What follows belongs to an exercise in optimizing a design on an open flow for small area and a short achievable clock period; a production flow would make more cautious choices. Where RTL was checked, it was by simulation tests only, not by an equivalence proof against the original. Not every run is shown, and edits may drop behaviour that the tests do not exercise. Only the layout flow was run in run 1; the RTL was not checked for function there.

--- flow/design.v: outline only ---
// module DCT: 4506 lines
// module dct_fa: 6 lines
// module dct_ha: 6 lines
// module dct_xor: 5 lines
// module dct_maj: 5 lines
// module dct_ao: 5 lines
// module dct_and: 5 lines
// module dct_not: 5 lines
module DCT(clk,rst_n,ena,done,
  data_in0,data_in1,data_in2,data_in3,data_in4,data_in5,data_in6,data_in7,
  data_out0,data_out1,data_out2,data_out3,data_out4,data_out5,data_out6,data_out7);
  // ...
==> flow/flow/run.sh <==
#!/bin/bash
# The standard layout, with plain buf_1 cells as the input/output port buffers
# (the standard flow picks a larger delay-buffer cell for them).
set -euo pipefail
export BUFFER_PORTS_ARGS="-buffer_cell sky130_fd_sc_hd__buf_1"
bash standard.sh > standard.log 2>&1
==> flow/standard.sh <==
#!/bin/bash
# synth_recipe.tcl (not shown) runs the flow's synth.tcl, then flattens the netlist and writes it again
# the make line also repeats each setting of config.mk as NAME=value (left out here)
make -C /OpenROAD-flow-scripts/flow DESIGN_CONFIG=/design/flow/config.mk WORK_HOME=/design/flow/orfs CLKGATE_MAP_FILE= SYNTH_SCRIPT=/design/flow/synth_recipe.tcl "${@:-finish}"
==> flow/config.mk <==
export PLATFORM = sky130hd
export DESIGN_NAME = DCT
export DESIGN_NICKNAME = DCT
export VERILOG_FILES = /design/flow/design.v
export SDC_FILE = /design/flow/constraint.sdc
export NUM_CORES = 4
export LEC_CHECK = 0
export CAP_MARGIN = 20
export CORE_MARGIN = 2
export CORE_UTILIZATION = 40
export CTS_CLUSTER_DIAMETER = 70
export CTS_CLUSTER_SIZE = 30
export SETUP_SLACK_MARGIN = 2.0
export SLEW_MARGIN = 20
export SYNTH_HIERARCHICAL = 1
export SYNTH_MINIMUM_KEEP_SIZE = 0
==> flow/constraint.sdc <==
create_clock -name core_clock -period 4.5 [get_ports {clk}]
set_input_delay 0.9000 -clock core_clock [delete_from_list [all_inputs] [get_ports {clk}]]
set_output_delay 0.9000 -clock core_clock [all_outputs]
set_load 0.01 [all_outputs]
### Zoomed window, run 1

Region (57, 191) to (77, 211) um. Cells in gray, sequential cells in the stronger gray; small squares are vias.
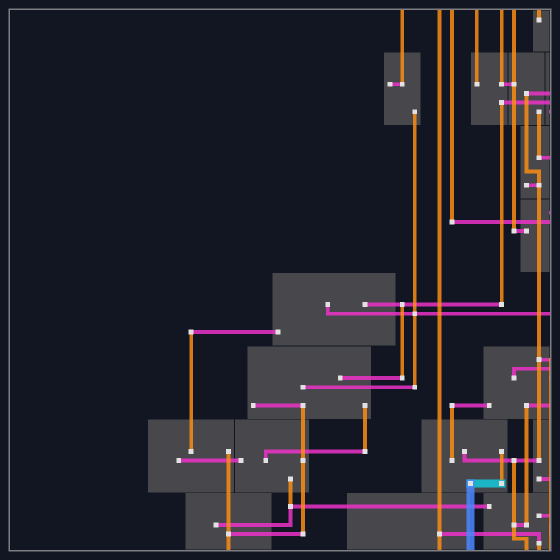
cyan -> M3
magenta -> M1
orange -> M2
blue -> M4
most frequent = buf_1 (4)
sequential cells in the window = 0
cells with their middle in the window = 13

### The clock network, run 1

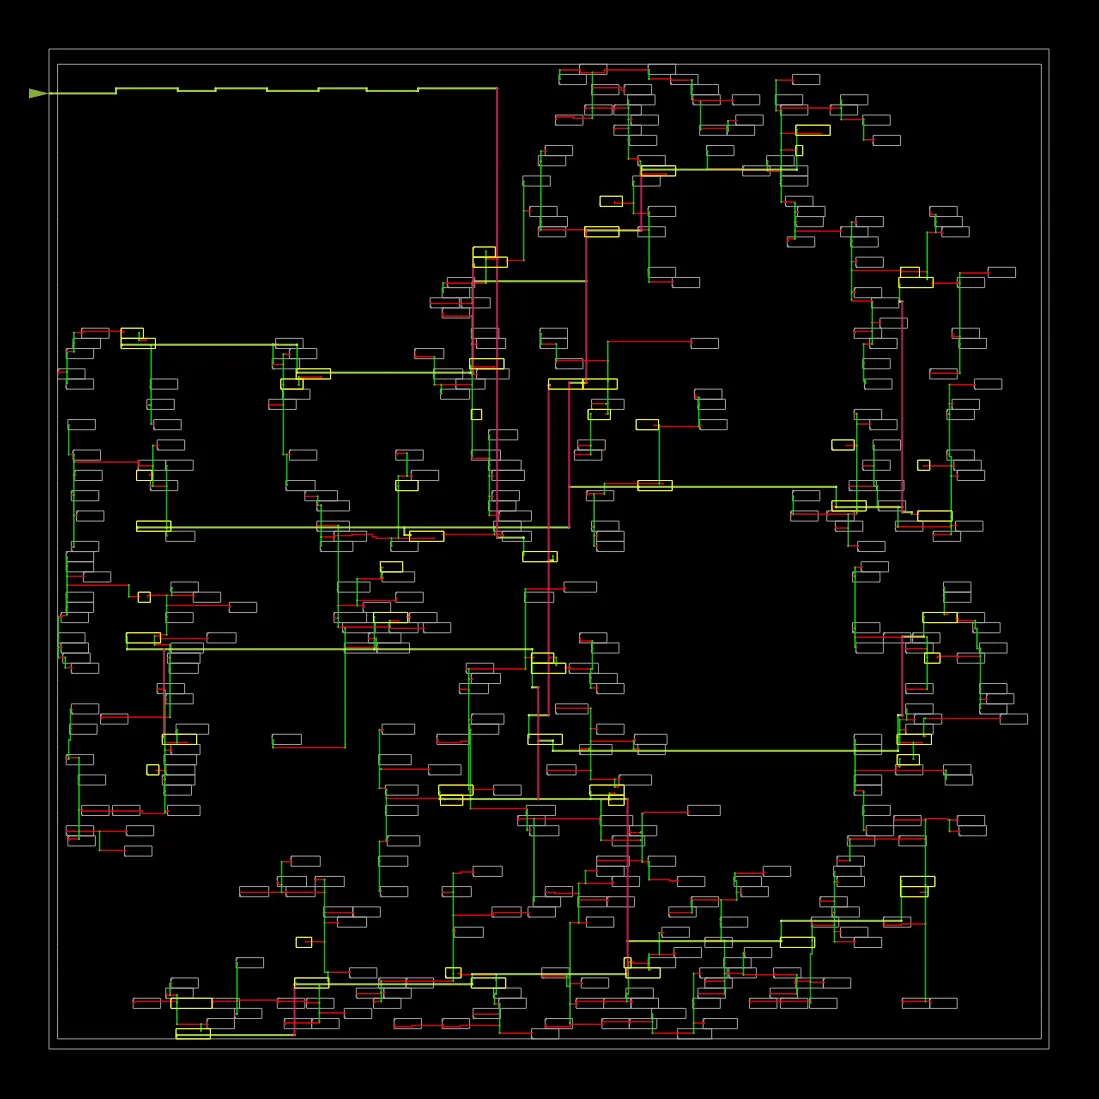
clock sink total: 372
worst-skew pair later-pin latency: 620 ps
Seq cells: 372

### Wire density map, run 1

(1.5 px per um) The die is cut into 27 by 27 equal tiles; black is low, pale yellow is high, scaled to the fullest tile. Values are wire area over tile area, all layers added.
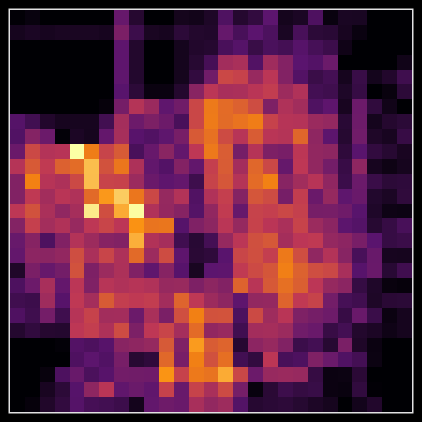
densest ninth of the die = left middle
mean over tiles = 0.14
fullest tile = 0.48
emptiest ninth of the die = top left
drt wl/cell: 16.0 um
vias: 18200
GR Util All Layers: 17.3%

==> summary.md, run 1 <==
| Metric | Value |
|---|---|
| Vias per cell | 4.65 |
| Placeable Area | 68800 sq um |
| Layout Nets | 3358 |
| GR Layer Usage met2 | 31.8% |
| Synthesized area | 27900 sq um |
| Met1 Usage GRT | 20.4% |
| H-tree depth | 1 |
| Die W | about 270 um |
| Status | no timing/DRC/antenna violations |
| Max-slew violations | 0 |
| Post-synth top area share | around a quarter |
| Crit end category | register |
| Row count | 96 |
| Sequential area share after synthesis | 26.8% |
| Initial cell density of the core | 40.5% |
| RSZ-0062 raised after global routing | true |
| Met3 usage | 3.06% |
| Routed WL | 62600 um |
| Iteration count of the initial detailed-routing pass | 5 |
| CTS tree | built |
| CP max FO | 5 |
| Peak Freq | around 400 MHz |
| Worst reg2reg path depth | 10 |
| Initial DRC count | 578 |
| Synth Register Bits | 372 |
| Global-route wire length before repair | 98800 um |
| Initial antenna violation count | 15 |
| Vias in the first global route | about 19000 |
| Netlist cell types | 14 |
| Area Overhead vs Synth | 13.8% |
run 1: cell usage after synthesis:
cell type  number
ha_1          281
dfrtp_1         3
inv_1         292
conb_1          1
and2_1        118
fa_1           38
xor2_1        824
or2_4           7
buf_4         111
xnor2_2         2
xnor2_1        23
a21o_1        316
dfxtp_1       369
maj3_2        317
run 1: timing repair:
item	in CTS	in global routing
pin swaps	67	57
resized for setup	111	85
setup endpoints to repair	93	72
setup buffers	48	47
gates cloned	0	0
run 1: stage by stage:
stage	area, sq um	std cells	hold slack (ps)	utilization [%]
3_3_place_gp	29200	3767	316	42.4
6_report	31700	3922	65.3	46.1
4_1_cts	31000	3872	32.4	45.1
3_5_place_dp	29200	3767	312	42.4
5_1_grt	31700	3921	53.9	46.1
2_1_floorplan	27900	2703	310	-
run 1: per-layer routing:
metal  routed length [um]  share of wire [%]
met3                 2680                4.3
met4                 1620                2.6
met2                31700                 51
met5                  126               0.20
met1                26500                 42
run 1: kinds of logic (layout without fill, tap and decap cells):
family	Yosys count	in the layout	synth area share, %
AOI/OAI and AO/OA	316	316	8.51
DFF	372	372	26.8
and+or+nand+nor	125	125	2.87
buffers and inverters	403	688	6.92
xor gates and xnor gates	849	849	26.7
other	1	5	0.0135
adders and majority gates	636	636	28.2
run 1: layout make-up:
type	count	area, sq um	area share (%)
diodes	3	7.51	0.0237
clock buffers	32	790	2.49
clock inverters	25	345	1.09
inverters	292	1110	3.52
multi-input cells	1928	18800	59.4
flip-flops and latches	372	7660	24.2
well taps	931	1160	3.67
repair buffers	339	1790	5.65
run 1: cells in the final DEF, fill, tap and decap left out:
cell,n
and2_1,111
dfxtp_4,40
a21o_4,1
inv_16,1
dfxtp_1,290
buf_12,4
xor2_2,18
ha_1,265
conb_1,2
dfrtp_1,3
a21o_1,315
clkinv_16,1
inv_12,2
clkbuf_16,31
clkinv_4,1
inv_2,11
fa_1,38
clkbuf_8,1
or2_4,7
dfxtp_2,39
inv_6,2
maj3_2,317
inv_1,276
buf_6,11
xor2_1,806
and2_4,7
clkinv_2,2
inv_8,5
diode_2,3
xnor2_1,23
clkinv_8,10
ha_4,16
buf_1,225
clkinvlp_4,6
xnor2_2,2
buf_4,99
run 1: critical path: stages, from the launching register on:
cell and delay (ps):
dfxtp_4 380, buf_4 160, xor2_2 190, xor2_1 190
maj3_2 320, ha_1 340, and2_1 160, and2_1 160
a21o_1 220, a21o_1 190, a21o_1 160
### Routed clock nets over the placement, run 1

(1.5 px per um)
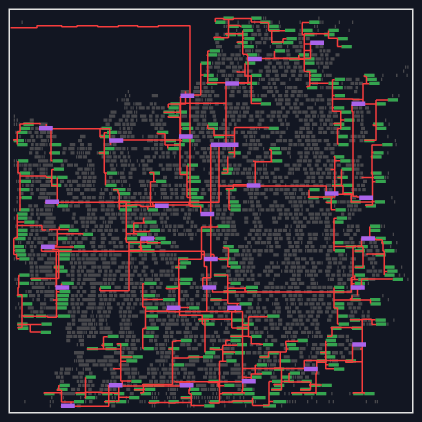

--- run 2: outline of the changes from run 1 ---
flow/design.v: 4543 -> 3366 lines; modules unchanged: 3
  DCT: edited, 4506 -> 3349 lines
  removed: dct_xor, dct_maj, dct_ao, dct_and
==> flow/run.sh (new file) <==
#!/bin/bash
# synth_recipe.tcl (not shown) runs the flow's synth.tcl, then flattens the netlist and writes it again
# the make line also repeats each setting of config.mk as NAME=value (left out here)
make -C /OpenROAD-flow-scripts/flow DESIGN_CONFIG=/design/flow/config.mk WORK_HOME=/design/flow/orfs CLKGATE_MAP_FILE= SYNTH_SCRIPT=/design/flow/synth_recipe.tcl finish
--- a/flow/config.mk
+++ b/flow/config.mk
@@ -9,7 +9,4 @@
 export CORE_MARGIN = 2
 export CORE_UTILIZATION = 40
-export CTS_CLUSTER_DIAMETER = 70
-export CTS_CLUSTER_SIZE = 30
-export SETUP_SLACK_MARGIN = 2.0
 export SLEW_MARGIN = 20
 export SYNTH_HIERARCHICAL = 1
removed: flow/flow/run.sh
removed: flow/standard.sh
### Routed clock nets over the placement, run 2

(1.5 px per um)
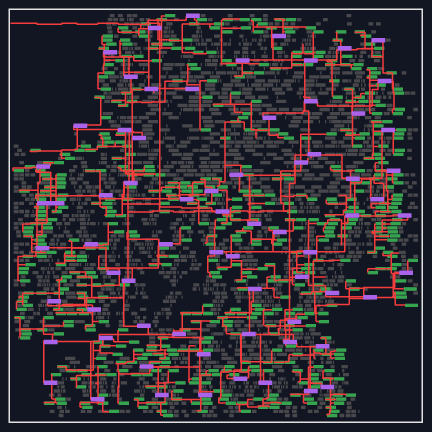
red -> clock wires  # length 7970 um
green -> flip-flops  # count 598
purple -> clock-net drivers  # count 70
routed clock nets = 71
worst-skew pair later-pin latency: 600 ps
Clock Skews: 24.3 ps

### Zoomed window, run 2

Region (59, 196) to (79, 216) um. Cells in gray, sequential cells in the stronger gray; small squares are vias.
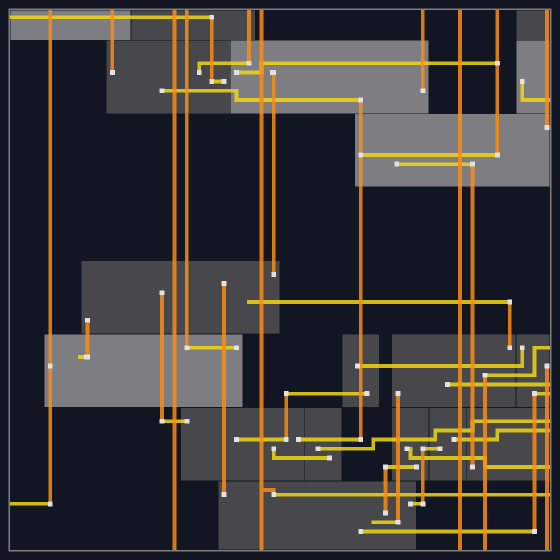
orange -> M2
yellow -> M1
cells with their middle in the window = 12
most frequent = inv_1 (4), ha_1 (3), dfxtp_1 (3)
sequential cells in the window = 3

### The clock network, run 2

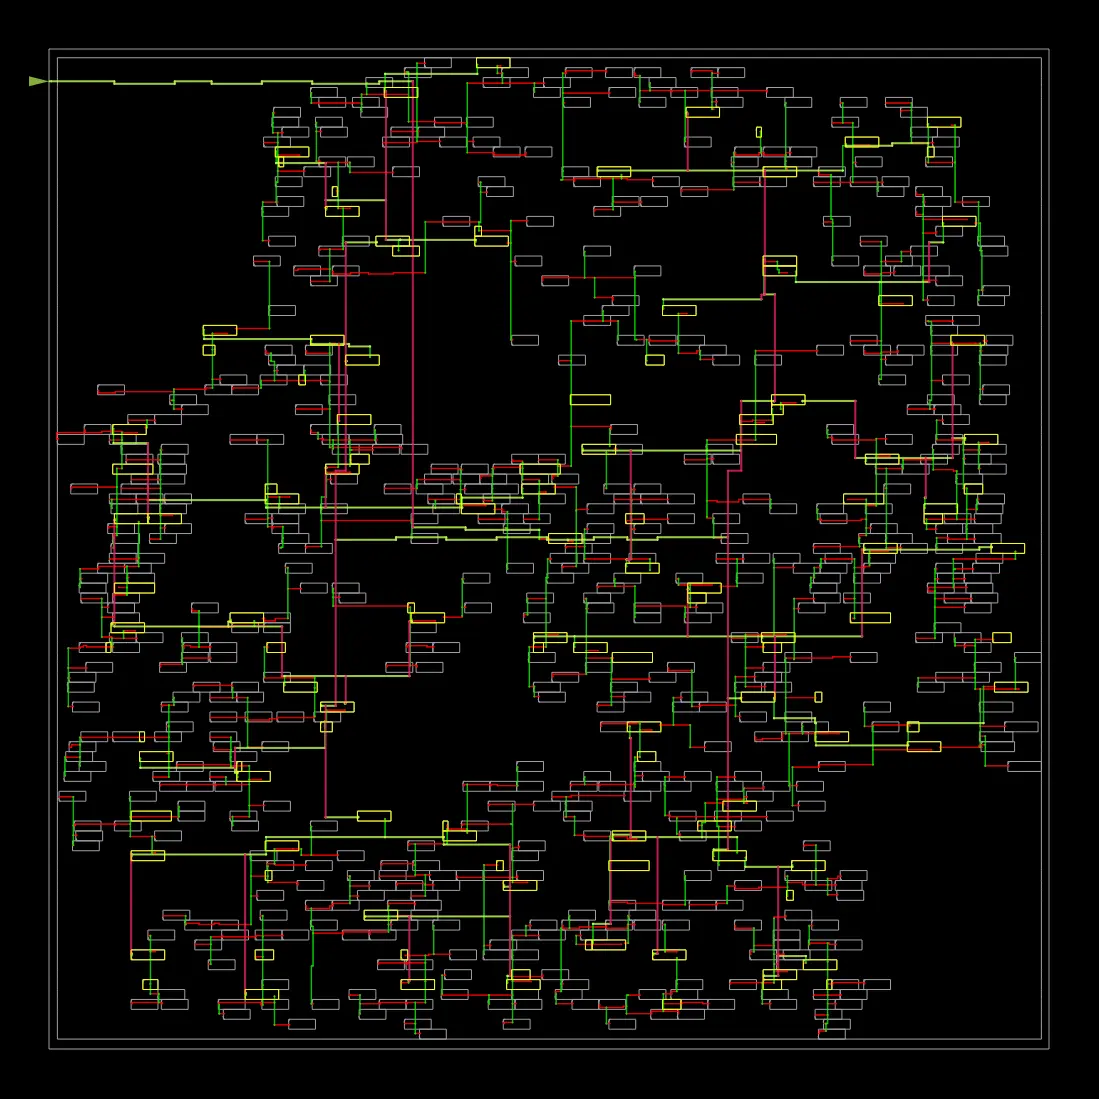
Clock buffer cells: 96
total CTS buffers: 70
clock sink total: 598
Seq cells: 598

==> run 2 against run 1 <==
  * Still clean on timing, DRC and antenna
  * Sequential cell count increased by 226
  * Worst hold slack improved by 250 ps
  * Design area increased by 9.1%
  * First-iteration DRC count increased by 13%
  * Final cell count decreased by 8.8%
  * Area after synthesis increased by 5.0%
  * Die area increased by 4.9%
  * Clock skew decreased by 7.3 ps
  * Critical path type unchanged
  * Critical endpoint is now rc_d[11]
  * Largest cell class unchanged
==> summary.md, run 2 <==
| Metric | Value |
|---|---|
| Post-CTS Setup Inserts | 0 |
| GR Util All Layers | 16.8% |
| Peak Freq | 283 MHz |
| Initial antenna violation count | 3 |
| Iteration count of the initial detailed-routing pass | 4 |
| Layout Utilization | 47.6% |
| Cell Chain, Critical Path | ha_1 > ha_1 > or2_2 > ha_1 > nor2_1 > xnor2_1 > inv_1 > ha_1 > a21oi_1 > nand2_1 > a31oi_1 > o21ai_1 > a31o_1 > ha_1 > nor2_1 > xnor2_1 |
| DP Area | approximately 32000 sq um |
| Routed WL | roughly 60000 um |
| Critical path depth | 16 |
| Sequential area share after synthesis | 41.0% |
| CP max FO | 3 |
| CTS tree | built |
| Crit end category | register |
| Vias | 16300 |
| Post-synth EDFFs | 0 |
| H-tree depth | 3 |
| Synth area leaders | dfxtp_1 41%, fa_1 21%, ha_1 20% |
| Most frequent cells after synthesis | 593 x dfxtp_1, 462 x ha_1, 310 x fa_1 |
| Initial cell density of the core | 40.2% |
| Vias per cell | roughly 4.6 |
| Drt wl/cell | 16.7 um |
| Multi-input logic area | between 15000 and 20000 sq um |
| Max-slew violations | 0 |
| Layout Nets | 3412 |
| Most common cell after layout, fill and taps aside | dfxtp_1 |
| Post-synth top area share | 40.6% |
| Fraction of registers with async set/reset | 0.836% |
| Status | no timing/DRC/antenna violations |
| Final std cells w/o fill | approximately 3600 |
| Synthesized area | 29200 sq um |
| Slowest stage cell, crit path | ha_1 |
| Bufs and invs on worst path | 1 |
| CTS resizes | 0 |
| Row count | between 90 and 100 |
| Most used cells in the layout excluding fill and tap cells | 593 x dfxtp_1, 462 x ha_1, 310 x fa_1 |
| Count leader, synth | dfxtp_1 |
| Main synth FF type | dfxtp_1 |
| Netlist cell types | 39 |
| Placeable Area | about 73000 sq um |
| Synth Register Bits | 598 |
| Fin area | 34600 sq um |
| Die W | 274 um |
| Worst path max stage delay | roughly 330 ps |
| Most frequent CP cell | ha_1 |
| RSZ-0062 raised after global routing | false |
| Initial DRC count | 653 |
| Worst reg2reg path depth | 16 |
-- run 2: changes by cell type after synthesis, sizes merged, moves of 32 or more --
cell	previous run	this run
a21o	316	18
dfxtp	369	593
nor2	0	125
nand2	0	97
ha	281	462
and2	118	0
fa	38	310
a21oi	0	80
o211ai	0	32
maj3	317	0
xor2	824	3
xnor2	25	106
o21ai	0	32
-- run 2: worst register-to-register path, stage by stage, from the launching register on --
cell,delay (ps)
dfxtp_1,320
ha_1,290
ha_1,200
or2_2,300
ha_1,180
nor2_1,120
xnor2_1,270
inv_1,90
ha_1,330
a21oi_1,170
nand2_1,100
a31oi_1,260
o21ai_1,140
a31o_1,240
ha_1,180
nor2_1,140
xnor2_1,130
-- run 2: through the flow --
step                hold WS (ps)  setup slack [ps]
global placement             314              1030
detailed placement           313               995
finish                       320               962
global route                 332               656
floorplan                    310              1460
CTS                          324               943
-- run 2: cell type report --
| class | instances | share of cell area, % |
|---|---|---|
| antenna | 1 | 0.00723 |
| clock buffer | 96 | 5.94 |
| inverter | 276 | 2.99 |
| timing repair buffer | 229 | 6.60 |
| sequential | 598 | 34.7 |
| multi-input combinational | 1390 | 45.1 |
| tap | 959 | 3.47 |
| clock inverter | 28 | 1.25 |
-- run 2: kinds of logic after synthesis --
group / count (synthesis) / share of synthesized area, %
other: 1 / 0.0128
adders and majority gates: 772 / 41.0
xor gates and xnor gates: 109 / 3.26
DFF: 598 / 41.0
and+or+nand+nor: 298 / 4.42
muxes: 5 / 0.188
buffers and inverters: 360 / 5.70
AOI/OAI and AO/OA: 204 / 4.42
-- run 2: per-layer routing --
layer | wire (um) | up-vias | GRT usage [%] | share of wire, %
met3 | 2690 | 83 | 3.08 | 4.5
met2 | 27300 | 273 | 27.2 | 46
met4 | 1190 | 0 | 4.76 | 2.0
met1 | 28600 | 7936 | 22.9 | 48
li1 | - | 7985 | - | -
met5 | 0 | - | 0 | 0
### The metal 3 layer, run 2

(1.5 px per um) Cells faint in the background.
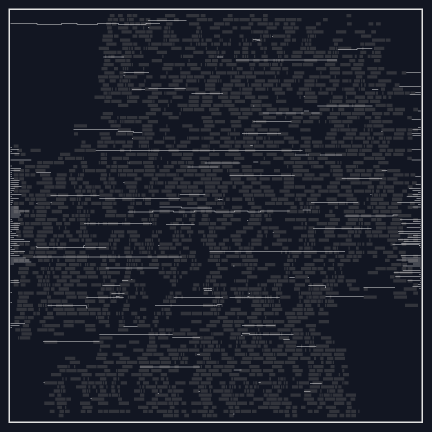

==> run 3: changes to the inputs <==
--- a/flow/config.mk
+++ b/flow/config.mk
@@ -8,6 +8,7 @@
 export CAP_MARGIN = 20
 export CORE_MARGIN = 2
 export CORE_UTILIZATION = 40
+export SETUP_SLACK_MARGIN = 1.0
 export SLEW_MARGIN = 20
 export SYNTH_HIERARCHICAL = 1
 export SYNTH_MINIMUM_KEEP_SIZE = 0
### The metal 3 layer, run 3

(1.5 px per um) Cells faint in the background.
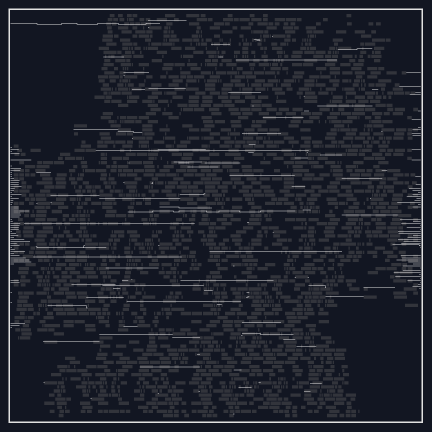
longest straight run = 142 um
nets with wire on the layer = 158
wire length on this layer = 2840 um
main direction = horizontal
vias: 16300
met3 usage: 3.08%
Routed WL: 59900 um

### Wire density map, run 3

(1.5 px per um) The die is cut into 27 by 27 equal tiles; black is low, pale yellow is high, scaled to the fullest tile. Values are wire area over tile area, all layers added.
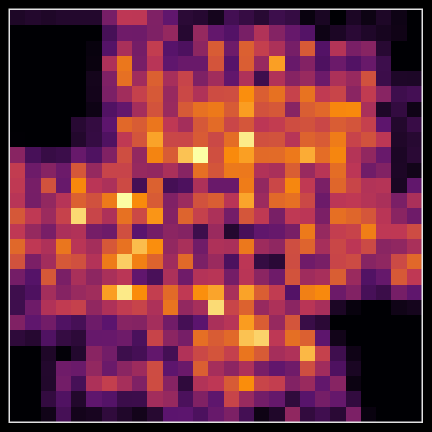
fullest tile = 0.35
emptiest ninth of the die = top left
nearly empty tiles = 12%
GR Util All Layers: 16.8%
drt wl/cell: 16.7 um

==> run 3 against run 2 <==
  * Synthesized cell count stayed put
  * Design area increased by 0.39%
  * Area after synthesis stayed put
  * Critical path type unchanged
  * Worst setup slack better by 230 ps
  * Maximum frequency up 6.9%
  * Global-route usage about the same
  * Count of clock-buffer cells in the layout unchanged
  * Non-clock buffer count rose by 1
  * Die area is the same
==> summary.md, run 3 <==
| Metric | Value |
|---|---|
| Status | no timing/DRC/antenna violations |
| Most frequent cells after synthesis | 593 x dfxtp_1, 462 x ha_1, 310 x fa_1 |
| Max-slew violations | 0 |
| Multi-input logic area | approximately 16000 sq um |
| Worst path max stage delay | 320 ps |
| Synth Register Bits | ~600 |
| Global-route wire length before repair | between 90000 and 100000 um |
| Total CTS buffers | 70 |
| Worst-skew pair later-pin latency | approximately 600 ps |
| Simple-gate share of the synthesized area | between 4 and 5% |
| Worst reg2reg path depth | 16 |
| Fraction of registers with async set/reset | 0.836% |
| RSZ-0062 raised after global routing | false |
| Initial DRC count | between 600 and 700 |
| H-tree depth | 3 |
| Most common cell after layout, fill and taps aside | dfxtp_1 |
| Count leader, synth | dfxtp_1 |
| Sequential area share after synthesis | around two fifths |
| Post-Place Cells | between 3000 and 4000 |
| Final std cells w/o fill | 3578 |
| Vias per cell | 4.54 |
| Synthesized area | 29200 sq um |
| Synth Area in XOR/XNOR | 3.26% |
| Main synth FF type | dfxtp_1 |
| CP max FO | 3 |
| Worst Slack Setup Final | ~1200 ps |
| Post-synth top area share | 40.6% |
| Synth Area in Compound Gates | between 4 and 5% |
| Synth area leaders | dfxtp_1 41%, fa_1 21%, ha_1 20% |
| Vias in the first global route | roughly 18000 |
| Clock sink total | about 600 |
| CP top delay family | adder cells |
| Row count | 99 |
| Initial cell density of the core | 40.2% |
| Largest family of logic cells by synthesized area | adder cells |
| Hold slack | between 300 and 400 ps |
| Area Overhead vs Synth | 18.7% |
| Iteration count of the initial detailed-routing pass | 4 |
| Layout Utilization | 47.8% |
| Placeable Area | 72700 sq um |
| Multiplexer share of the synthesized area | 0.188% |
| Netlist cell types | 39 |
| Slowest stage cell, crit path | dfxtp_1 |
| Cell Chain, Critical Path | ha_1 > ha_1 > o211ai_1 > nand2_2 > ha_1 > nor2_2 > xnor2_2 > inv_1 > ha_4 > a21o_1 > a31oi_2 > o21ai_1 > a31o_1 > ha_1 > nor2_1 > xnor2_1 |
| Layout Nets | roughly 3400 |
| CTS tree | built |
| Peak Freq | 302 MHz |
| Bufs and invs on worst path | 1 |
| Synth Area in Adders | about two fifths |
| Critical path depth | 16 |
### The clock network, run 3

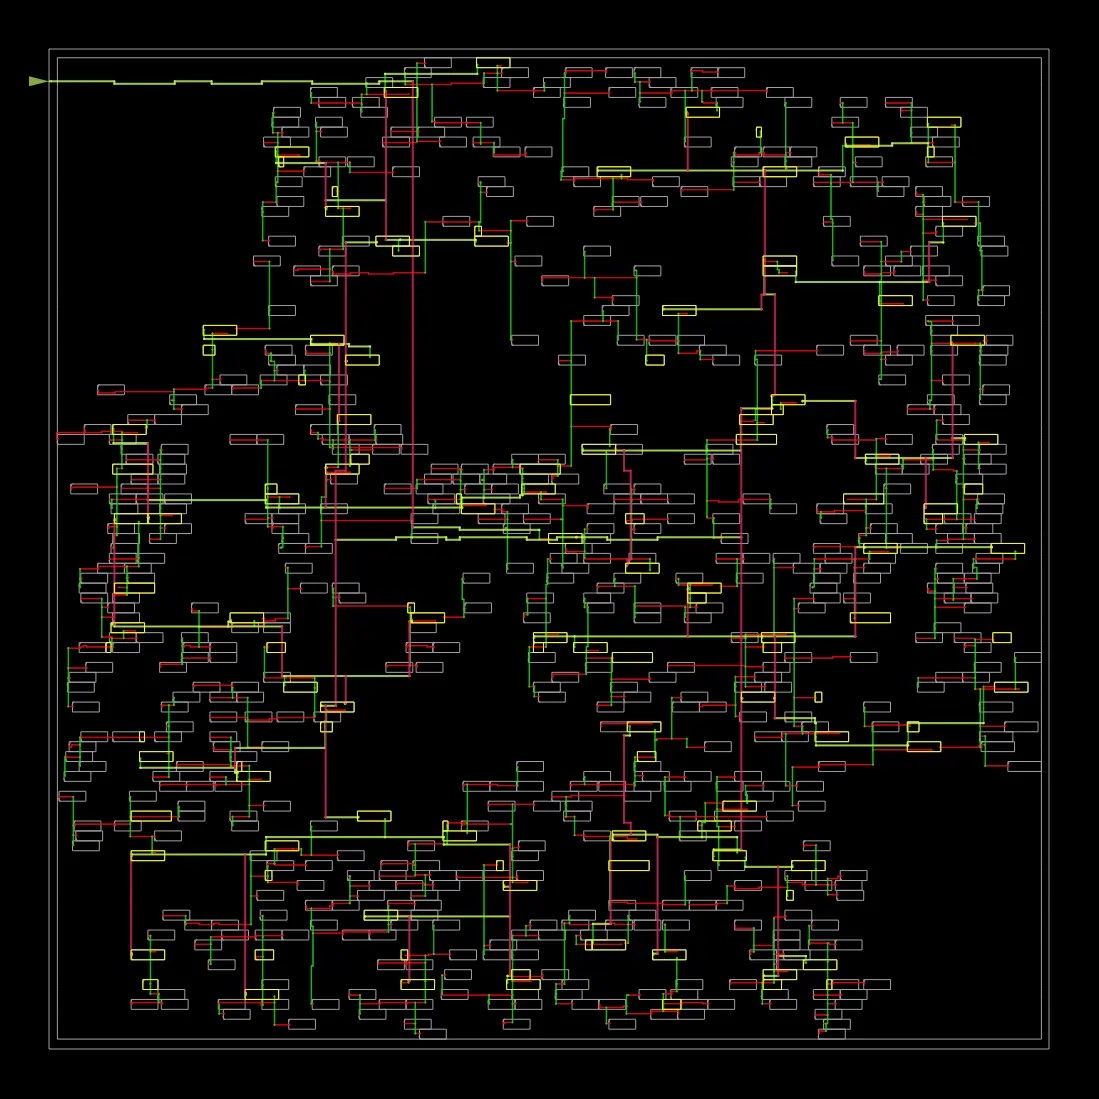
Clock Skews: 24.3 ps

[run 3: per-layer routing]
| layer | GRT usage, % | up-vias | routed length (um) |
|---|---|---|---|
| met2 | 27.2 | 274 | 27400 |
| li1 | - | 7985 | - |
| met4 | 4.76 | 0 | 1190 |
| met5 | 0 | - | 0 |
| met3 | 3.08 | 83 | 2840 |
| met1 | 22.9 | 7917 | 28500 |
[run 3: layout make-up]
type	count	area share [%]
diodes	1	0.00721
clock buffers	96	5.91
clock inverters	28	1.25
inverters	276	2.98
multi-input cells	1390	45.3
flip-flops and latches	598	34.5
well taps	959	3.46
repair buffers	230	6.59
[run 3: timing repair]
item / CTS / global route
pin swaps: 0 / 5
gates resized for setup: 2 / 17
endpoints found under the setup margin: 1 / 5
setup buffers: 0 / 1
[run 3: logic make-up after synthesis]
kind of cell | after synthesis
flip-flops | 598
XOR/XNOR | 109
AO/OA/AOI/OAI | 204
multiplexers | 5
buffers and inverters | 360
adder cells (fa/ha/maj) | 772
AND/OR/NAND/NOR | 298
other | 1
[run 3: per-stage QoR]
| stage | cell area, sq um |
|---|---|
| final | 34700 |
| after global routing | 34700 |
| after CTS | 34600 |
| after detailed placement | 32100 |
| after global placement | 32100 |
| after floorplan | 29300 |
### Routed clock nets over the placement, run 3

(1.5 px per um)
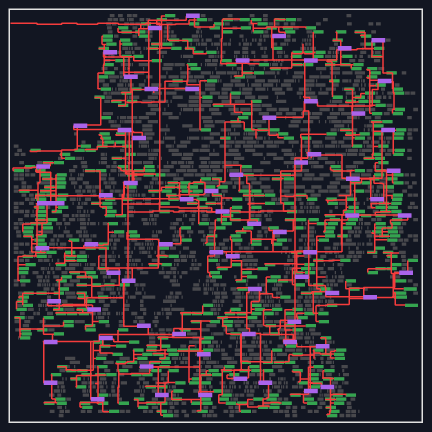

==> run 4: changes to the inputs <==
--- a/flow/config.mk
+++ b/flow/config.mk
@@ -8,7 +8,7 @@
 export CAP_MARGIN = 20
 export CORE_MARGIN = 2
 export CORE_UTILIZATION = 40
-export SETUP_SLACK_MARGIN = 1.0
+export SETUP_SLACK_MARGIN = 2.0
 export SLEW_MARGIN = 20
 export SYNTH_HIERARCHICAL = 1
 export SYNTH_MINIMUM_KEEP_SIZE = 0
### Routed clock nets over the placement, run 4

(1.5 px per um)
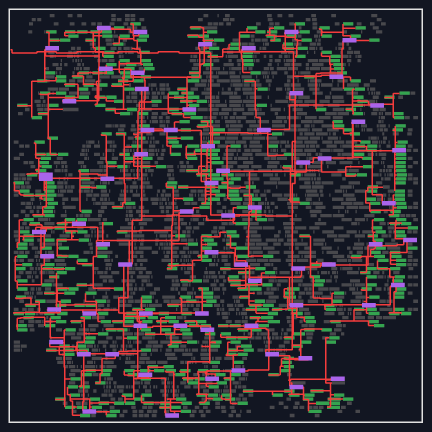
green -> flip-flops  # count 598
red -> clock wires  # length 7880 um
purple -> clock-net drivers  # count 68
flops lie = widely spread
Clock Skews: 41.5 ps
worst-skew pair later-pin latency: 620 ps

### The metal 3 layer, run 4

(1.5 px per um) Cells faint in the background.
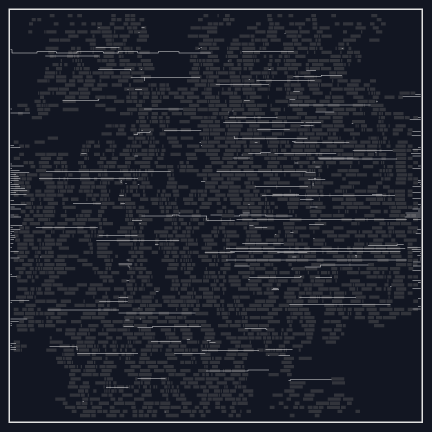
share of all routed wire = 5.1%
nets with wire on the layer = 163
main direction = horizontal
wire length on this layer = 3350 um
Routed WL: 65700 um
met3 usage: 3.20%
vias: 17000

### Zoomed window, run 4

Region (59, 196) to (79, 216) um. Cells in gray, sequential cells in the stronger gray; small squares are vias.
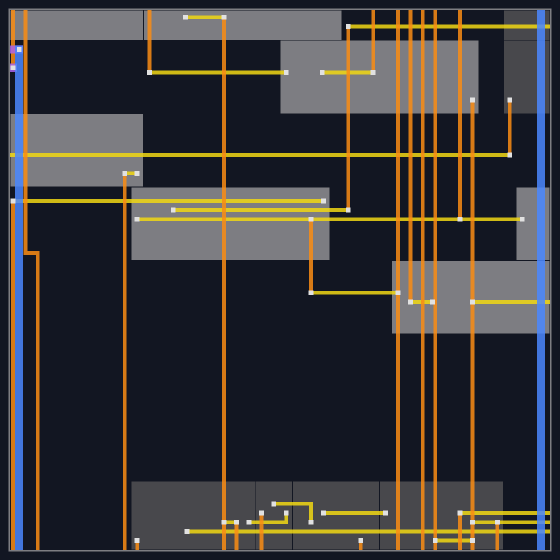
blue -> M4
yellow -> M1
purple -> M3
orange -> M2
sequential cells in the window = 4
most frequent = dfxtp_1 (4), ha_1 (2)
cells with their middle in the window = 8

==> run 4 against run 3 <==
  * Still clean on timing, DRC and antenna
  * Sequential cell count stayed put
  * Register-to-register slack improved by 330 ps
  * Worst setup slack better by 330 ps
  * Non-clock buffer count increased by 113
  * Final cell count is 3.1% higher
  * Synthesized cell count unchanged
  * Design area rose by 6.4%
  * Area after synthesis did not move
  * Largest cell class unchanged
==> summary.md, run 4 <==
| Metric | Value |
|---|---|
| Area Overhead vs Synth | 26.3% |
| Met1 Usage GRT | 22.4% |
| Post-Place Cells | 3448 |
| H-tree depth | 3 |
| Status | no timing/DRC/antenna violations |
| DP Area | 32600 sq um |
| Vias in the first global route | 18400 |
| GR Util All Layers | roughly 18% |
| Critical path depth | 16 |
| Worst path max stage delay | around 330 ps |
| Most frequent cells after synthesis | 593 x dfxtp_1, 462 x ha_1, 310 x fa_1 |
| Most Crowded Layer GR | met2 |
| Die W | 274 um |
| Initial antenna violation count | 1 |
| Main synth FF type | dfxtp_1 |
| Slowest stage cell, crit path | dfxtp_2 |
| GR Layer Usage met2 | 31.6% |
| Initial DRC count | 514 |
| Count leader, synth | dfxtp_1 |
| CP max FO | 3 |
| Initial cell density of the core | between 40 and 50% |
| Fraction of registers with async set/reset | 0.836% |
| Synthesized area | a little under 30000 sq um |
| Most frequent CP cell | ha_4 |
| RSZ-0062 raised after global routing | true |
| Vias per cell | 4.61 |
| Total CTS buffers | between 60 and 70 |
| Global-route wire length before repair | 102000 um |
| Fin area | ~37000 sq um |
| Worst reg2reg path depth | 16 |
| CP top delay family | adder cells |
| Hold slack | 312 ps |
| Row count | 99 |
| Synth Register Bits | ~600 |
| Most common cell after layout, fill and taps aside | dfxtp_1 |
| Max-slew violations | 0 |
| Sequential area share after synthesis | 41.0% |
| Placeable Area | 72700 sq um |
| Peak Freq | 335 MHz |
| Post-synth top area share | 40.6% |
run 4: area by class of cell:
| cell class | instances | area, sq um | share of cell area [%] |
|---|---|---|---|
| clock inverters | 32 | 338 | 0.914 |
| diodes | 1 | 2.50 | 0.00677 |
| repair buffers | 343 | 3400 | 9.21 |
| clock buffers | 90 | 1930 | 5.22 |
| well taps | 959 | 1200 | 3.25 |
| multi-input cells | 1390 | 16800 | 45.6 |
| inverters | 276 | 1070 | 2.91 |
| flip-flops and latches | 598 | 12200 | 32.9 |
run 4: repair_timing:
item                       CTS  global route
setup endpoints to repair  102           110
hold buffers                 0             0
buffers inserted            85            33
gates cloned                 0             0
pin swaps                  102           111
resized for setup          183           120
run 4: cell families after synthesis:
logic type                 count (synthesis)  synth area share (%)
adders and majority gates                772                  41.0
DFF                                      598                  41.0
buffers and inverters                    360                  5.70
and+or+nand+nor                          298                  4.42
AOI/OAI and AO/OA                        204                  4.42
xor gates and xnor gates                 109                  3.26
muxes                                      5                 0.188
other                                      1                0.0128
run 4: worst register-to-register path, stage by stage, from the launching register on:
cell and delay, ps:
dfxtp_2 330, ha_4 240, ha_4 150, o211ai_1 190, nand2_2 140, ha_4 190
nor2_4 130, xnor2_4 160, inv_2 60, ha_4 230, a21o_1 190, a31oi_4 190
o21ai_2 100, a31o_1 210, ha_4 160, nor2_2 90, xnor2_1 120
run 4: routing by layer:
layer / up-vias / share of wire [%]
met3: 124 / 5.1
li1: 8220 / -
met4: 0 / 3.2
met5: - / 0
met2: 324 / 50
met1: 8336 / 42
run 4: metrics by stage:
stage          setup slack [ps]  util [%]
4_1_cts                    1500      49.8
5_1_grt                    1350      50.8
6_report                   1520      50.8
2_1_floorplan              1740         -
3_3_place_gp               1400      44.8
3_5_place_dp               1380      44.8
### Wire density map, run 4

(1.5 px per um) The die is cut into 27 by 27 equal tiles; black is low, pale yellow is high, scaled to the fullest tile. Values are wire area over tile area, all layers added.
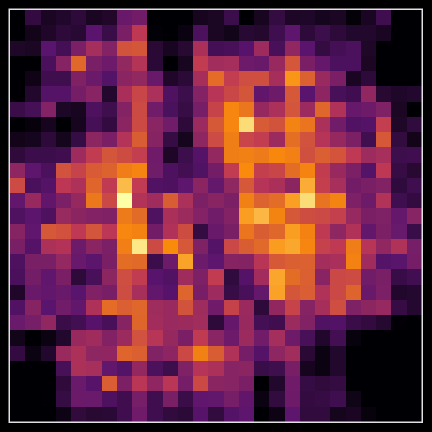

==> run 5: changes to the inputs <==
--- a/flow/config.mk
+++ b/flow/config.mk
@@ -8,7 +8,8 @@
 export CAP_MARGIN = 20
 export CORE_MARGIN = 2
 export CORE_UTILIZATION = 40
-export SETUP_SLACK_MARGIN = 2.0
+export CTS_BUF_LIST = sky130_fd_sc_hd__clkbuf_8
+export SETUP_SLACK_MARGIN = 1.5
 export SLEW_MARGIN = 20
 export SYNTH_HIERARCHICAL = 1
 export SYNTH_MINIMUM_KEEP_SIZE = 0
### Wire density map, run 5

(1.5 px per um) The die is cut into 27 by 27 equal tiles; black is low, pale yellow is high, scaled to the fullest tile. Values are wire area over tile area, all layers added.
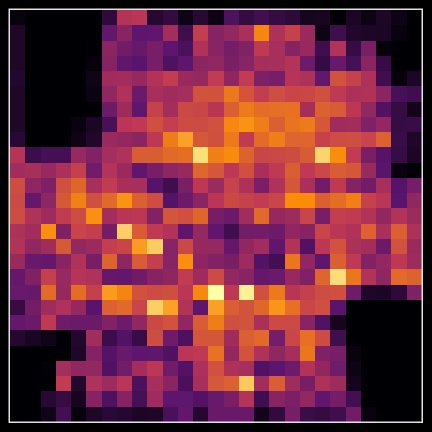
tiles over half the peak = 28%
fullest tile = 0.36
mean over tiles = 0.13
emptiest ninth of the die = top left
nearly empty tiles = 13%
vias: 16700
GR Util All Layers: 17.2%

### Routed clock nets over the placement, run 5

(1.5 px per um)
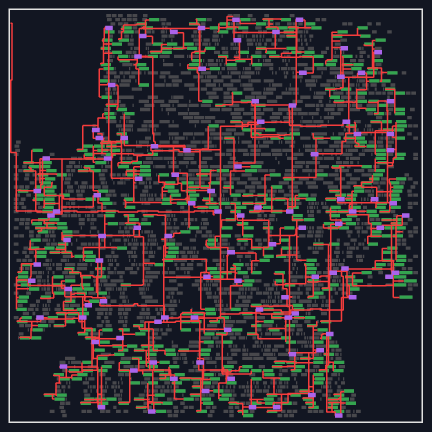
red -> clock wires  # length 8680 um
purple -> clock-net drivers  # count 101
green -> flip-flops  # count 598
flops lie = widely spread
routed clock nets = 102
worst-skew pair later-pin latency: 720 ps
Clock Skews: 36.4 ps

==> run 5 against run 4 <==
  * Design area down 5.6%
  * Routed wire length down 6.2%
  * Clock skew down 5.1 ps
  * Utilization down 2.9 points
  * Worst hold slack better by 1.1 ps
  * Via count down 1.9%
  * Critical endpoint unchanged
  * Largest cell class unchanged
==> summary.md, run 5 <==
| Metric | Value |
|---|---|
| Sequential area share after synthesis | 41.0% |
| Synthesized area | about 29000 sq um |
| Status | no timing/DRC/antenna violations |
| CP max FO | 3 |
| Cell count after synthesis | approximately 2300 |
| Count leader, synth | dfxtp_1 |
| Most common cell after layout, fill and taps aside | dfxtp_1 |
| Area Overhead vs Synth | 19.2% |
| Synth Register Bits | approximately 600 |
| Main synth FF type | dfxtp_1 |
| Crit end category | register |
| Post-synth top area share | 40.6% |
| Pin count of the biggest net entering global routing | 15 |
| Global-route wire length before repair | 99200 um |
| Vias per cell | 4.56 |
| RSZ-0062 raised after global routing | true |
| Drt wl/cell | about 17 um |
| H-tree depth | 3 |
| Mean post-synth cell area | 12.5 sq um |
| CTS tree | built |
| Fraction of registers with async set/reset | less than 1% |
| Initial cell density of the core | about two fifths |
| Actual slew at the worst max-slew pin | 710 ps |
| Layout Nets | 3463 |
| Max-slew violations | 0 |
| Most used cells in the layout excluding fill and tap cells | 553 x dfxtp_1, 439 x ha_1, 310 x fa_1 |
| Synth area leaders | dfxtp_1 41%, fa_1 21%, ha_1 20% |
| # DRC | 0 |
| Die W | 274 um |
| Placeable Area | 72700 sq um |
| Initial antenna violation count | 3 |
| Multi-input logic area | about 16000 sq um |
| Row count | 99 |
| Most frequent cells after synthesis | 593 x dfxtp_1, 462 x ha_1, 310 x fa_1 |
| Initial DRC count | 533 |
| Vias in the first global route | 18500 |
| Clock Root Buffer | clkbuf_8 |
| Post-synth EDFFs | 0 |
| Worst reg2reg path depth | 17 |
| Register area | around 12000 sq um |
| Iteration count of the initial detailed-routing pass | 5 |
| Peak Freq | 321 MHz |
| GP Congestion | 0.809 |
| Netlist cell types | 39 |
| Routed WL | 61600 um |
| Synthesis Warnings | 7 |
| Clock sink total | around 600 |
### The clock network, run 5

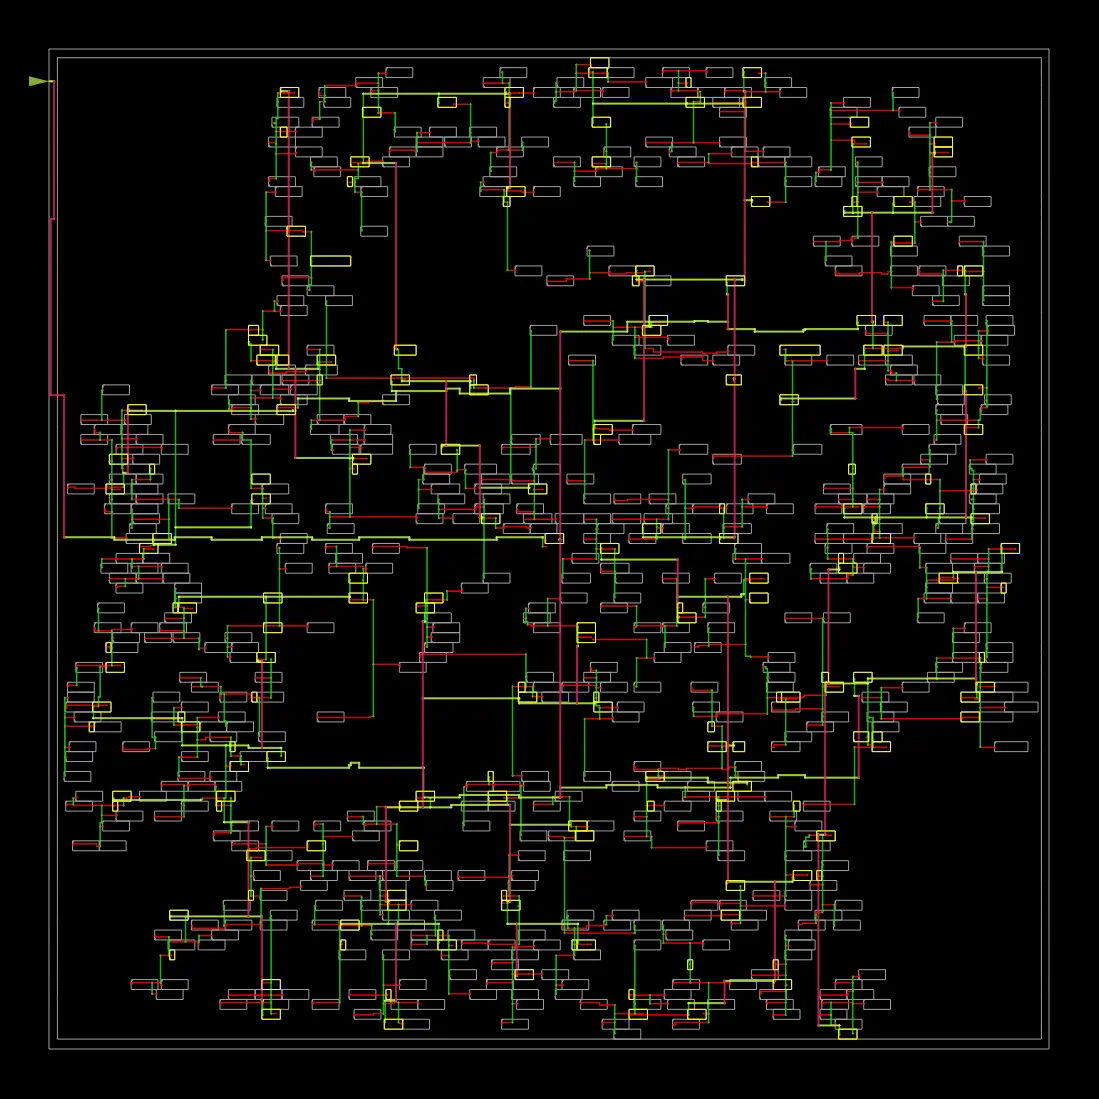
Clock buffer cells: 125
total CTS buffers: 101

-- run 5: cell counts after synthesis --
Identical to the previous run, type by type.
-- run 5: cell type report --
type / count / area share, %
multi-input cells: 1390 / 46.0
flip-flops and latches: 598 / 34.6
repair buffers: 249 / 7.01
clock buffers: 125 / 4.93
well taps: 959 / 3.44
inverters: 276 / 3.00
clock inverters: 60 / 0.973
diodes: 4 / 0.0287
-- run 5: worst max-delay path: stages, from the launching register on --
cell and delay [ps]:
dfxtp_2 340, ha_4 240, ha_4 150, o211ai_1 200, nand2_2 150, buf_6 150, ha_4 150, nor2_4 150
xnor2_4 170, inv_2 80, ha_4 220, a21o_1 180, a31oi_4 170, o21ai_2 100, a31o_1 220, ha_2 170
nor2_2 110, xnor2_1 110
-- run 5: through the flow --
stage | area [sq um] | worst slack, ps | std cells | utilization, % | hold slack, ps
floorplan | 29300 | 1460 | 2348 | - | 310
global placement | 32100 | 1030 | 3448 | 44.1 | 315
detailed placement | 32100 | 974 | 3448 | 44.1 | 313
CTS | 34600 | 1420 | 3642 | 47.6 | 318
global route | 34900 | 1250 | 3660 | 47.9 | 327
finish | 34900 | 1390 | 3661 | 47.9 | 313
-- run 5: routing by layer --
metal / up-vias / part of all wire, % / global-route usage (%)
met3: 100 / 4.0 / 3.38
met4: 0 / 2.4 / 5.15
met5: - / 0 / 0
li1: 8120 / - / -
met2: 314 / 46 / 27.6
met1: 8145 / 48 / 23.5
-- run 5: cell families after synthesis --
group                    Yosys count  share of synthesized area, %
adder cells (fa/ha/maj)          772                          41.0
buffers and inverters            360                          5.70
XOR/XNOR                         109                          3.26
flip-flops                       598                          41.0
other                              1                        0.0128
AND/OR/NAND/NOR                  298                          4.42
AO/OA/AOI/OAI                    204                          4.42
multiplexers                       5                         0.188
-- run 5: what timing repair did --
item / CTS / global route
hold buffers: 0 / 0
endpoints found under the setup margin: 64 / 29
buffers inserted: 9 / 15
pin swaps: 36 / 28
hold endpoints to repair: 0 / 0
resized for setup: 99 / 33
### The metal 3 layer, run 5

(1.5 px per um) Cells faint in the background.
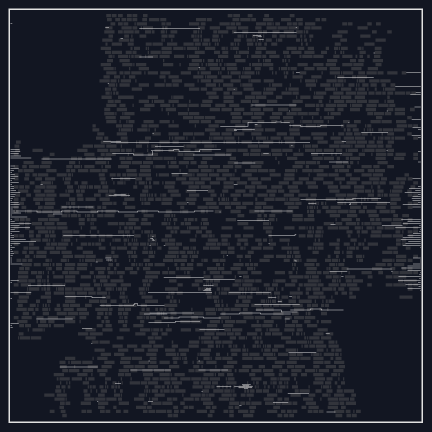

==> run 6: changes to the inputs <==
==> flow/flow/run.sh (new file) <==
#!/bin/bash
# The standard layout, with plain buf_1 cells as the input/output port buffers
# (the standard flow picks a larger delay-buffer cell for them).
set -euo pipefail
export BUFFER_PORTS_ARGS="-buffer_cell sky130_fd_sc_hd__buf_1"
bash standard.sh > standard.log 2>&1
==> flow/standard.sh (new file) <==
#!/bin/bash
# synth_recipe.tcl (not shown) runs the flow's synth.tcl, then flattens the netlist and writes it again
# the make line also repeats each setting of config.mk as NAME=value (left out here)
make -C /OpenROAD-flow-scripts/flow DESIGN_CONFIG=/design/flow/config.mk WORK_HOME=/design/flow/orfs CLKGATE_MAP_FILE= SYNTH_SCRIPT=/design/flow/synth_recipe.tcl "${@:-finish}"
--- a/flow/config.mk
+++ b/flow/config.mk
@@ -8,7 +8,6 @@
 export CAP_MARGIN = 20
 export CORE_MARGIN = 2
 export CORE_UTILIZATION = 40
-export CTS_BUF_LIST = sky130_fd_sc_hd__clkbuf_8
 export SETUP_SLACK_MARGIN = 1.5
 export SLEW_MARGIN = 20
 export SYNTH_HIERARCHICAL = 1
removed: flow/run.sh
### The metal 3 layer, run 6

(1.5 px per um) Cells faint in the background.
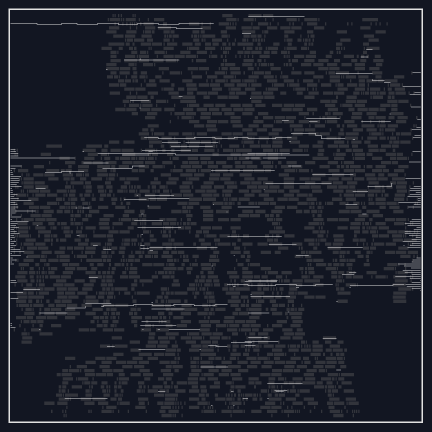
nets with wire on the layer = 170
wire length on this layer = 2640 um
main direction = horizontal
share of all routed wire = 4.4%
met3 usage: 3.38%
vias: 16600
Routed WL: 60600 um

### Metal 2, run 6

(2 px per um) Cells faint in the background.
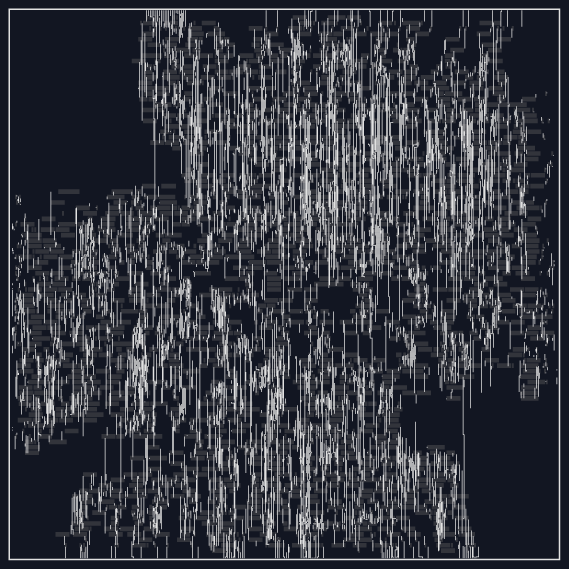
main direction = vertical
longest straight run = 99.3 um
GR Layer Usage met2: 26.8%

### Wire density map, run 6

(1.5 px per um) The die is cut into 27 by 27 equal tiles; black is low, pale yellow is high, scaled to the fullest tile. Values are wire area over tile area, all layers added.
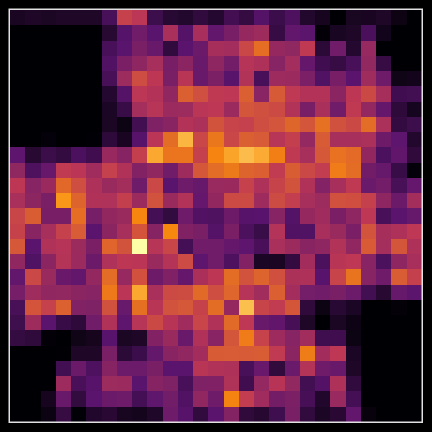
fullest tile = 0.40
mean over tiles = 0.13
tiles over half the peak = 20%
nearly empty tiles = 15%
emptiest ninth of the die = top left
GR Util All Layers: 17.0%
drt wl/cell: 16.8 um

==> run 6 against run 5 <==
  * Still clean on timing, DRC and antenna
  * Worst setup slack better by 62 ps
  * Area after synthesis stayed put
  * Clock skew is 20 ps lower
  * Design area is 2.9% lower
  * Critical path depth is 1 lower
  * Largest cell class unchanged
==> summary.md, run 6 <==
| Metric | Value |
|---|---|
| Row count | 99 |
| Cell count after synthesis | 2347 |
| Actual slew at the worst max-slew pin | 610 ps |
| Worst slack, placed | 1090 ps |
| Main synth FF type | dfxtp_1 |
| Synthesized area | 29200 sq um |
| Critical path depth | 16 |
| Area Overhead vs Synth | 15.8% |
| Status | no timing/DRC/antenna violations |
| Crit end category | register |
| Worst Slack Setup Final | 1450 ps |
| Netlist cell types | 39 |
| Mean post-synth cell area | ~12 sq um |
| Routed met1 length | 28700 um |
| GP Congestion | 0.836 |
| H-tree depth | 3 |
| Clock Skews | 16.5 ps |
| # diodes | 0 |
| Synthesis Warnings | 7 |
| Worst-skew pair later-pin latency | 610 ps |
| Slowest stage cell, crit path | dfxtp_2 |
| Initial cell density of the core | roughly two fifths |
| Synth Register Bits | 598 |
| Most frequent cells after synthesis | 593 x dfxtp_1, 462 x ha_1, 310 x fa_1 |
| Fraction of registers with async set/reset | less than 1% |
| Vias per cell | 4.60 |
| Bufs and invs on worst path | 1 |
| Clock sink total | 598 |
| Met3 WL post-DR | roughly 2600 um |
| Multi-input logic area | 15900 sq um |
| Global-route wire length before repair | 98100 um |
| Most common cell after layout, fill and taps aside | dfxtp_1 |
| Worst path max stage delay | 340 ps |
| # DRC | 0 |
| RSZ-0062 raised after global routing | true |
| Vias in the first global route | 18100 |
[run 6: cell types whose count changed in the layout (fill, tap and decap cells not counted), moves of 6 or more]
cell and delta:
buf_1 +225, buf_4 +7, bufinv_16 +11, clkbuf_1 +9, clkbuf_16 +73, clkbuf_8 -115
clkdlybuf4s50_1 -225, clkinv_2 -6, ha_1 +8, inv_1 -39
[run 6: logic make-up after synthesis]
logic type               Yosys count  share of synthesized area (%)
other                              1                         0.0128
adder cells (fa/ha/maj)          772                           41.0
flip-flops                       598                           41.0
AO/OA/AOI/OAI                    204                           4.42
AND/OR/NAND/NOR                  298                           4.42
buffers and inverters            360                           5.70
XOR/XNOR                         109                           3.26
multiplexers                       5                          0.188
[run 6: timing repair]
item                       in CTS  in global routing
setup buffers                  14                 13
setup endpoints to repair      59                 23
pin swaps                      30                 11
resized for setup              87                 25
[run 6: layer usage]
layer | global-route usage [%] | vias up
li1 | - | 8037
met3 | 3.38 | 99
met1 | 23.5 | 8112
met5 | 0 | -
met2 | 26.8 | 304
met4 | 5.02 | 0
[run 6: metrics by stage]
stage	hold WS, ps	instances	instance area, sq um
final	124	3600	33900
after global routing	115	3600	33900
after CTS	89.5	3587	33700
after detailed placement	312	3450	30700
after global placement	316	3450	30700
after floorplan	310	2348	29300
[run 6: area by class of cell]
| cell class | count | area share [%] |
|---|---|---|
| Multi-Input combinational cell | 1390 | 47.0 |
| Sequential cell | 598 | 35.6 |
| Clock buffer | 92 | 5.90 |
| Tap cell | 959 | 3.54 |
| Timing Repair Buffer | 254 | 3.15 |
| Inverter | 276 | 3.11 |
| Clock inverter | 31 | 1.65 |
### The clock network, run 6

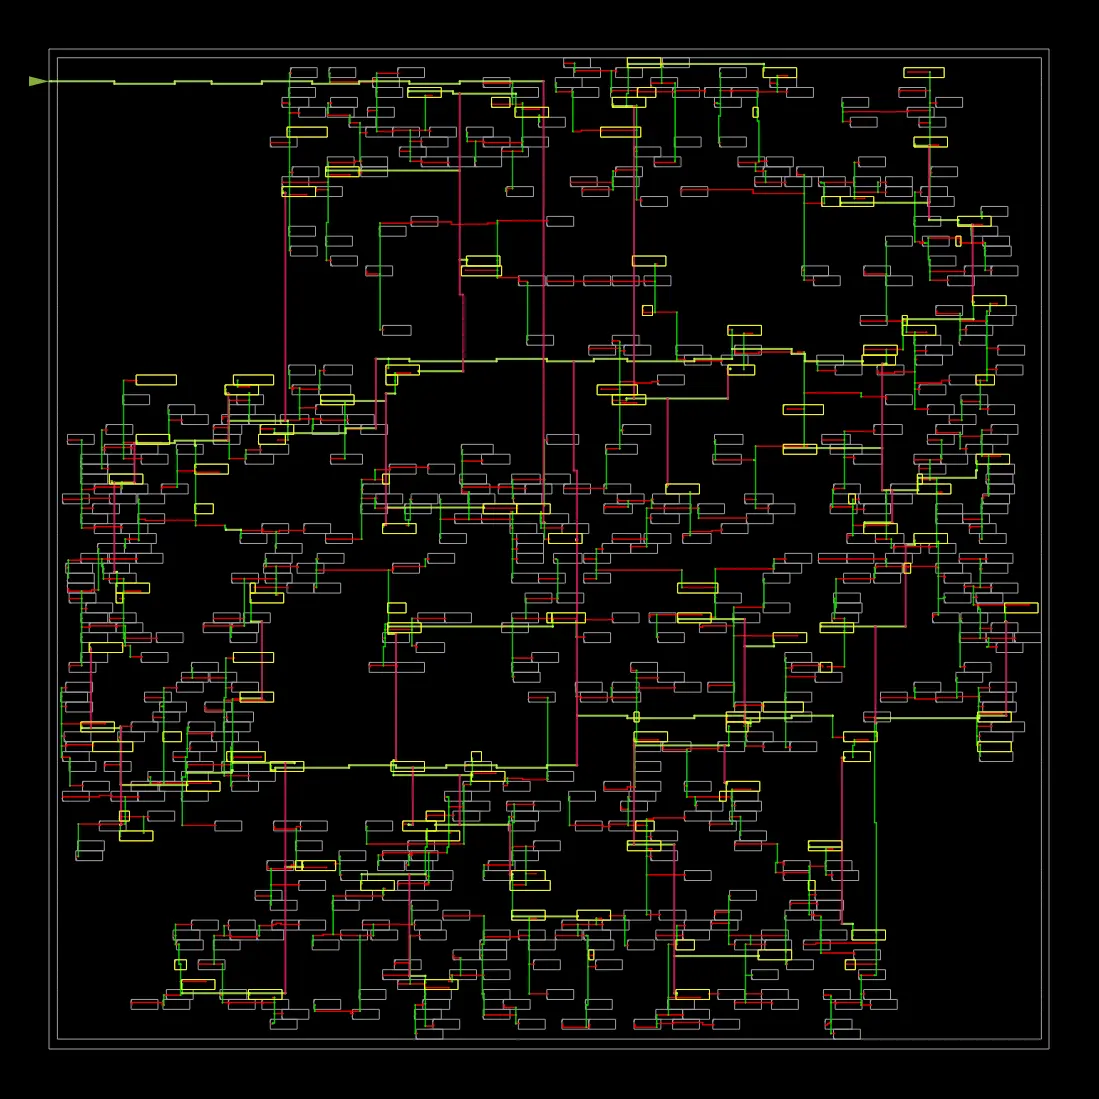

## Run 7: large edit since run 6, in outline
flow/design.v: 3366 -> 3354 lines; modules unchanged: 3
  DCT: edited, 3349 -> 3337 lines
==> flow/run.sh (new file) <==
#!/bin/bash
# synth_recipe.tcl (not shown) runs the flow's synth.tcl, then flattens the netlist and writes it again
# the make line also repeats each setting of config.mk as NAME=value (left out here)
make -C /OpenROAD-flow-scripts/flow DESIGN_CONFIG=/design/flow/config.mk WORK_HOME=/design/flow/orfs CLKGATE_MAP_FILE= SYNTH_SCRIPT=/design/flow/synth_recipe.tcl finish
--- a/flow/config.mk
+++ b/flow/config.mk
@@ -9,5 +9,5 @@
 export CORE_MARGIN = 2
 export CORE_UTILIZATION = 40
-export SETUP_SLACK_MARGIN = 1.5
+export SETUP_SLACK_MARGIN = 1.0
 export SLEW_MARGIN = 20
 export SYNTH_HIERARCHICAL = 1
removed: flow/flow/run.sh
removed: flow/standard.sh
### The clock network, run 7

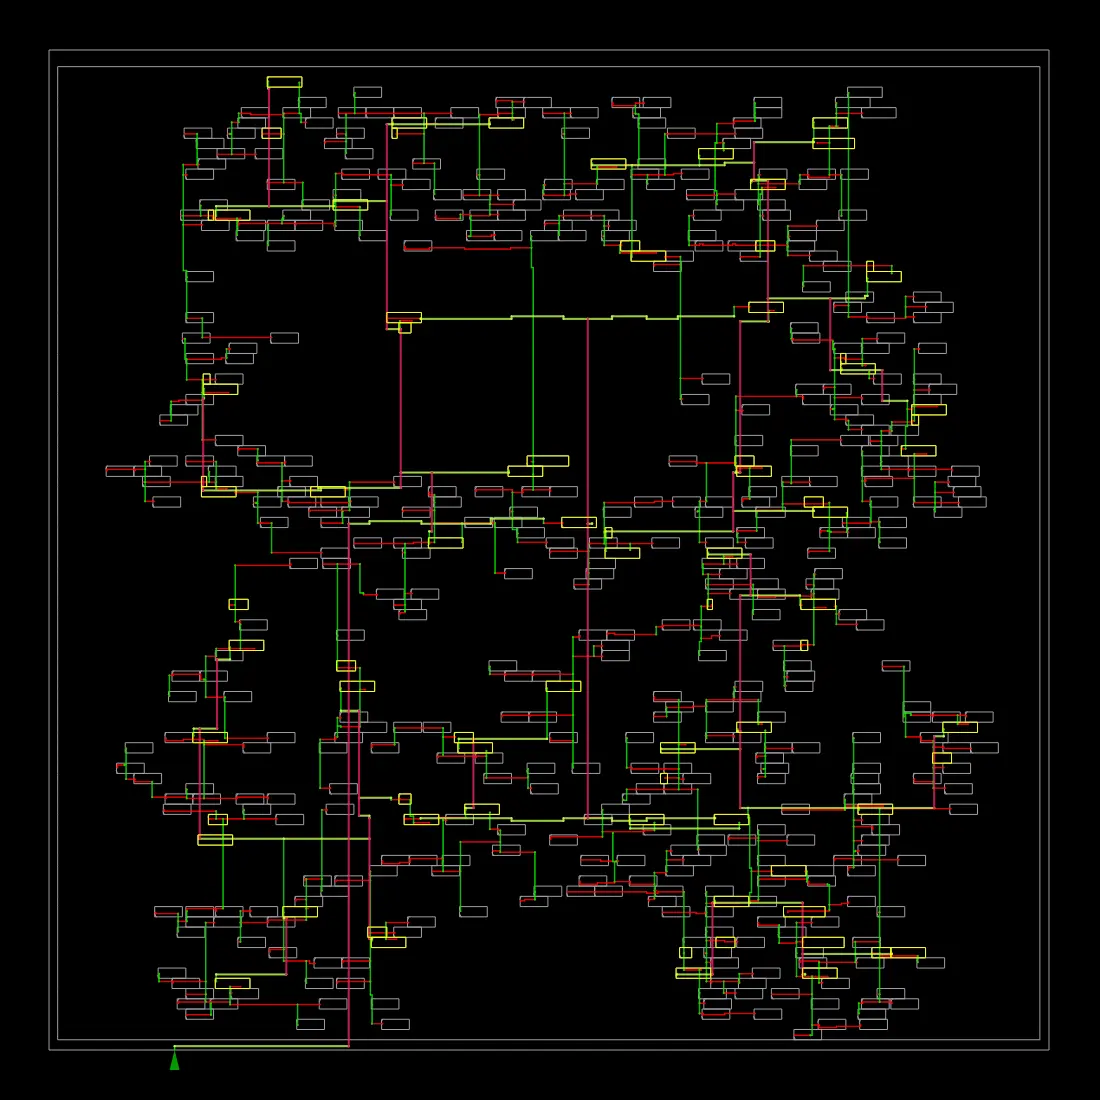
worst-skew pair later-pin latency: 590 ps

### The metal 3 layer, run 7

(1.5 px per um) Cells faint in the background.
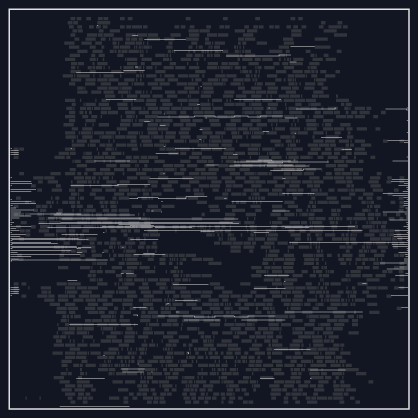
share of all routed wire = 6.0%
nets with wire on the layer = 154
main direction = horizontal
longest straight run = 149 um
wire length on this layer = 3520 um
Routed WL: 58600 um
met3 usage: 4.74%
vias: 15300

### Zoomed window, run 7

Region (56, 189) to (76, 209) um. Cells in gray, sequential cells in the stronger gray; small squares are vias.
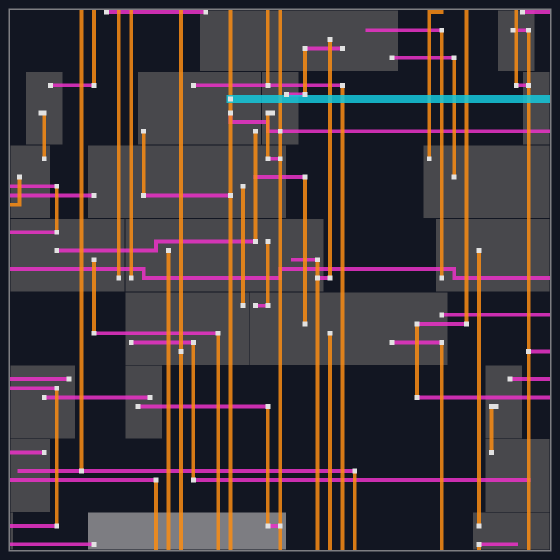
cyan -> M3
orange -> M2
magenta -> M1
sequential cells in the window = 1
cells with their middle in the window = 16
most frequent = fa_1 (6), inv_1 (5), ha_1 (4)

==> run 7 against run 6 <==
  * First-iteration DRC count increased by 0.68%
  * Sequential share of layout area decreased by 7.4 points
  * Via count decreased by 7.9%
  * Area after synthesis decreased by 6.5%
  * Count of clock-buffer cells in the layout decreased by 25
  * Worst setup slack got worse by 390 ps
  * Critical path depth decreased by 2
  * Still clean
  * Utilization increased by 0.84 points
==> summary.md, run 7 <==
| Metric | Value |
|---|---|
| Status | no timing/DRC/antenna violations |
| Netlist cell types | 39 |
| Register area | 9000 sq um |
| Simple-gate share of the synthesized area | 3.52% |
| Placeable Area | 67400 sq um |
| Mean post-synth cell area | 12.6 sq um |
| Layout Utilization | 47.4% |
| GR Util All Layers | 17.6% |
| RSZ-0062 raised after global routing | true |
| Max-slew violations | 0 |
| Largest family of logic cells by synthesized area | adder cells |
| Synth area leaders | dfxtp_1 33%, fa_1 32%, ha_1 19% |
| Global-route wire length before repair | 95300 um |
| Row count | 95 |
| Crit end category | register |
| Vias in the first global route | 17400 |
| Initial DRC count | around 600 |
| Pin count of the biggest net entering global routing | 14 |
| Multi-input logic area | 16600 sq um |
| Clock Skews | between 10 and 15 ps |
| Synthesized area | 27400 sq um |
| Die W | around 270 um |
| Synth Area in Compound Gates | 3.89% |
| Count leader, synth | dfxtp_1 |
| Total CTS buffers | approximately 50 |
| Post-synth EDFFs | 0 |
| Post-synth top area share | 32.6% |
| CTS tree | built |
| Multiplexer share of the synthesized area | 0.128% |
| Fraction of registers with async set/reset | 0.668% |
| Actual slew at the worst max-slew pin | around 850 ps |
| Vias per cell | 4.63 |
==> run 7: cell types whose count changed after synthesis, sizes merged, moves of 17 or more <==
cell / previous run / this run
dfxtp: 593 / 446
ha: 462 / 406
inv: 276 / 336
a21oi: 80 / 63
nor2: 125 / 94
fa: 310 / 434
nand2: 97 / 72
xnor2: 106 / 80
==> run 7: metal layers <==
metal | track usage, % | wire (um) | vias to the layer above
met5 | 0 | 66 | -
met4 | 4.54 | 1350 | 10
met3 | 4.74 | 3520 | 94
met2 | 28.9 | 27500 | 271
met1 | 23.2 | 26100 | 7613
li1 | - | - | 7264
==> run 7: repair_timing <==
| action | 4_1_cts | 5_1_grt |
|---|---|---|
| resized for setup | 20 | 18 |
| pin swaps | 6 | 8 |
| setup endpoints to repair | 17 | 14 |
| cloned | 0 | 0 |
| setup buffers | 4 | 0 |
==> run 7: logic make-up (layout without fill, tap and decap cells) <==
family,Yosys count,in the layout
xor+xnor,84,84
mux,3,3
compound gates,169,169
fa+ha+maj,840,840
flops,449,449
other cells,1,5
buf+inv,406,652
simple gates,221,221
==> run 7: through the flow <==
| step | cells | hold slack [ps] | setup slack (ps) |
|---|---|---|---|
| finish | 3296 | 347 | 1060 |
| CTS | 3293 | 348 | 1000 |
| global route | 3294 | 358 | 936 |
| detailed placement | 3209 | 339 | 142 |
| floorplan | 2174 | 331 | 1070 |
| global placement | 3209 | 337 | 182 |
==> run 7: worst max-delay path, delay by kind of cell <==
family	cells	cell delay [ps]
AOI/OAI and AO/OA	3	440
xor gates and xnor gates	1	130
buffers and inverters	4	760
and+or+nand+nor	1	120
adders and majority gates	5	1620
==> run 7: area by class of cell <==
class                           count  area share [%]
Multi-Input combinational cell   1319            52.1
Sequential cell                   449            28.2
Timing Repair Buffer              236            7.33
Clock buffer                       67            4.46
Inverter                          336            3.95
Tap cell                          873            3.42
Clock inverter                     13           0.552
Antenna cell                        3          0.0235
### Routed clock nets over the placement, run 7

(1.5 px per um)
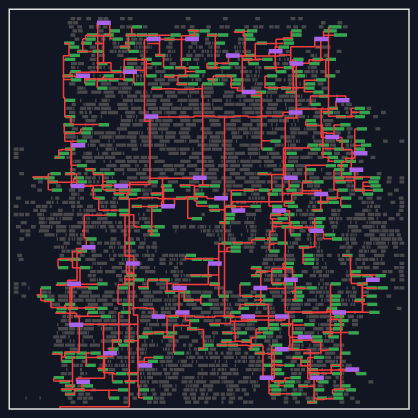

==> run 8: changes to the inputs <==
==> flow/flow/run.sh (new file) <==
#!/bin/bash
# The standard layout, with plain buf_1 cells as the input/output port buffers
# (the standard flow picks a larger delay-buffer cell for them).
set -euo pipefail
export BUFFER_PORTS_ARGS="-buffer_cell sky130_fd_sc_hd__buf_1"
bash standard.sh > standard.log 2>&1
==> flow/standard.sh (new file) <==
#!/bin/bash
# synth_recipe.tcl (not shown) runs the flow's synth.tcl, then flattens the netlist and writes it again
# the make line also repeats each setting of config.mk as NAME=value (left out here)
make -C /OpenROAD-flow-scripts/flow DESIGN_CONFIG=/design/flow/config.mk WORK_HOME=/design/flow/orfs CLKGATE_MAP_FILE= SYNTH_SCRIPT=/design/flow/synth_recipe.tcl "${@:-finish}"
--- a/flow/config.mk
+++ b/flow/config.mk
@@ -8,7 +8,7 @@
 export CAP_MARGIN = 20
 export CORE_MARGIN = 2
 export CORE_UTILIZATION = 40
-export SETUP_SLACK_MARGIN = 1.0
+export SETUP_SLACK_MARGIN = 2.0
 export SLEW_MARGIN = 20
 export SYNTH_HIERARCHICAL = 1
 export SYNTH_MINIMUM_KEEP_SIZE = 0
removed: flow/run.sh
### Routed clock nets over the placement, run 8

(1.5 px per um)
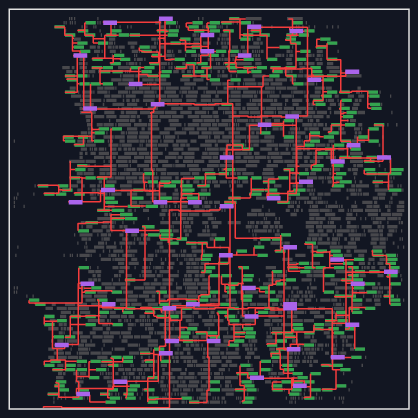
green -> flip-flops  # count 449
red -> clock wires  # length 6310 um
purple -> clock-net drivers  # count 51
flops lie = widely spread
routed clock nets = 52
Clock Skews: 19.7 ps

### The metal 3 layer, run 8

(1.5 px per um) Cells faint in the background.
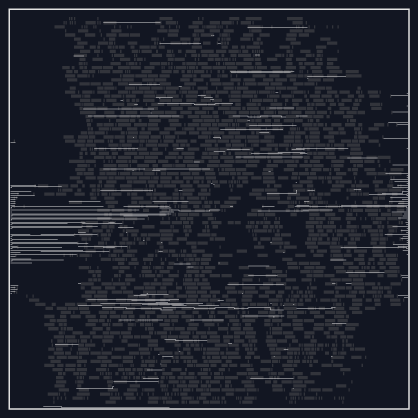
nets with wire on the layer = 157
longest straight run = 107 um
main direction = horizontal
met3 usage: 5.21%
Routed WL: 62500 um
vias: 15900

==> run 8 against run 7 <==
  * Global-route usage increased by 0.68 points
  * Critical path depth decreased by 1
  * Register-to-register slack improved by 460 ps
  * Routed wire length increased by 6.7%
  * Maximum frequency increased by 14%
  * Final cell count increased by 4.2%
  * Synthesized cell count unchanged
  * Highest routed layer unchanged
==> summary.md, run 8 <==
| Metric | Value |
|---|---|
| Status | no timing/DRC/antenna violations |
| CP max FO | 3 |
| Initial antenna violation count | 20 |
| Main synth FF type | dfxtp_1 |
| H-tree depth | 2 |
| Iteration count of the initial detailed-routing pass | 7 |
| Final std cells w/o fill | 3434 |
| Synth Register Bits | 449 |
| Synthesis Warnings | 7 |
| Placeable Area | roughly 67000 sq um |
| GP Congestion | 0.837 |
| Area Overhead vs Synth | 23.0% |
| Post-synth EDFFs | 0 |
| Synthesized area | 27400 sq um |
| Sequential area share after synthesis | 32.9% |
| Layout Nets | 3428 |
| Initial DRC count | a little over 600 |
| Pin count of the biggest net entering global routing | 14 |
| Worst reg2reg path depth | 7 |
| Crit end category | register |
| Worst slack, placed | 576 ps |
| Actual slew at the worst max-slew pin | 670 ps |
| Synth Area in Adders | 50.3% |
| Initial cell density of the core | 40.6% |
### The clock network, run 8

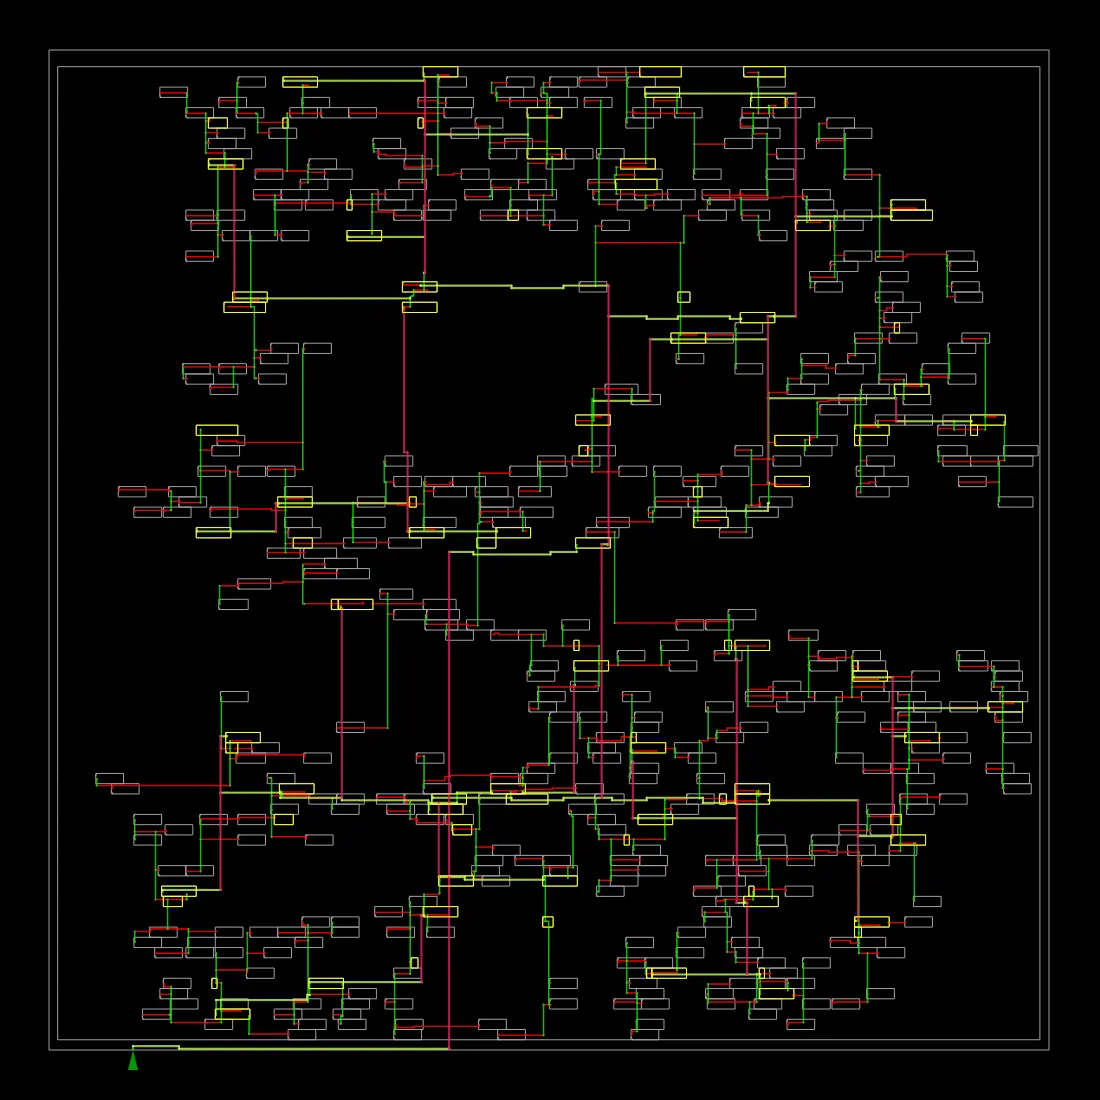
clock sink total: 449
total CTS buffers: 51
Clock buffer cells: 73
Seq cells: 449

## run 8: kinds of logic after synthesis
family | Yosys count
AO/OA/AOI/OAI | 169
XOR/XNOR | 84
adder cells (fa/ha/maj) | 840
flip-flops | 449
buffers and inverters | 406
multiplexers | 3
AND/OR/NAND/NOR | 221
other | 1
## run 8: metal layers
metal / share of wire (%) / up-vias / routed length (um) / global-route usage (%)
li1: - / 7539 / - / -
met4: 2.9 / 26 / 1830 / 5.83
met1: 42 / 7973 / 26500 / 23.3
met3: 6.2 / 116 / 3890 / 5.21
met5: 0.25 / - / 155 / 0
met2: 48 / 285 / 30100 / 30.2
## run 8: what timing repair did
action | 4_1_cts | 5_1_grt
buffers inserted | 88 | 43
pin swaps | 130 | 114
endpoints found under the setup margin | 115 | 112
resized for setup | 242 | 128
## run 8: stage by stage
| step | util [%] |
|---|---|
| 2_1_floorplan | - |
| 3_3_place_gp | 43.8 |
| 3_5_place_dp | 43.8 |
| 4_1_cts | 48.7 |
| 5_1_grt | 49.9 |
| 6_report | 49.9 |
## run 8: worst max-delay path, cell delays in order
cell      delay, ps
buf_8           100
fa_1            540
fa_1            440
ha_1            290
ha_2            180
o211ai_1        190
nand2_2         130
buf_4           160
buf_6           100
buf_6           100
ha_4            150
nor2_4           90
xnor2_2         130
## run 8: area by class of cell
cell class | count | area, sq um | share of cell area [%]
Inverter | 336 | 1370 | 4.06
Timing Repair Buffer | 356 | 2190 | 6.52
Clock inverter | 21 | 298 | 0.885
Antenna cell | 7 | 17.5 | 0.0521
Clock buffer | 73 | 1480 | 4.41
Multi-Input combinational cell | 1319 | 18100 | 53.6
Tap cell | 873 | 1090 | 3.25
Sequential cell | 449 | 9150 | 27.2
### Zoomed window, run 8

Region (56, 189) to (76, 209) um. Cells in gray, sequential cells in the stronger gray; small squares are vias.
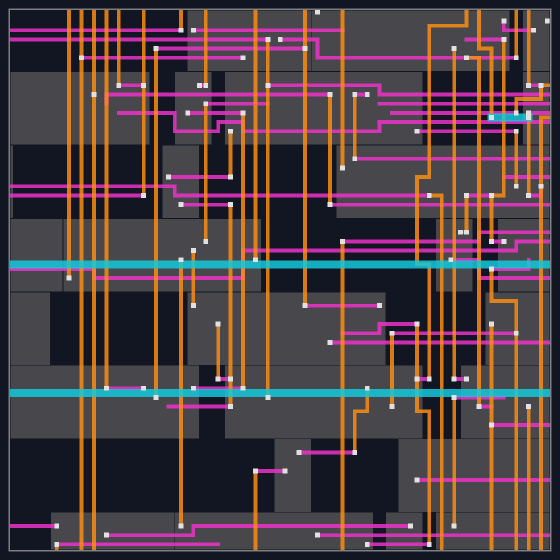

==> run 9: changes to the inputs <==
--- a/flow/config.mk
+++ b/flow/config.mk
@@ -8,7 +8,7 @@
 export CAP_MARGIN = 20
 export CORE_MARGIN = 2
 export CORE_UTILIZATION = 40
-export SETUP_SLACK_MARGIN = 2.0
+export SETUP_SLACK_MARGIN = 1.5
 export SLEW_MARGIN = 20
 export SYNTH_HIERARCHICAL = 1
 export SYNTH_MINIMUM_KEEP_SIZE = 0
### Zoomed window, run 9

Region (56, 189) to (76, 209) um. Cells in gray, sequential cells in the stronger gray; small squares are vias.
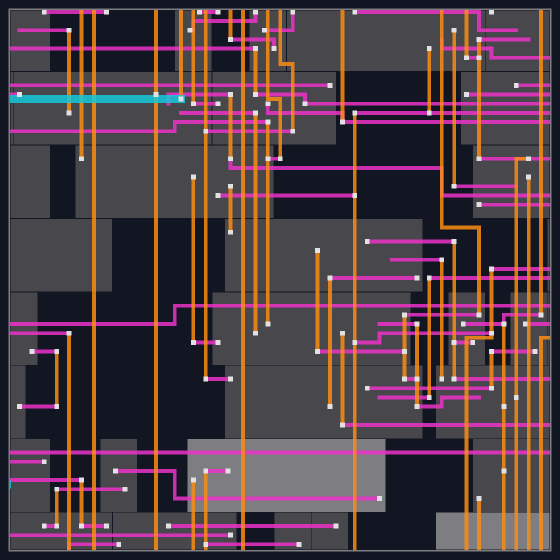
orange -> M2
magenta -> M1
cyan -> M3
sequential cells in the window = 2
cells with their middle in the window = 21
most frequent = inv_1 (7), fa_1 (7), ha_1 (4)

### Wire density map, run 9

(1.5 px per um) The die is cut into 27 by 27 equal tiles; black is low, pale yellow is high, scaled to the fullest tile. Values are wire area over tile area, all layers added.
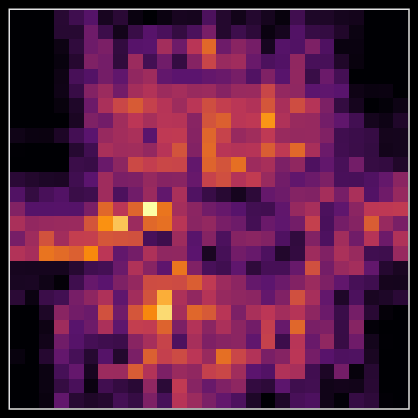
densest ninth of the die = bottom middle
fullest tile = 0.51
tiles over half the peak = 12%
Routed WL: 60200 um
vias: 15500

### Routed clock nets over the placement, run 9

(1.5 px per um)
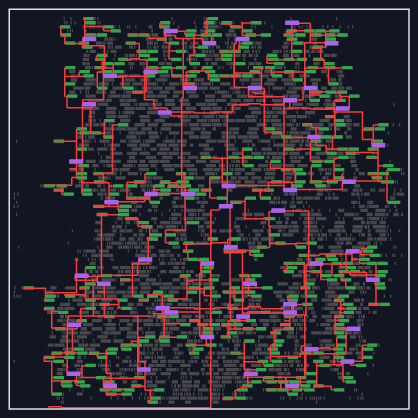
red -> clock wires  # length 6200 um
green -> flip-flops  # count 449
purple -> clock-net drivers  # count 50
flops lie = widely spread
routed clock nets = 51
Clock Skews: 19.9 ps
worst-skew pair later-pin latency: 600 ps

==> run 9 against run 8 <==
  * Non-clock buffer count decreased by 107
  * Synthesized cell count did not move
  * Largest cell class unchanged
  * First-iteration DRC count decreased by 11%
  * Via count fell by 2.8%
  * Critical endpoint is now ra_p12[9]
  * Maximum frequency rose by 0.43%
==> summary.md, run 9 <==
| Metric | Value |
|---|---|
| Final setup TNS | 0 ps |
| Main synth FF type | dfxtp_1 |
| Synth Area in Compound Gates | 3.89% |
| Cell count after synthesis | 2173 |
| RSZ-0062 raised after global routing | true |
| Total CTS buffers | 50 |
| Most frequent cells after synthesis | 446 x dfxtp_1, 434 x fa_1, 406 x ha_1 |
| Hold slack | 103 ps |
| Netlist cell types | 39 |
| Count leader, synth | dfxtp_1 |
| Vias in the first global route | roughly 17000 |
| Post-Place Cells | 3206 |
| H-tree depth | 2 |
| DR top layer | met5 |
| Crit end category | register |
| Initial cell density of the core | about 40% |
| Post-synth EDFFs | 0 |
| Fraction of registers with async set/reset | less than 1% |
| Initial DRC count | approximately 540 |
| Synth Area in XOR/XNOR | 2.69% |
| Iteration count of the initial detailed-routing pass | 5 |
| Area Overhead vs Synth | 13.9% |
| Met3 WL post-DR | 3260 um |
| Layout Nets | 3320 |
| Synthesized area | 27400 sq um |
| Peak Freq | between 300 and 400 MHz |
| Max-slew violations | 0 |
| Routed met1 length | between 20000 and 30000 um |
| Clock Root Buffer | clkbuf_16 |
| Initial antenna violation count | 21 |
| Drt wl/cell | 18.1 um |
| Largest family of logic cells by synthesized area | adder cells |
| Synthesis Warnings | 7 |
| Mean post-synth cell area | 12.6 sq um |
| Global-route wire length before repair | about 96000 um |
| Die W | 266 um |
| # DRC | 0 |
| Most used cells in the layout excluding fill and tap cells | 434 x fa_1, 414 x dfxtp_1, 382 x ha_1 |
| GR Util All Layers | 17.8% |
| Status | no timing/DRC/antenna violations |
| Clock sink total | about 450 |
| Most common cell after layout, fill and taps aside | fa_1 |
| Final setup violating endpoints | 0 |
| CP max FO | 4 |
| Worst reg2reg path depth | 4 |
| Hold buffer count at CTS | 0 |
| Row count | 95 |
| Actual slew at the worst max-slew pin | between 700 and 800 ps |
| Sequential area share after synthesis | 32.9% |
| Met2 WL | 28900 um |
| Final std cells w/o fill | 3323 |
| GP Congestion | 0.834 |
| Synth area leaders | dfxtp_1 33%, fa_1 32%, ha_1 19% |
run 9: cell types whose count changed in the layout (fill, tap and decap cells not counted), sizes merged:
cell      previous run  this run
clkinvlp             6         4
diode                7         6
clkbuf              82        81
bufinv               7         4
buf                347       243
run 9: cells by family (layout without fill, tap and decap cells):
kind of cell / Yosys count / after routing
other: 1 / 8
AO/OA/AOI/OAI: 169 / 169
adder cells (fa/ha/maj): 840 / 840
flip-flops: 449 / 449
AND/OR/NAND/NOR: 221 / 221
multiplexers: 3 / 3
buffers and inverters: 406 / 676
XOR/XNOR: 84 / 84
run 9: area by class of cell:
class / instances / area [sq um]
Antenna cell: 6 / 15.0
Clock buffer: 75 / 1470
Clock inverter: 16 / 201
Fill cell: 6015 / 36200
Inverter: 336 / 1270
Multi-Input combinational cell: 1319 / 17000
Sequential cell: 449 / 9060
Tap cell: 873 / 1090
Timing Repair Buffer: 249 / 1090
run 9: metrics by stage:
step           util [%]  worst slack (ps)  area [sq um]
3_3_place_gp       43.0               621         29000
3_5_place_dp       43.0               548         29000
6_report           46.2              1490         31200
4_1_cts            45.8              1420         30900
5_1_grt            46.2              1390         31100
2_1_floorplan         -              1130         27500
run 9: routing by layer:
layer	GRT usage, %	vias to the layer above
met5	0	-
met4	5.47	24
met3	4.70	108
met2	29.6	256
met1	22.8	7790
li1	-	7318
run 9: critical path, stage by stage:
cell	delay [ps]
buf_8	110
fa_1	550
fa_1	450
ha_4	240
ha_4	150
o211ai_1	190
nand2_2	140
a31oi_4	290
o21ai_2	100
ha_2	180
nor2_2	90
xnor2_1	120
run 9: repair_timing:
action	CTS	global route
gates cloned	0	0
pin swaps	30	35
setup endpoints to repair	71	29
setup buffers	5	15
gates resized for setup	70	45
### The metal 3 layer, run 9

(1.5 px per um) Cells faint in the background.
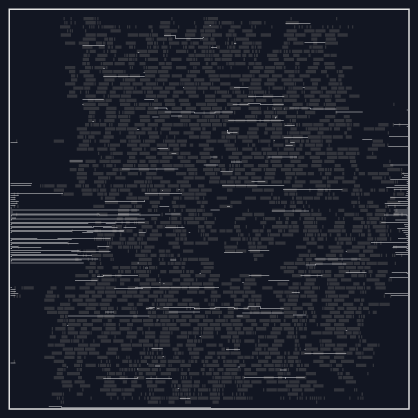

==> run 10: too many edits to list; what changed since run 9 <==
flow/design.v: 3354 -> 3446 lines; modules unchanged: 3
  DCT: edited, 3337 -> 3419 lines
  dct_ao: new, 5 lines
  dct_and: new, 5 lines
==> module dct_ao as of run 10 <==
module dct_ao(a, b, c, y);
input a, b, c;
output y;
assign y = a | (b & c);
endmodule
==> module dct_and as of run 10 <==
module dct_and(a, b, y);
input a, b;
output y;
assign y = a & b;
endmodule
--- a/flow/config.mk
+++ b/flow/config.mk
@@ -9,5 +9,5 @@
 export CORE_MARGIN = 2
 export CORE_UTILIZATION = 40
-export SETUP_SLACK_MARGIN = 1.5
+export SETUP_SLACK_MARGIN = 2.0
 export SLEW_MARGIN = 20
 export SYNTH_HIERARCHICAL = 1
### The metal 3 layer, run 10

(1.5 px per um) Cells faint in the background.
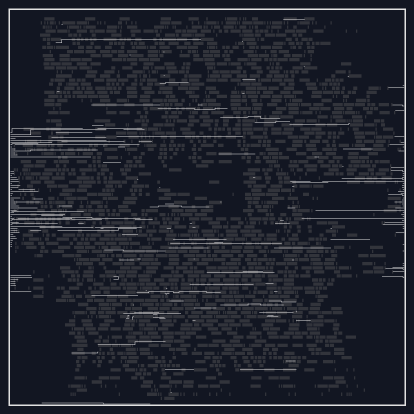
main direction = horizontal
wire length on this layer = 3200 um
longest straight run = 93.1 um
met3 usage: 4.40%
vias: 14900
Routed WL: 57500 um

### The clock network, run 10

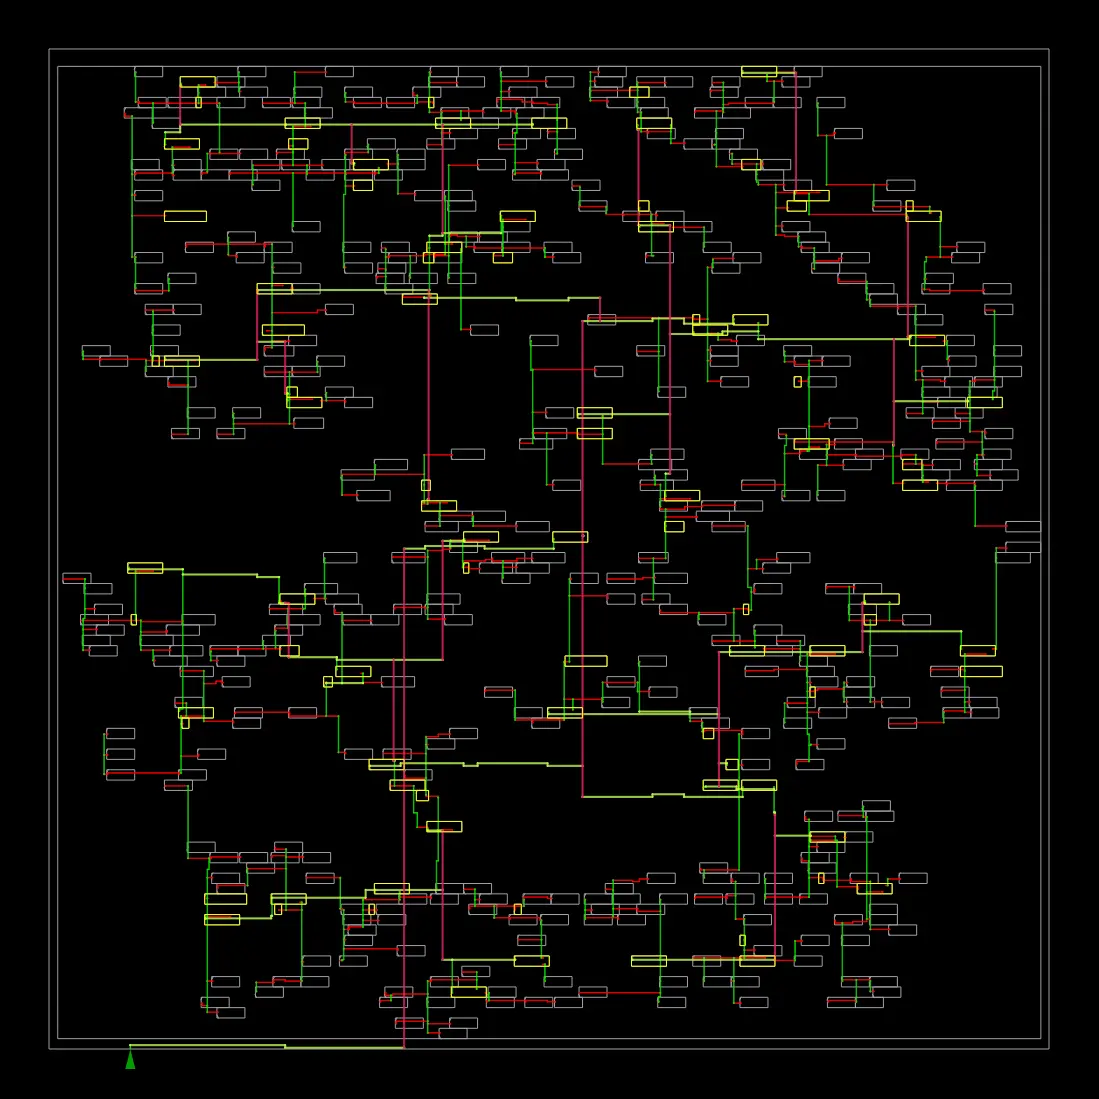
Clock buffer cells: 70
total CTS buffers: 50
worst-skew pair later-pin latency: 590 ps
clock sink total: 438

### Routed clock nets over the placement, run 10

(1.5 px per um)
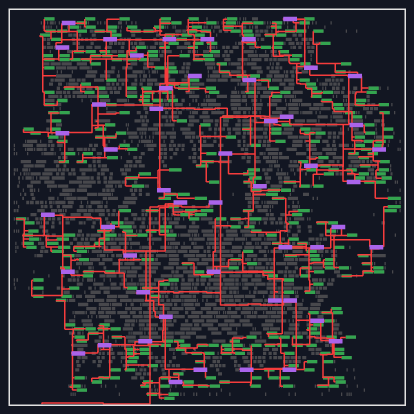
green -> flip-flops  # count 438
red -> clock wires  # length 6100 um
purple -> clock-net drivers  # count 50
flops lie = widely spread
routed clock nets = 51
Clock Skews: 17.0 ps

==> run 10 against run 9 <==
  * Still clean on timing, DRC and antenna
  * Utilization is 1.3 points higher
  * Die area is 1.9% lower
  * Clock skew is 2.9 ps lower
  * Sequential share of layout area is 0.66 points lower
  * Critical path type unchanged
  * Critical endpoint is now ra_m12[9]
==> summary.md, run 10 <==
| Metric | Value |
|---|---|
| Synth area leaders | dfxtp_1 32%, fa_1 31%, ha_1 11% |
| Final setup TNS | 0 ps |
| Netlist cell types | 12 |
| Synthesized area | ~27000 sq um |
| RSZ-0062 raised after global routing | true |
| Max-slew violations | 0 |
| Area Overhead vs Synth | 17.2% |
| Post-synth EDFFs | 0 |
| Count leader, synth | dfxtp_1 |
| Vias in the first global route | 16700 |
| Post-synth top area share | 32.5% |
| Initial DRC count | 411 |
| Synth Register Bits | 438 |
| Final setup violating endpoints | 0 |
| Most frequent cells after synthesis | 435 x dfxtp_1, 420 x fa_1, 336 x inv_1 |
| Worst path max stage delay | roughly 550 ps |
| Synthesis Warnings | 7 |
| Most Crowded Layer GR | met2 |
| Most used cells in the layout excluding fill and tap cells | 393 x dfxtp_1, 349 x fa_1, 306 x inv_1 |
| Row count | 94 |
| Slowest stage cell, crit path | fa_1 |
| Fin area | roughly 31000 sq um |
| Hold buffer count at CTS | 0 |
| Initial antenna violation count | 14 |
| Main synth FF type | dfxtp_1 |
| Drt wl/cell | 17.4 um |
| Cell count after synthesis | 2133 |
| # DRC | 0 |
| Vias per cell | between 4 and 5 |
| Mean post-synth cell area | 12.6 sq um |
| Actual slew at the worst max-slew pin | roughly 640 ps |
| GR Util All Layers | roughly 17% |
| Crit end category | register |
| CP max FO | 3 |
| Peak Freq | 354 MHz |
| Pin count of the biggest net entering global routing | 14 |
| Sequential area share after synthesis | approximately a third |
| Placeable Area | 66100 sq um |
| Status | no timing/DRC/antenna violations |
| Most common cell after layout, fill and taps aside | dfxtp_1 |
| GP Congestion | 0.856 |
| CTS tree | built |
| Worst reg2reg path depth | 6 |
[run 10: cell count changes after synthesis, moves of 14 or more]
cell      before  now
ha_1         406  246
or2_2         22    0
a21oi_1       62    0
fa_1         434  420
o21ai_0       22    0
xor2_1         4  177
xnor2_1       80    1
and2_1         0  105
a21o_1        13  265
o211ai_1      23    0
nand2_1       72    0
nor2_1        94    0
buf_4         70  140
[run 10: per-layer routing]
metal / vias up / share of wire, %
li1: 7029 / -
met1: 7442 / 44
met2: 262 / 48
met3: 99 / 5.6
met4: 24 / 2.1
met5: - / 0.25
[run 10: worst max-delay path: cells and delay by family]
| family | cells | cell delay (ps) |
|---|---|---|
| adders and majority gates | 3 | 1290 |
| xor gates and xnor gates | 1 | 150 |
| AOI/OAI and AO/OA | 3 | 590 |
| buffers and inverters | 4 | 230 |
| and+or+nand+nor | 1 | 140 |
[run 10: cell families (layout without fill, tap and decap cells)]
group	after synthesis	in the layout	synth area share [%]
fa+ha+maj	666	666	42.8
flops	438	438	32.7
buf+inv	476	772	8.62
simple gates	109	109	2.58
xor+xnor	178	178	5.81
other cells	1	4	0.0140
compound gates	265	265	7.42
[run 10: layout make-up]
class                      count  area [sq um]
fill                        5905         34700
multi-input combinational   1220         16300
sequential                   438          8930
timing repair buffer         345          2110
clock buffer                  70          1460
inverter                     336          1310
tap                          864          1080
clock inverter                21           254
antenna                        2          5.00
[run 10: stage by stage]
stage               setup WS, ps  util, %  std cells
floorplan                   1350        -       2134
detailed placement           869     42.3       3083
global placement             949     42.3       3083
finish                      1680     47.6       3296
global route                1680     47.6       3295
CTS                         1740     46.9       3264
[run 10: timing repair]
item,CTS,global route
setup endpoints to repair,92,76
setup buffers,90,30
resized for setup,153,72
gates cloned,0,0
pin swaps,93,69
### Wire density map, run 10

(1.5 px per um) The die is cut into 26 by 26 equal tiles; black is low, pale yellow is high, scaled to the fullest tile. Values are wire area over tile area, all layers added.
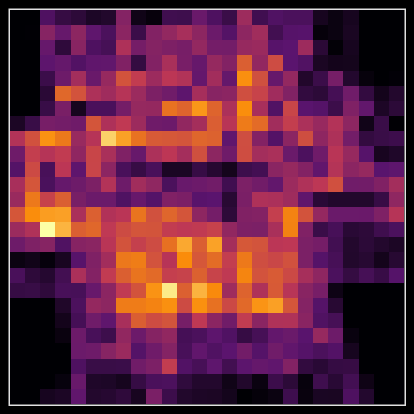

==> run 11: changes to the inputs <==
--- a/flow/config.mk
+++ b/flow/config.mk
@@ -8,7 +8,7 @@
 export CAP_MARGIN = 20
 export CORE_MARGIN = 2
 export CORE_UTILIZATION = 40
-export SETUP_SLACK_MARGIN = 2.0
+export SETUP_SLACK_MARGIN = 1.25
 export SLEW_MARGIN = 20
 export SYNTH_HIERARCHICAL = 1
 export SYNTH_MINIMUM_KEEP_SIZE = 0
### Wire density map, run 11

(1.5 px per um) The die is cut into 26 by 26 equal tiles; black is low, pale yellow is high, scaled to the fullest tile. Values are wire area over tile area, all layers added.
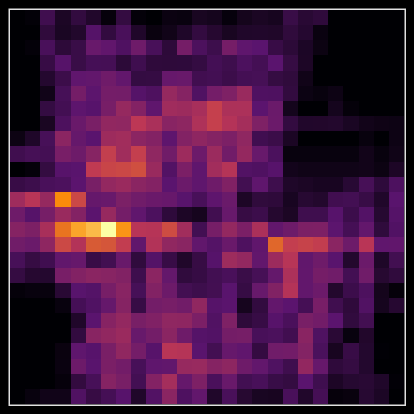
densest ninth of the die = left middle
nearly empty tiles = 15%
fullest tile = 0.62
vias: 14300
Routed WL: 54700 um
drt wl/cell: 17.2 um
GR Util All Layers: 16.6%

### The metal 3 layer, run 11

(1.5 px per um) Cells faint in the background.
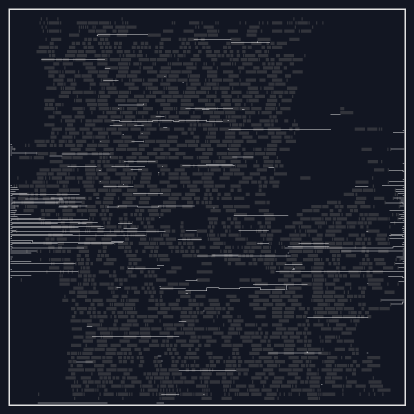
main direction = horizontal
share of all routed wire = 5.3%
nets with wire on the layer = 133
longest straight run = 102 um
wire length on this layer = 2920 um
met3 usage: 4.13%

==> run 11 against run 10 <==
  * Worst hold slack worse by 20 ps
  * Maximum frequency is 8.9% lower
  * Global-route usage decreased by 0.47 points
  * Worst setup slack lost 280 ps
  * Sequential cell count unchanged
==> summary.md, run 11 <==
| Metric | Value |
|---|---|
| Status | no timing/DRC/antenna violations |
| Post-synth EDFFs | 0 |
| Most common cell after layout, fill and taps aside | dfxtp_1 |
| Worst reg2reg path depth | 5 |
| Die W | 263 um |
| Initial antenna violation count | 16 |
| Iteration count of the initial detailed-routing pass | 4 |
| Clock Skews | 30.3 ps |
| Initial DRC count | 464 |
| Cell count after synthesis | 2133 |
| Mean post-synth cell area | 12.6 sq um |
| Fin area | 29600 sq um |
| Synth Register Bits | 438 |
| Hold slack | 82.1 ps |
| Max-slew violations | 0 |
| Synthesis Warnings | 7 |
| Layout Nets | 3015 |
| Synth area leaders | dfxtp_1 32%, fa_1 31%, ha_1 11% |
| Final setup violating endpoints | 0 |
| Peak Freq | 323 MHz |
| Fraction of registers with async set/reset | less than 1% |
| Clock Root Buffer | clkbuf_16 |
| GP Congestion | between 0.8 and 0.9 |
| Synth Area in Compound Gates | between 7 and 8% |
| H-tree depth | 2 |
| Largest family of logic cells by synthesized area | adder cells |
| Multiplexer share of the synthesized area | 0% |
| Global-route wire length before repair | between 80000 and 90000 um |
| Pin count of the biggest net entering global routing | 15 |
| Vias per cell | 4.50 |
| Worst-skew pair later-pin latency | 610 ps |
| Row count | 94 |
| Register area | about 9000 sq um |
### The clock network, run 11

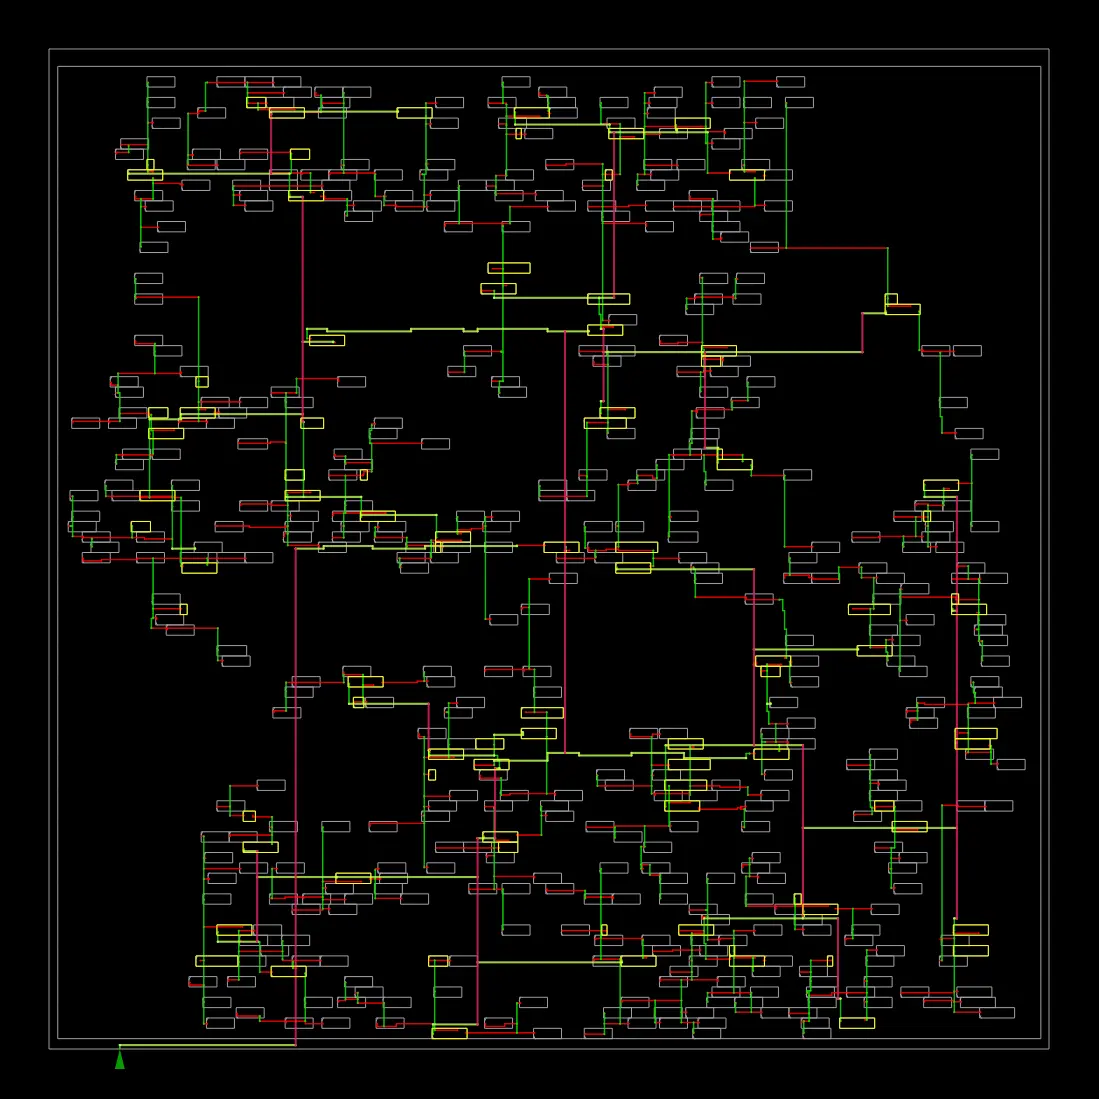
total CTS buffers: 49
Seq cells: 438
Clock buffer cells: 66

-- run 11: cell counts after synthesis --
Identical to the previous run, type by type.
-- run 11: kinds of logic (layout without fill, tap and decap cells) --
group                      count (synthesis)  after routing
AOI/OAI and AO/OA                        265            265
adders and majority gates                666            666
DFF                                      438            438
and+or+nand+nor                          109            109
other                                      1              8
buffers and inverters                    476            655
xor gates and xnor gates                 178            178
-- run 11: through the flow --
| step | instances | utilization (%) | setup WS (ps) |
|---|---|---|---|
| after floorplan | 2134 | - | 1310 |
| after global placement | 3087 | 42.0 | 1010 |
| after detailed placement | 3087 | 42.0 | 946 |
| after CTS | 3177 | 44.8 | 1340 |
| after global routing | 3179 | 44.8 | 1290 |
| final | 3183 | 44.8 | 1400 |
-- run 11: routing by layer --
metal  wire, um  vias to the layer above  global-route usage (%)  part of all wire, %
met1      23900                     7174                    21.1                   44
met3       2920                       90                    4.13                  5.3
met4       1400                       16                    4.76                  2.6
met2      26400                      239                    28.1                   48
met5        111                        -                       0                 0.20
li1           -                     6798                       -                    -
-- run 11: critical path, stage by stage, from the launching register on --
cell and delay [ps]:
dfxtp_1 820, fa_1 540, fa_1 470, fa_1 530
inv_1 60, fa_1 520
-- run 11: final cells by class --
| class | count | area share, % |
|---|---|---|
| multi-input combinational | 1220 | 53.2 |
| timing repair buffer | 229 | 2.95 |
| clock inverter | 24 | 1.39 |
| clock buffer | 66 | 4.77 |
| sequential | 438 | 29.7 |
| tap | 864 | 3.65 |
| antenna | 6 | 0.0507 |
| inverter | 336 | 4.26 |
-- run 11: repair_timing --
action | CTS | global route
endpoints found under the setup margin | 0 | 4
resized for setup | 0 | 3
hold buffers | 0 | 0
buffers inserted | 0 | 0
### Zoomed window, run 11

Region (56, 187) to (76, 207) um. Cells in gray, sequential cells in the stronger gray; small squares are vias.
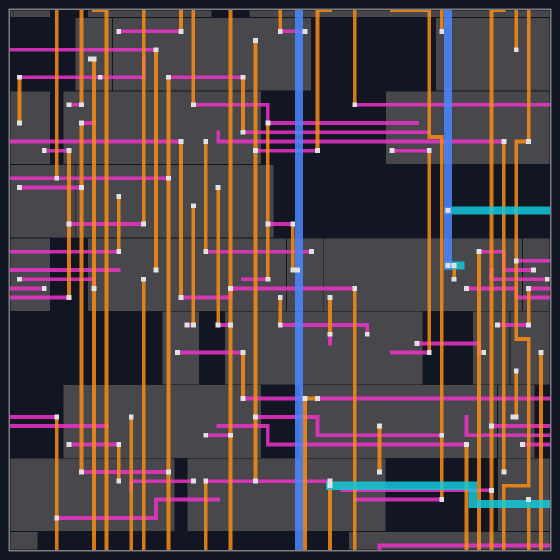

==> run 12: changes to the inputs <==
--- a/flow/config.mk
+++ b/flow/config.mk
@@ -8,7 +8,7 @@
 export CAP_MARGIN = 20
 export CORE_MARGIN = 2
 export CORE_UTILIZATION = 40
-export SETUP_SLACK_MARGIN = 1.25
+export SETUP_SLACK_MARGIN = 1.5
 export SLEW_MARGIN = 20
 export SYNTH_HIERARCHICAL = 1
 export SYNTH_MINIMUM_KEEP_SIZE = 0
### Zoomed window, run 12

Region (56, 187) to (76, 207) um. Cells in gray, sequential cells in the stronger gray; small squares are vias.
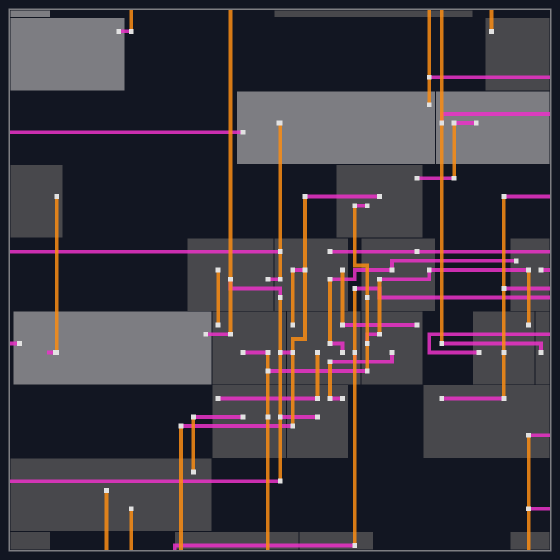
orange -> M2
magenta -> M1
sequential cells in the window = 4
most frequent = a21o_1 (6), dfxtp_1 (4)
cells with their middle in the window = 18

### The metal 3 layer, run 12

(1.5 px per um) Cells faint in the background.
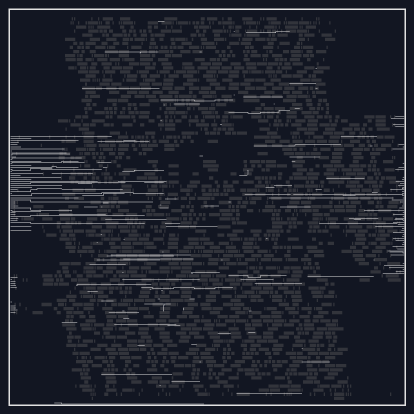
longest straight run = 94.8 um
main direction = horizontal
Routed WL: 54600 um
met3 usage: 5.36%
vias: 14400

### Routed clock nets over the placement, run 12

(1.5 px per um)
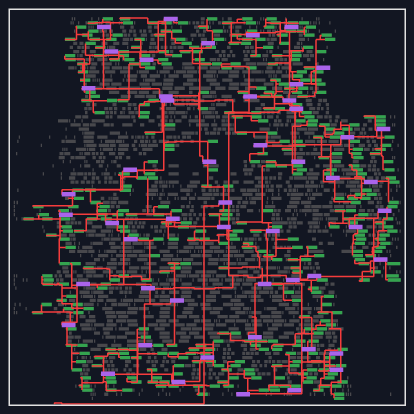
purple -> clock-net drivers  # count 51
red -> clock wires  # length 6110 um
green -> flip-flops  # count 438
routed clock nets = 52
flops lie = widely spread
Clock Skews: 15.7 ps

==> run 12 against run 11 <==
  * Synthesized cell count is the same
  * Clock skew shrank 15 ps
  * Non-clock buffer count increased by 3
  * Final cell count barely moved
  * Critical path depth unchanged
  * Critical endpoint is now ryb7[7]
==> summary.md, run 12 <==
| Metric | Value |
|---|---|
| GR Util All Layers | 16.6% |
| Post-synth top area share | 32.5% |
| Area Overhead vs Synth | 11.0% |
| Met3 WL post-DR | 3710 um |
| Peak Freq | around 340 MHz |
| Register area | roughly 8800 sq um |
| GP Congestion | 0.818 |
| Most frequent cells after synthesis | 435 x dfxtp_1, 420 x fa_1, 336 x inv_1 |
| Most common cell after layout, fill and taps aside | fa_1 |
| Initial antenna violation count | 21 |
| Multi-input logic area | 15900 sq um |
| Crit end category | register |
| Synth area leaders | dfxtp_1 32%, fa_1 31%, ha_1 11% |
| CP max FO | 9 |
| Clock sink total | 438 |
| Post-synth EDFFs | 0 |
| # fillers | 6114 |
| Total CTS buffers | 51 |
| Status | no timing/DRC/antenna violations |
| Synthesized area | 26800 sq um |
| Placeable Area | 66100 sq um |
| H-tree depth | 2 |
| Hold buffer count at CTS | 0 |
| Pin count of the biggest net entering global routing | 14 |
| Die W | 263 um |
| Mean post-synth cell area | 12.6 sq um |
| Most used cells in the layout excluding fill and tap cells | 420 x fa_1, 407 x dfxtp_1, 331 x inv_1 |
| Final setup TNS | 0 ps |
| Fraction of registers with async set/reset | less than 1% |
| CTS tree | built |
| Final setup violating endpoints | 0 |
| Layout Nets | 3020 |
| Synth Register Bits | 438 |
| # DRC | 0 |
| Vias in the first global route | 16500 |
run 12: cell counts after synthesis:
No cell type changed its count.
run 12: area by class of cell:
class | instances | area share [%]
flip-flops and latches | 438 | 29.6
multi-input cells | 1220 | 53.4
well taps | 864 | 3.63
clock buffers | 68 | 4.87
clock inverters | 22 | 1.12
diodes | 6 | 0.0504
repair buffers | 232 | 3.03
inverters | 336 | 4.30
run 12: worst max-delay path: stages (launching register included):
cell	delay [ps]
dfxtp_1	800
fa_1	560
fa_1	390
inv_1	70
fa_1	430
fa_1	530
run 12: routing by layer:
metal | GRT usage (%) | vias up
met5 | 0 | -
met4 | 4.94 | 30
met3 | 5.36 | 110
met2 | 26.8 | 257
met1 | 21.3 | 7204
li1 | - | 6815
run 12: cells by family (layout without fill, tap and decap cells):
group                    after synthesis  count (layout)  synth area share [%]
other                                  1               8                0.0140
AO/OA/AOI/OAI                        265             265                  7.42
XOR/XNOR                             178             178                  5.81
flip-flops                           438             438                  32.7
adder cells (fa/ha/maj)              666             666                  42.8
buffers and inverters                476             658                  8.62
AND/OR/NAND/NOR                      109             109                  2.58
run 12: metrics by stage:
step / setup slack, ps / util (%) / cells / instance area [sq um] / hold WS [ps]
4_1_cts: 1430 / 45.0 / 3178 / 29700 / 70.6
2_1_floorplan: 1350 / - / 2134 / 27000 / 310
5_1_grt: 1470 / 45.0 / 3182 / 29800 / 94.2
6_report: 1570 / 45.0 / 3186 / 29800 / 114
3_3_place_gp: 962 / 42.2 / 3088 / 27900 / 314
3_5_place_dp: 898 / 42.2 / 3088 / 27900 / 314
run 12: repair_timing:
| item | in CTS | in global routing |
|---|---|---|
| endpoints found under the setup margin | 35 | 30 |
| resized for setup | 21 | 12 |
| buffers inserted | 0 | 2 |

## Gallery

Wire density map.
Plate I
(1.5 px per um) The die is cut into 26 by 26 equal tiles; black is low, pale yellow is high, scaled to the fullest tile. Values are wire area over tile area, all layers added.
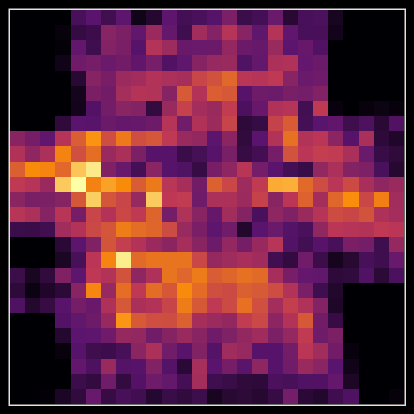
Plate II
(1.5 px per um) The die is cut into 27 by 27 equal tiles; black is low, pale yellow is high, scaled to the fullest tile. Values are wire area over tile area, all layers added.
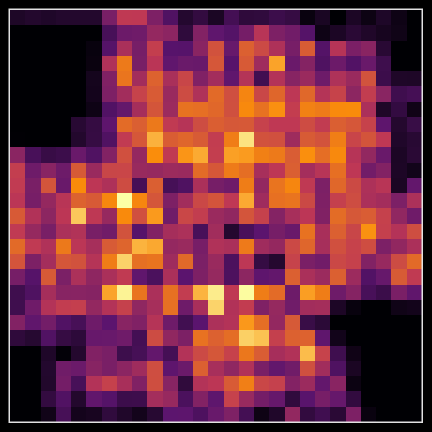
Plate III
(1.5 px per um) The die is cut into 27 by 27 equal tiles; black is low, pale yellow is high, scaled to the fullest tile. Values are wire area over tile area, all layers added.
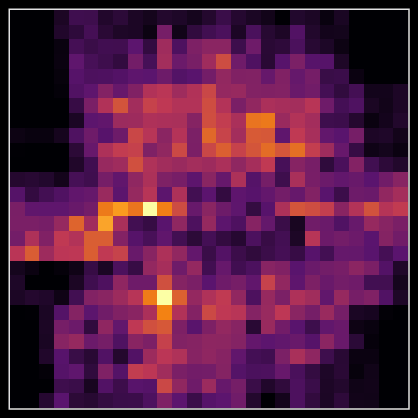
Plate I: run 12
Plate III: run 8
Plate II: run 2

Key to Plate III:
tiles over half the peak = 8.9%
fullest tile = 0.58
densest ninth of the die = bottom middle


==> layout pictures side by side <==
The clock network.
panel A
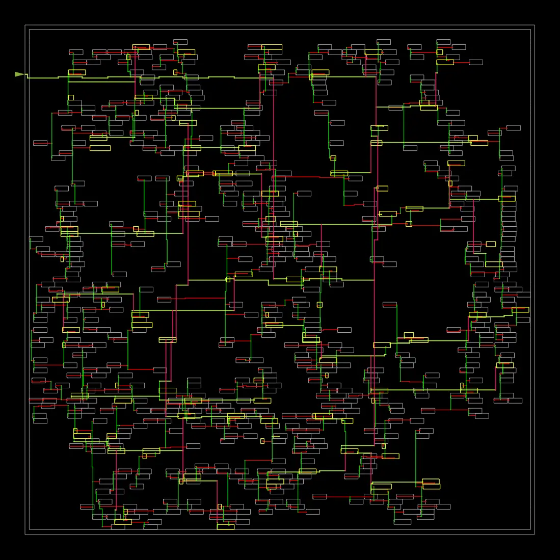
panel B
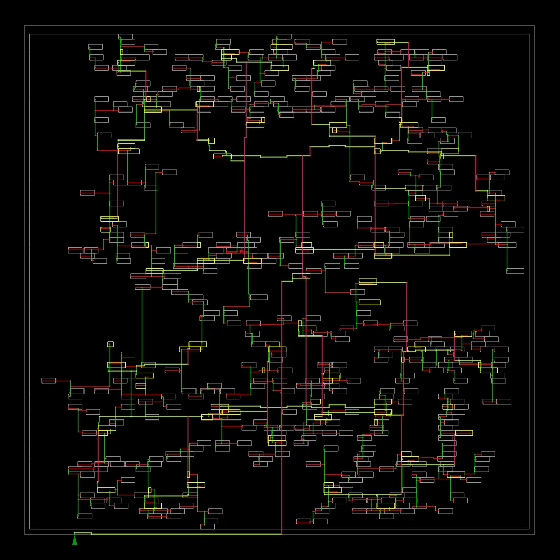
panel C
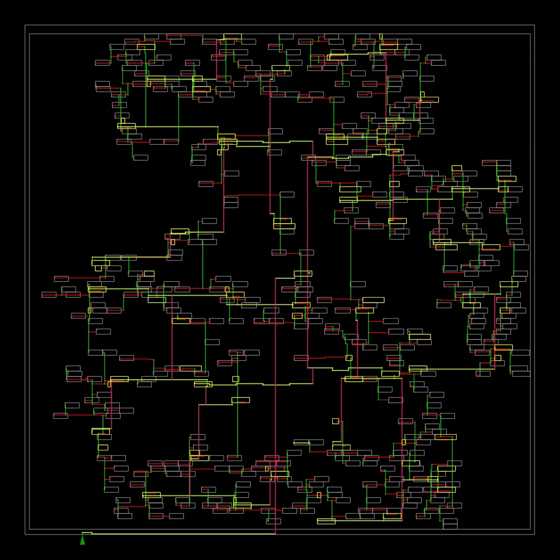
Of these, most clock buffers: panel A
Panel C is run 12.
Panel A is run 4.
Panel B is run 9.

## static timing again, ports no longer ideal
How much do the figures lean on ideal ports? The routed layouts below were timed once more, with nothing changed but the port constraints.
Step 1 assumes that a clkbuf_16 drives the clock port and a buf_2 every other input.
Step 2 also shifts input and output timing later by t, the mid clock arrival at the registers, as if the neighbouring blocks saw the same clock.
a / b / c = no drivers / after step 1 / after step 2; a / b = the first two.
| run | shift t [ns] | setup slack, ns | latest minus earliest clock arrival (ns) | pins driven straight from the clock port |
|---|---|---|---|---|
| run 1 | 0.661 | 1.926 / 1.926 / 1.714 | 0.033 / 0.033 | 1 |
| run 2 | 0.657 | 0.962 / 0.962 / 0.962 | 0.027 / 0.027 | 1 |
| run 3 | 0.655 | 1.189 / 1.189 / 1.189 | 0.027 / 0.027 | 1 |
| run 4 | 0.661 | 1.516 / 1.516 / 1.516 | 0.043 / 0.043 | 1 |
| run 5 | 0.765 | 1.386 / 1.386 / 1.386 | 0.036 / 0.036 | 1 |
| run 6 | 0.666 | 1.447 / 1.447 / 1.447 | 0.017 / 0.016 | 1 |
| run 7 | 0.639 | 1.060 / 1.085 / 0.446 | 0.015 / 0.015 | 1 |
| run 8 | 0.641 | 1.476 / 1.495 / 0.853 | 0.023 / 0.023 | 1 |
| run 9 | 0.644 | 1.489 / 1.488 / 0.844 | 0.022 / 0.022 | 1 |
| run 10 | 0.642 | 1.678 / 1.648 / 1.006 | 0.020 / 0.020 | 1 |
| run 11 | 0.653 | 1.402 / 1.402 / 0.869 | 0.030 / 0.031 | 1 |
| run 12 | 0.640 | 1.572 / 1.570 / 0.930 | 0.020 / 0.020 | 1 |
After both steps setup and hold are still met in every run listed. For run 10, which loses most, drivers alone change the setup slack by -0.030 ns; drivers and shift together by -0.672 ns.
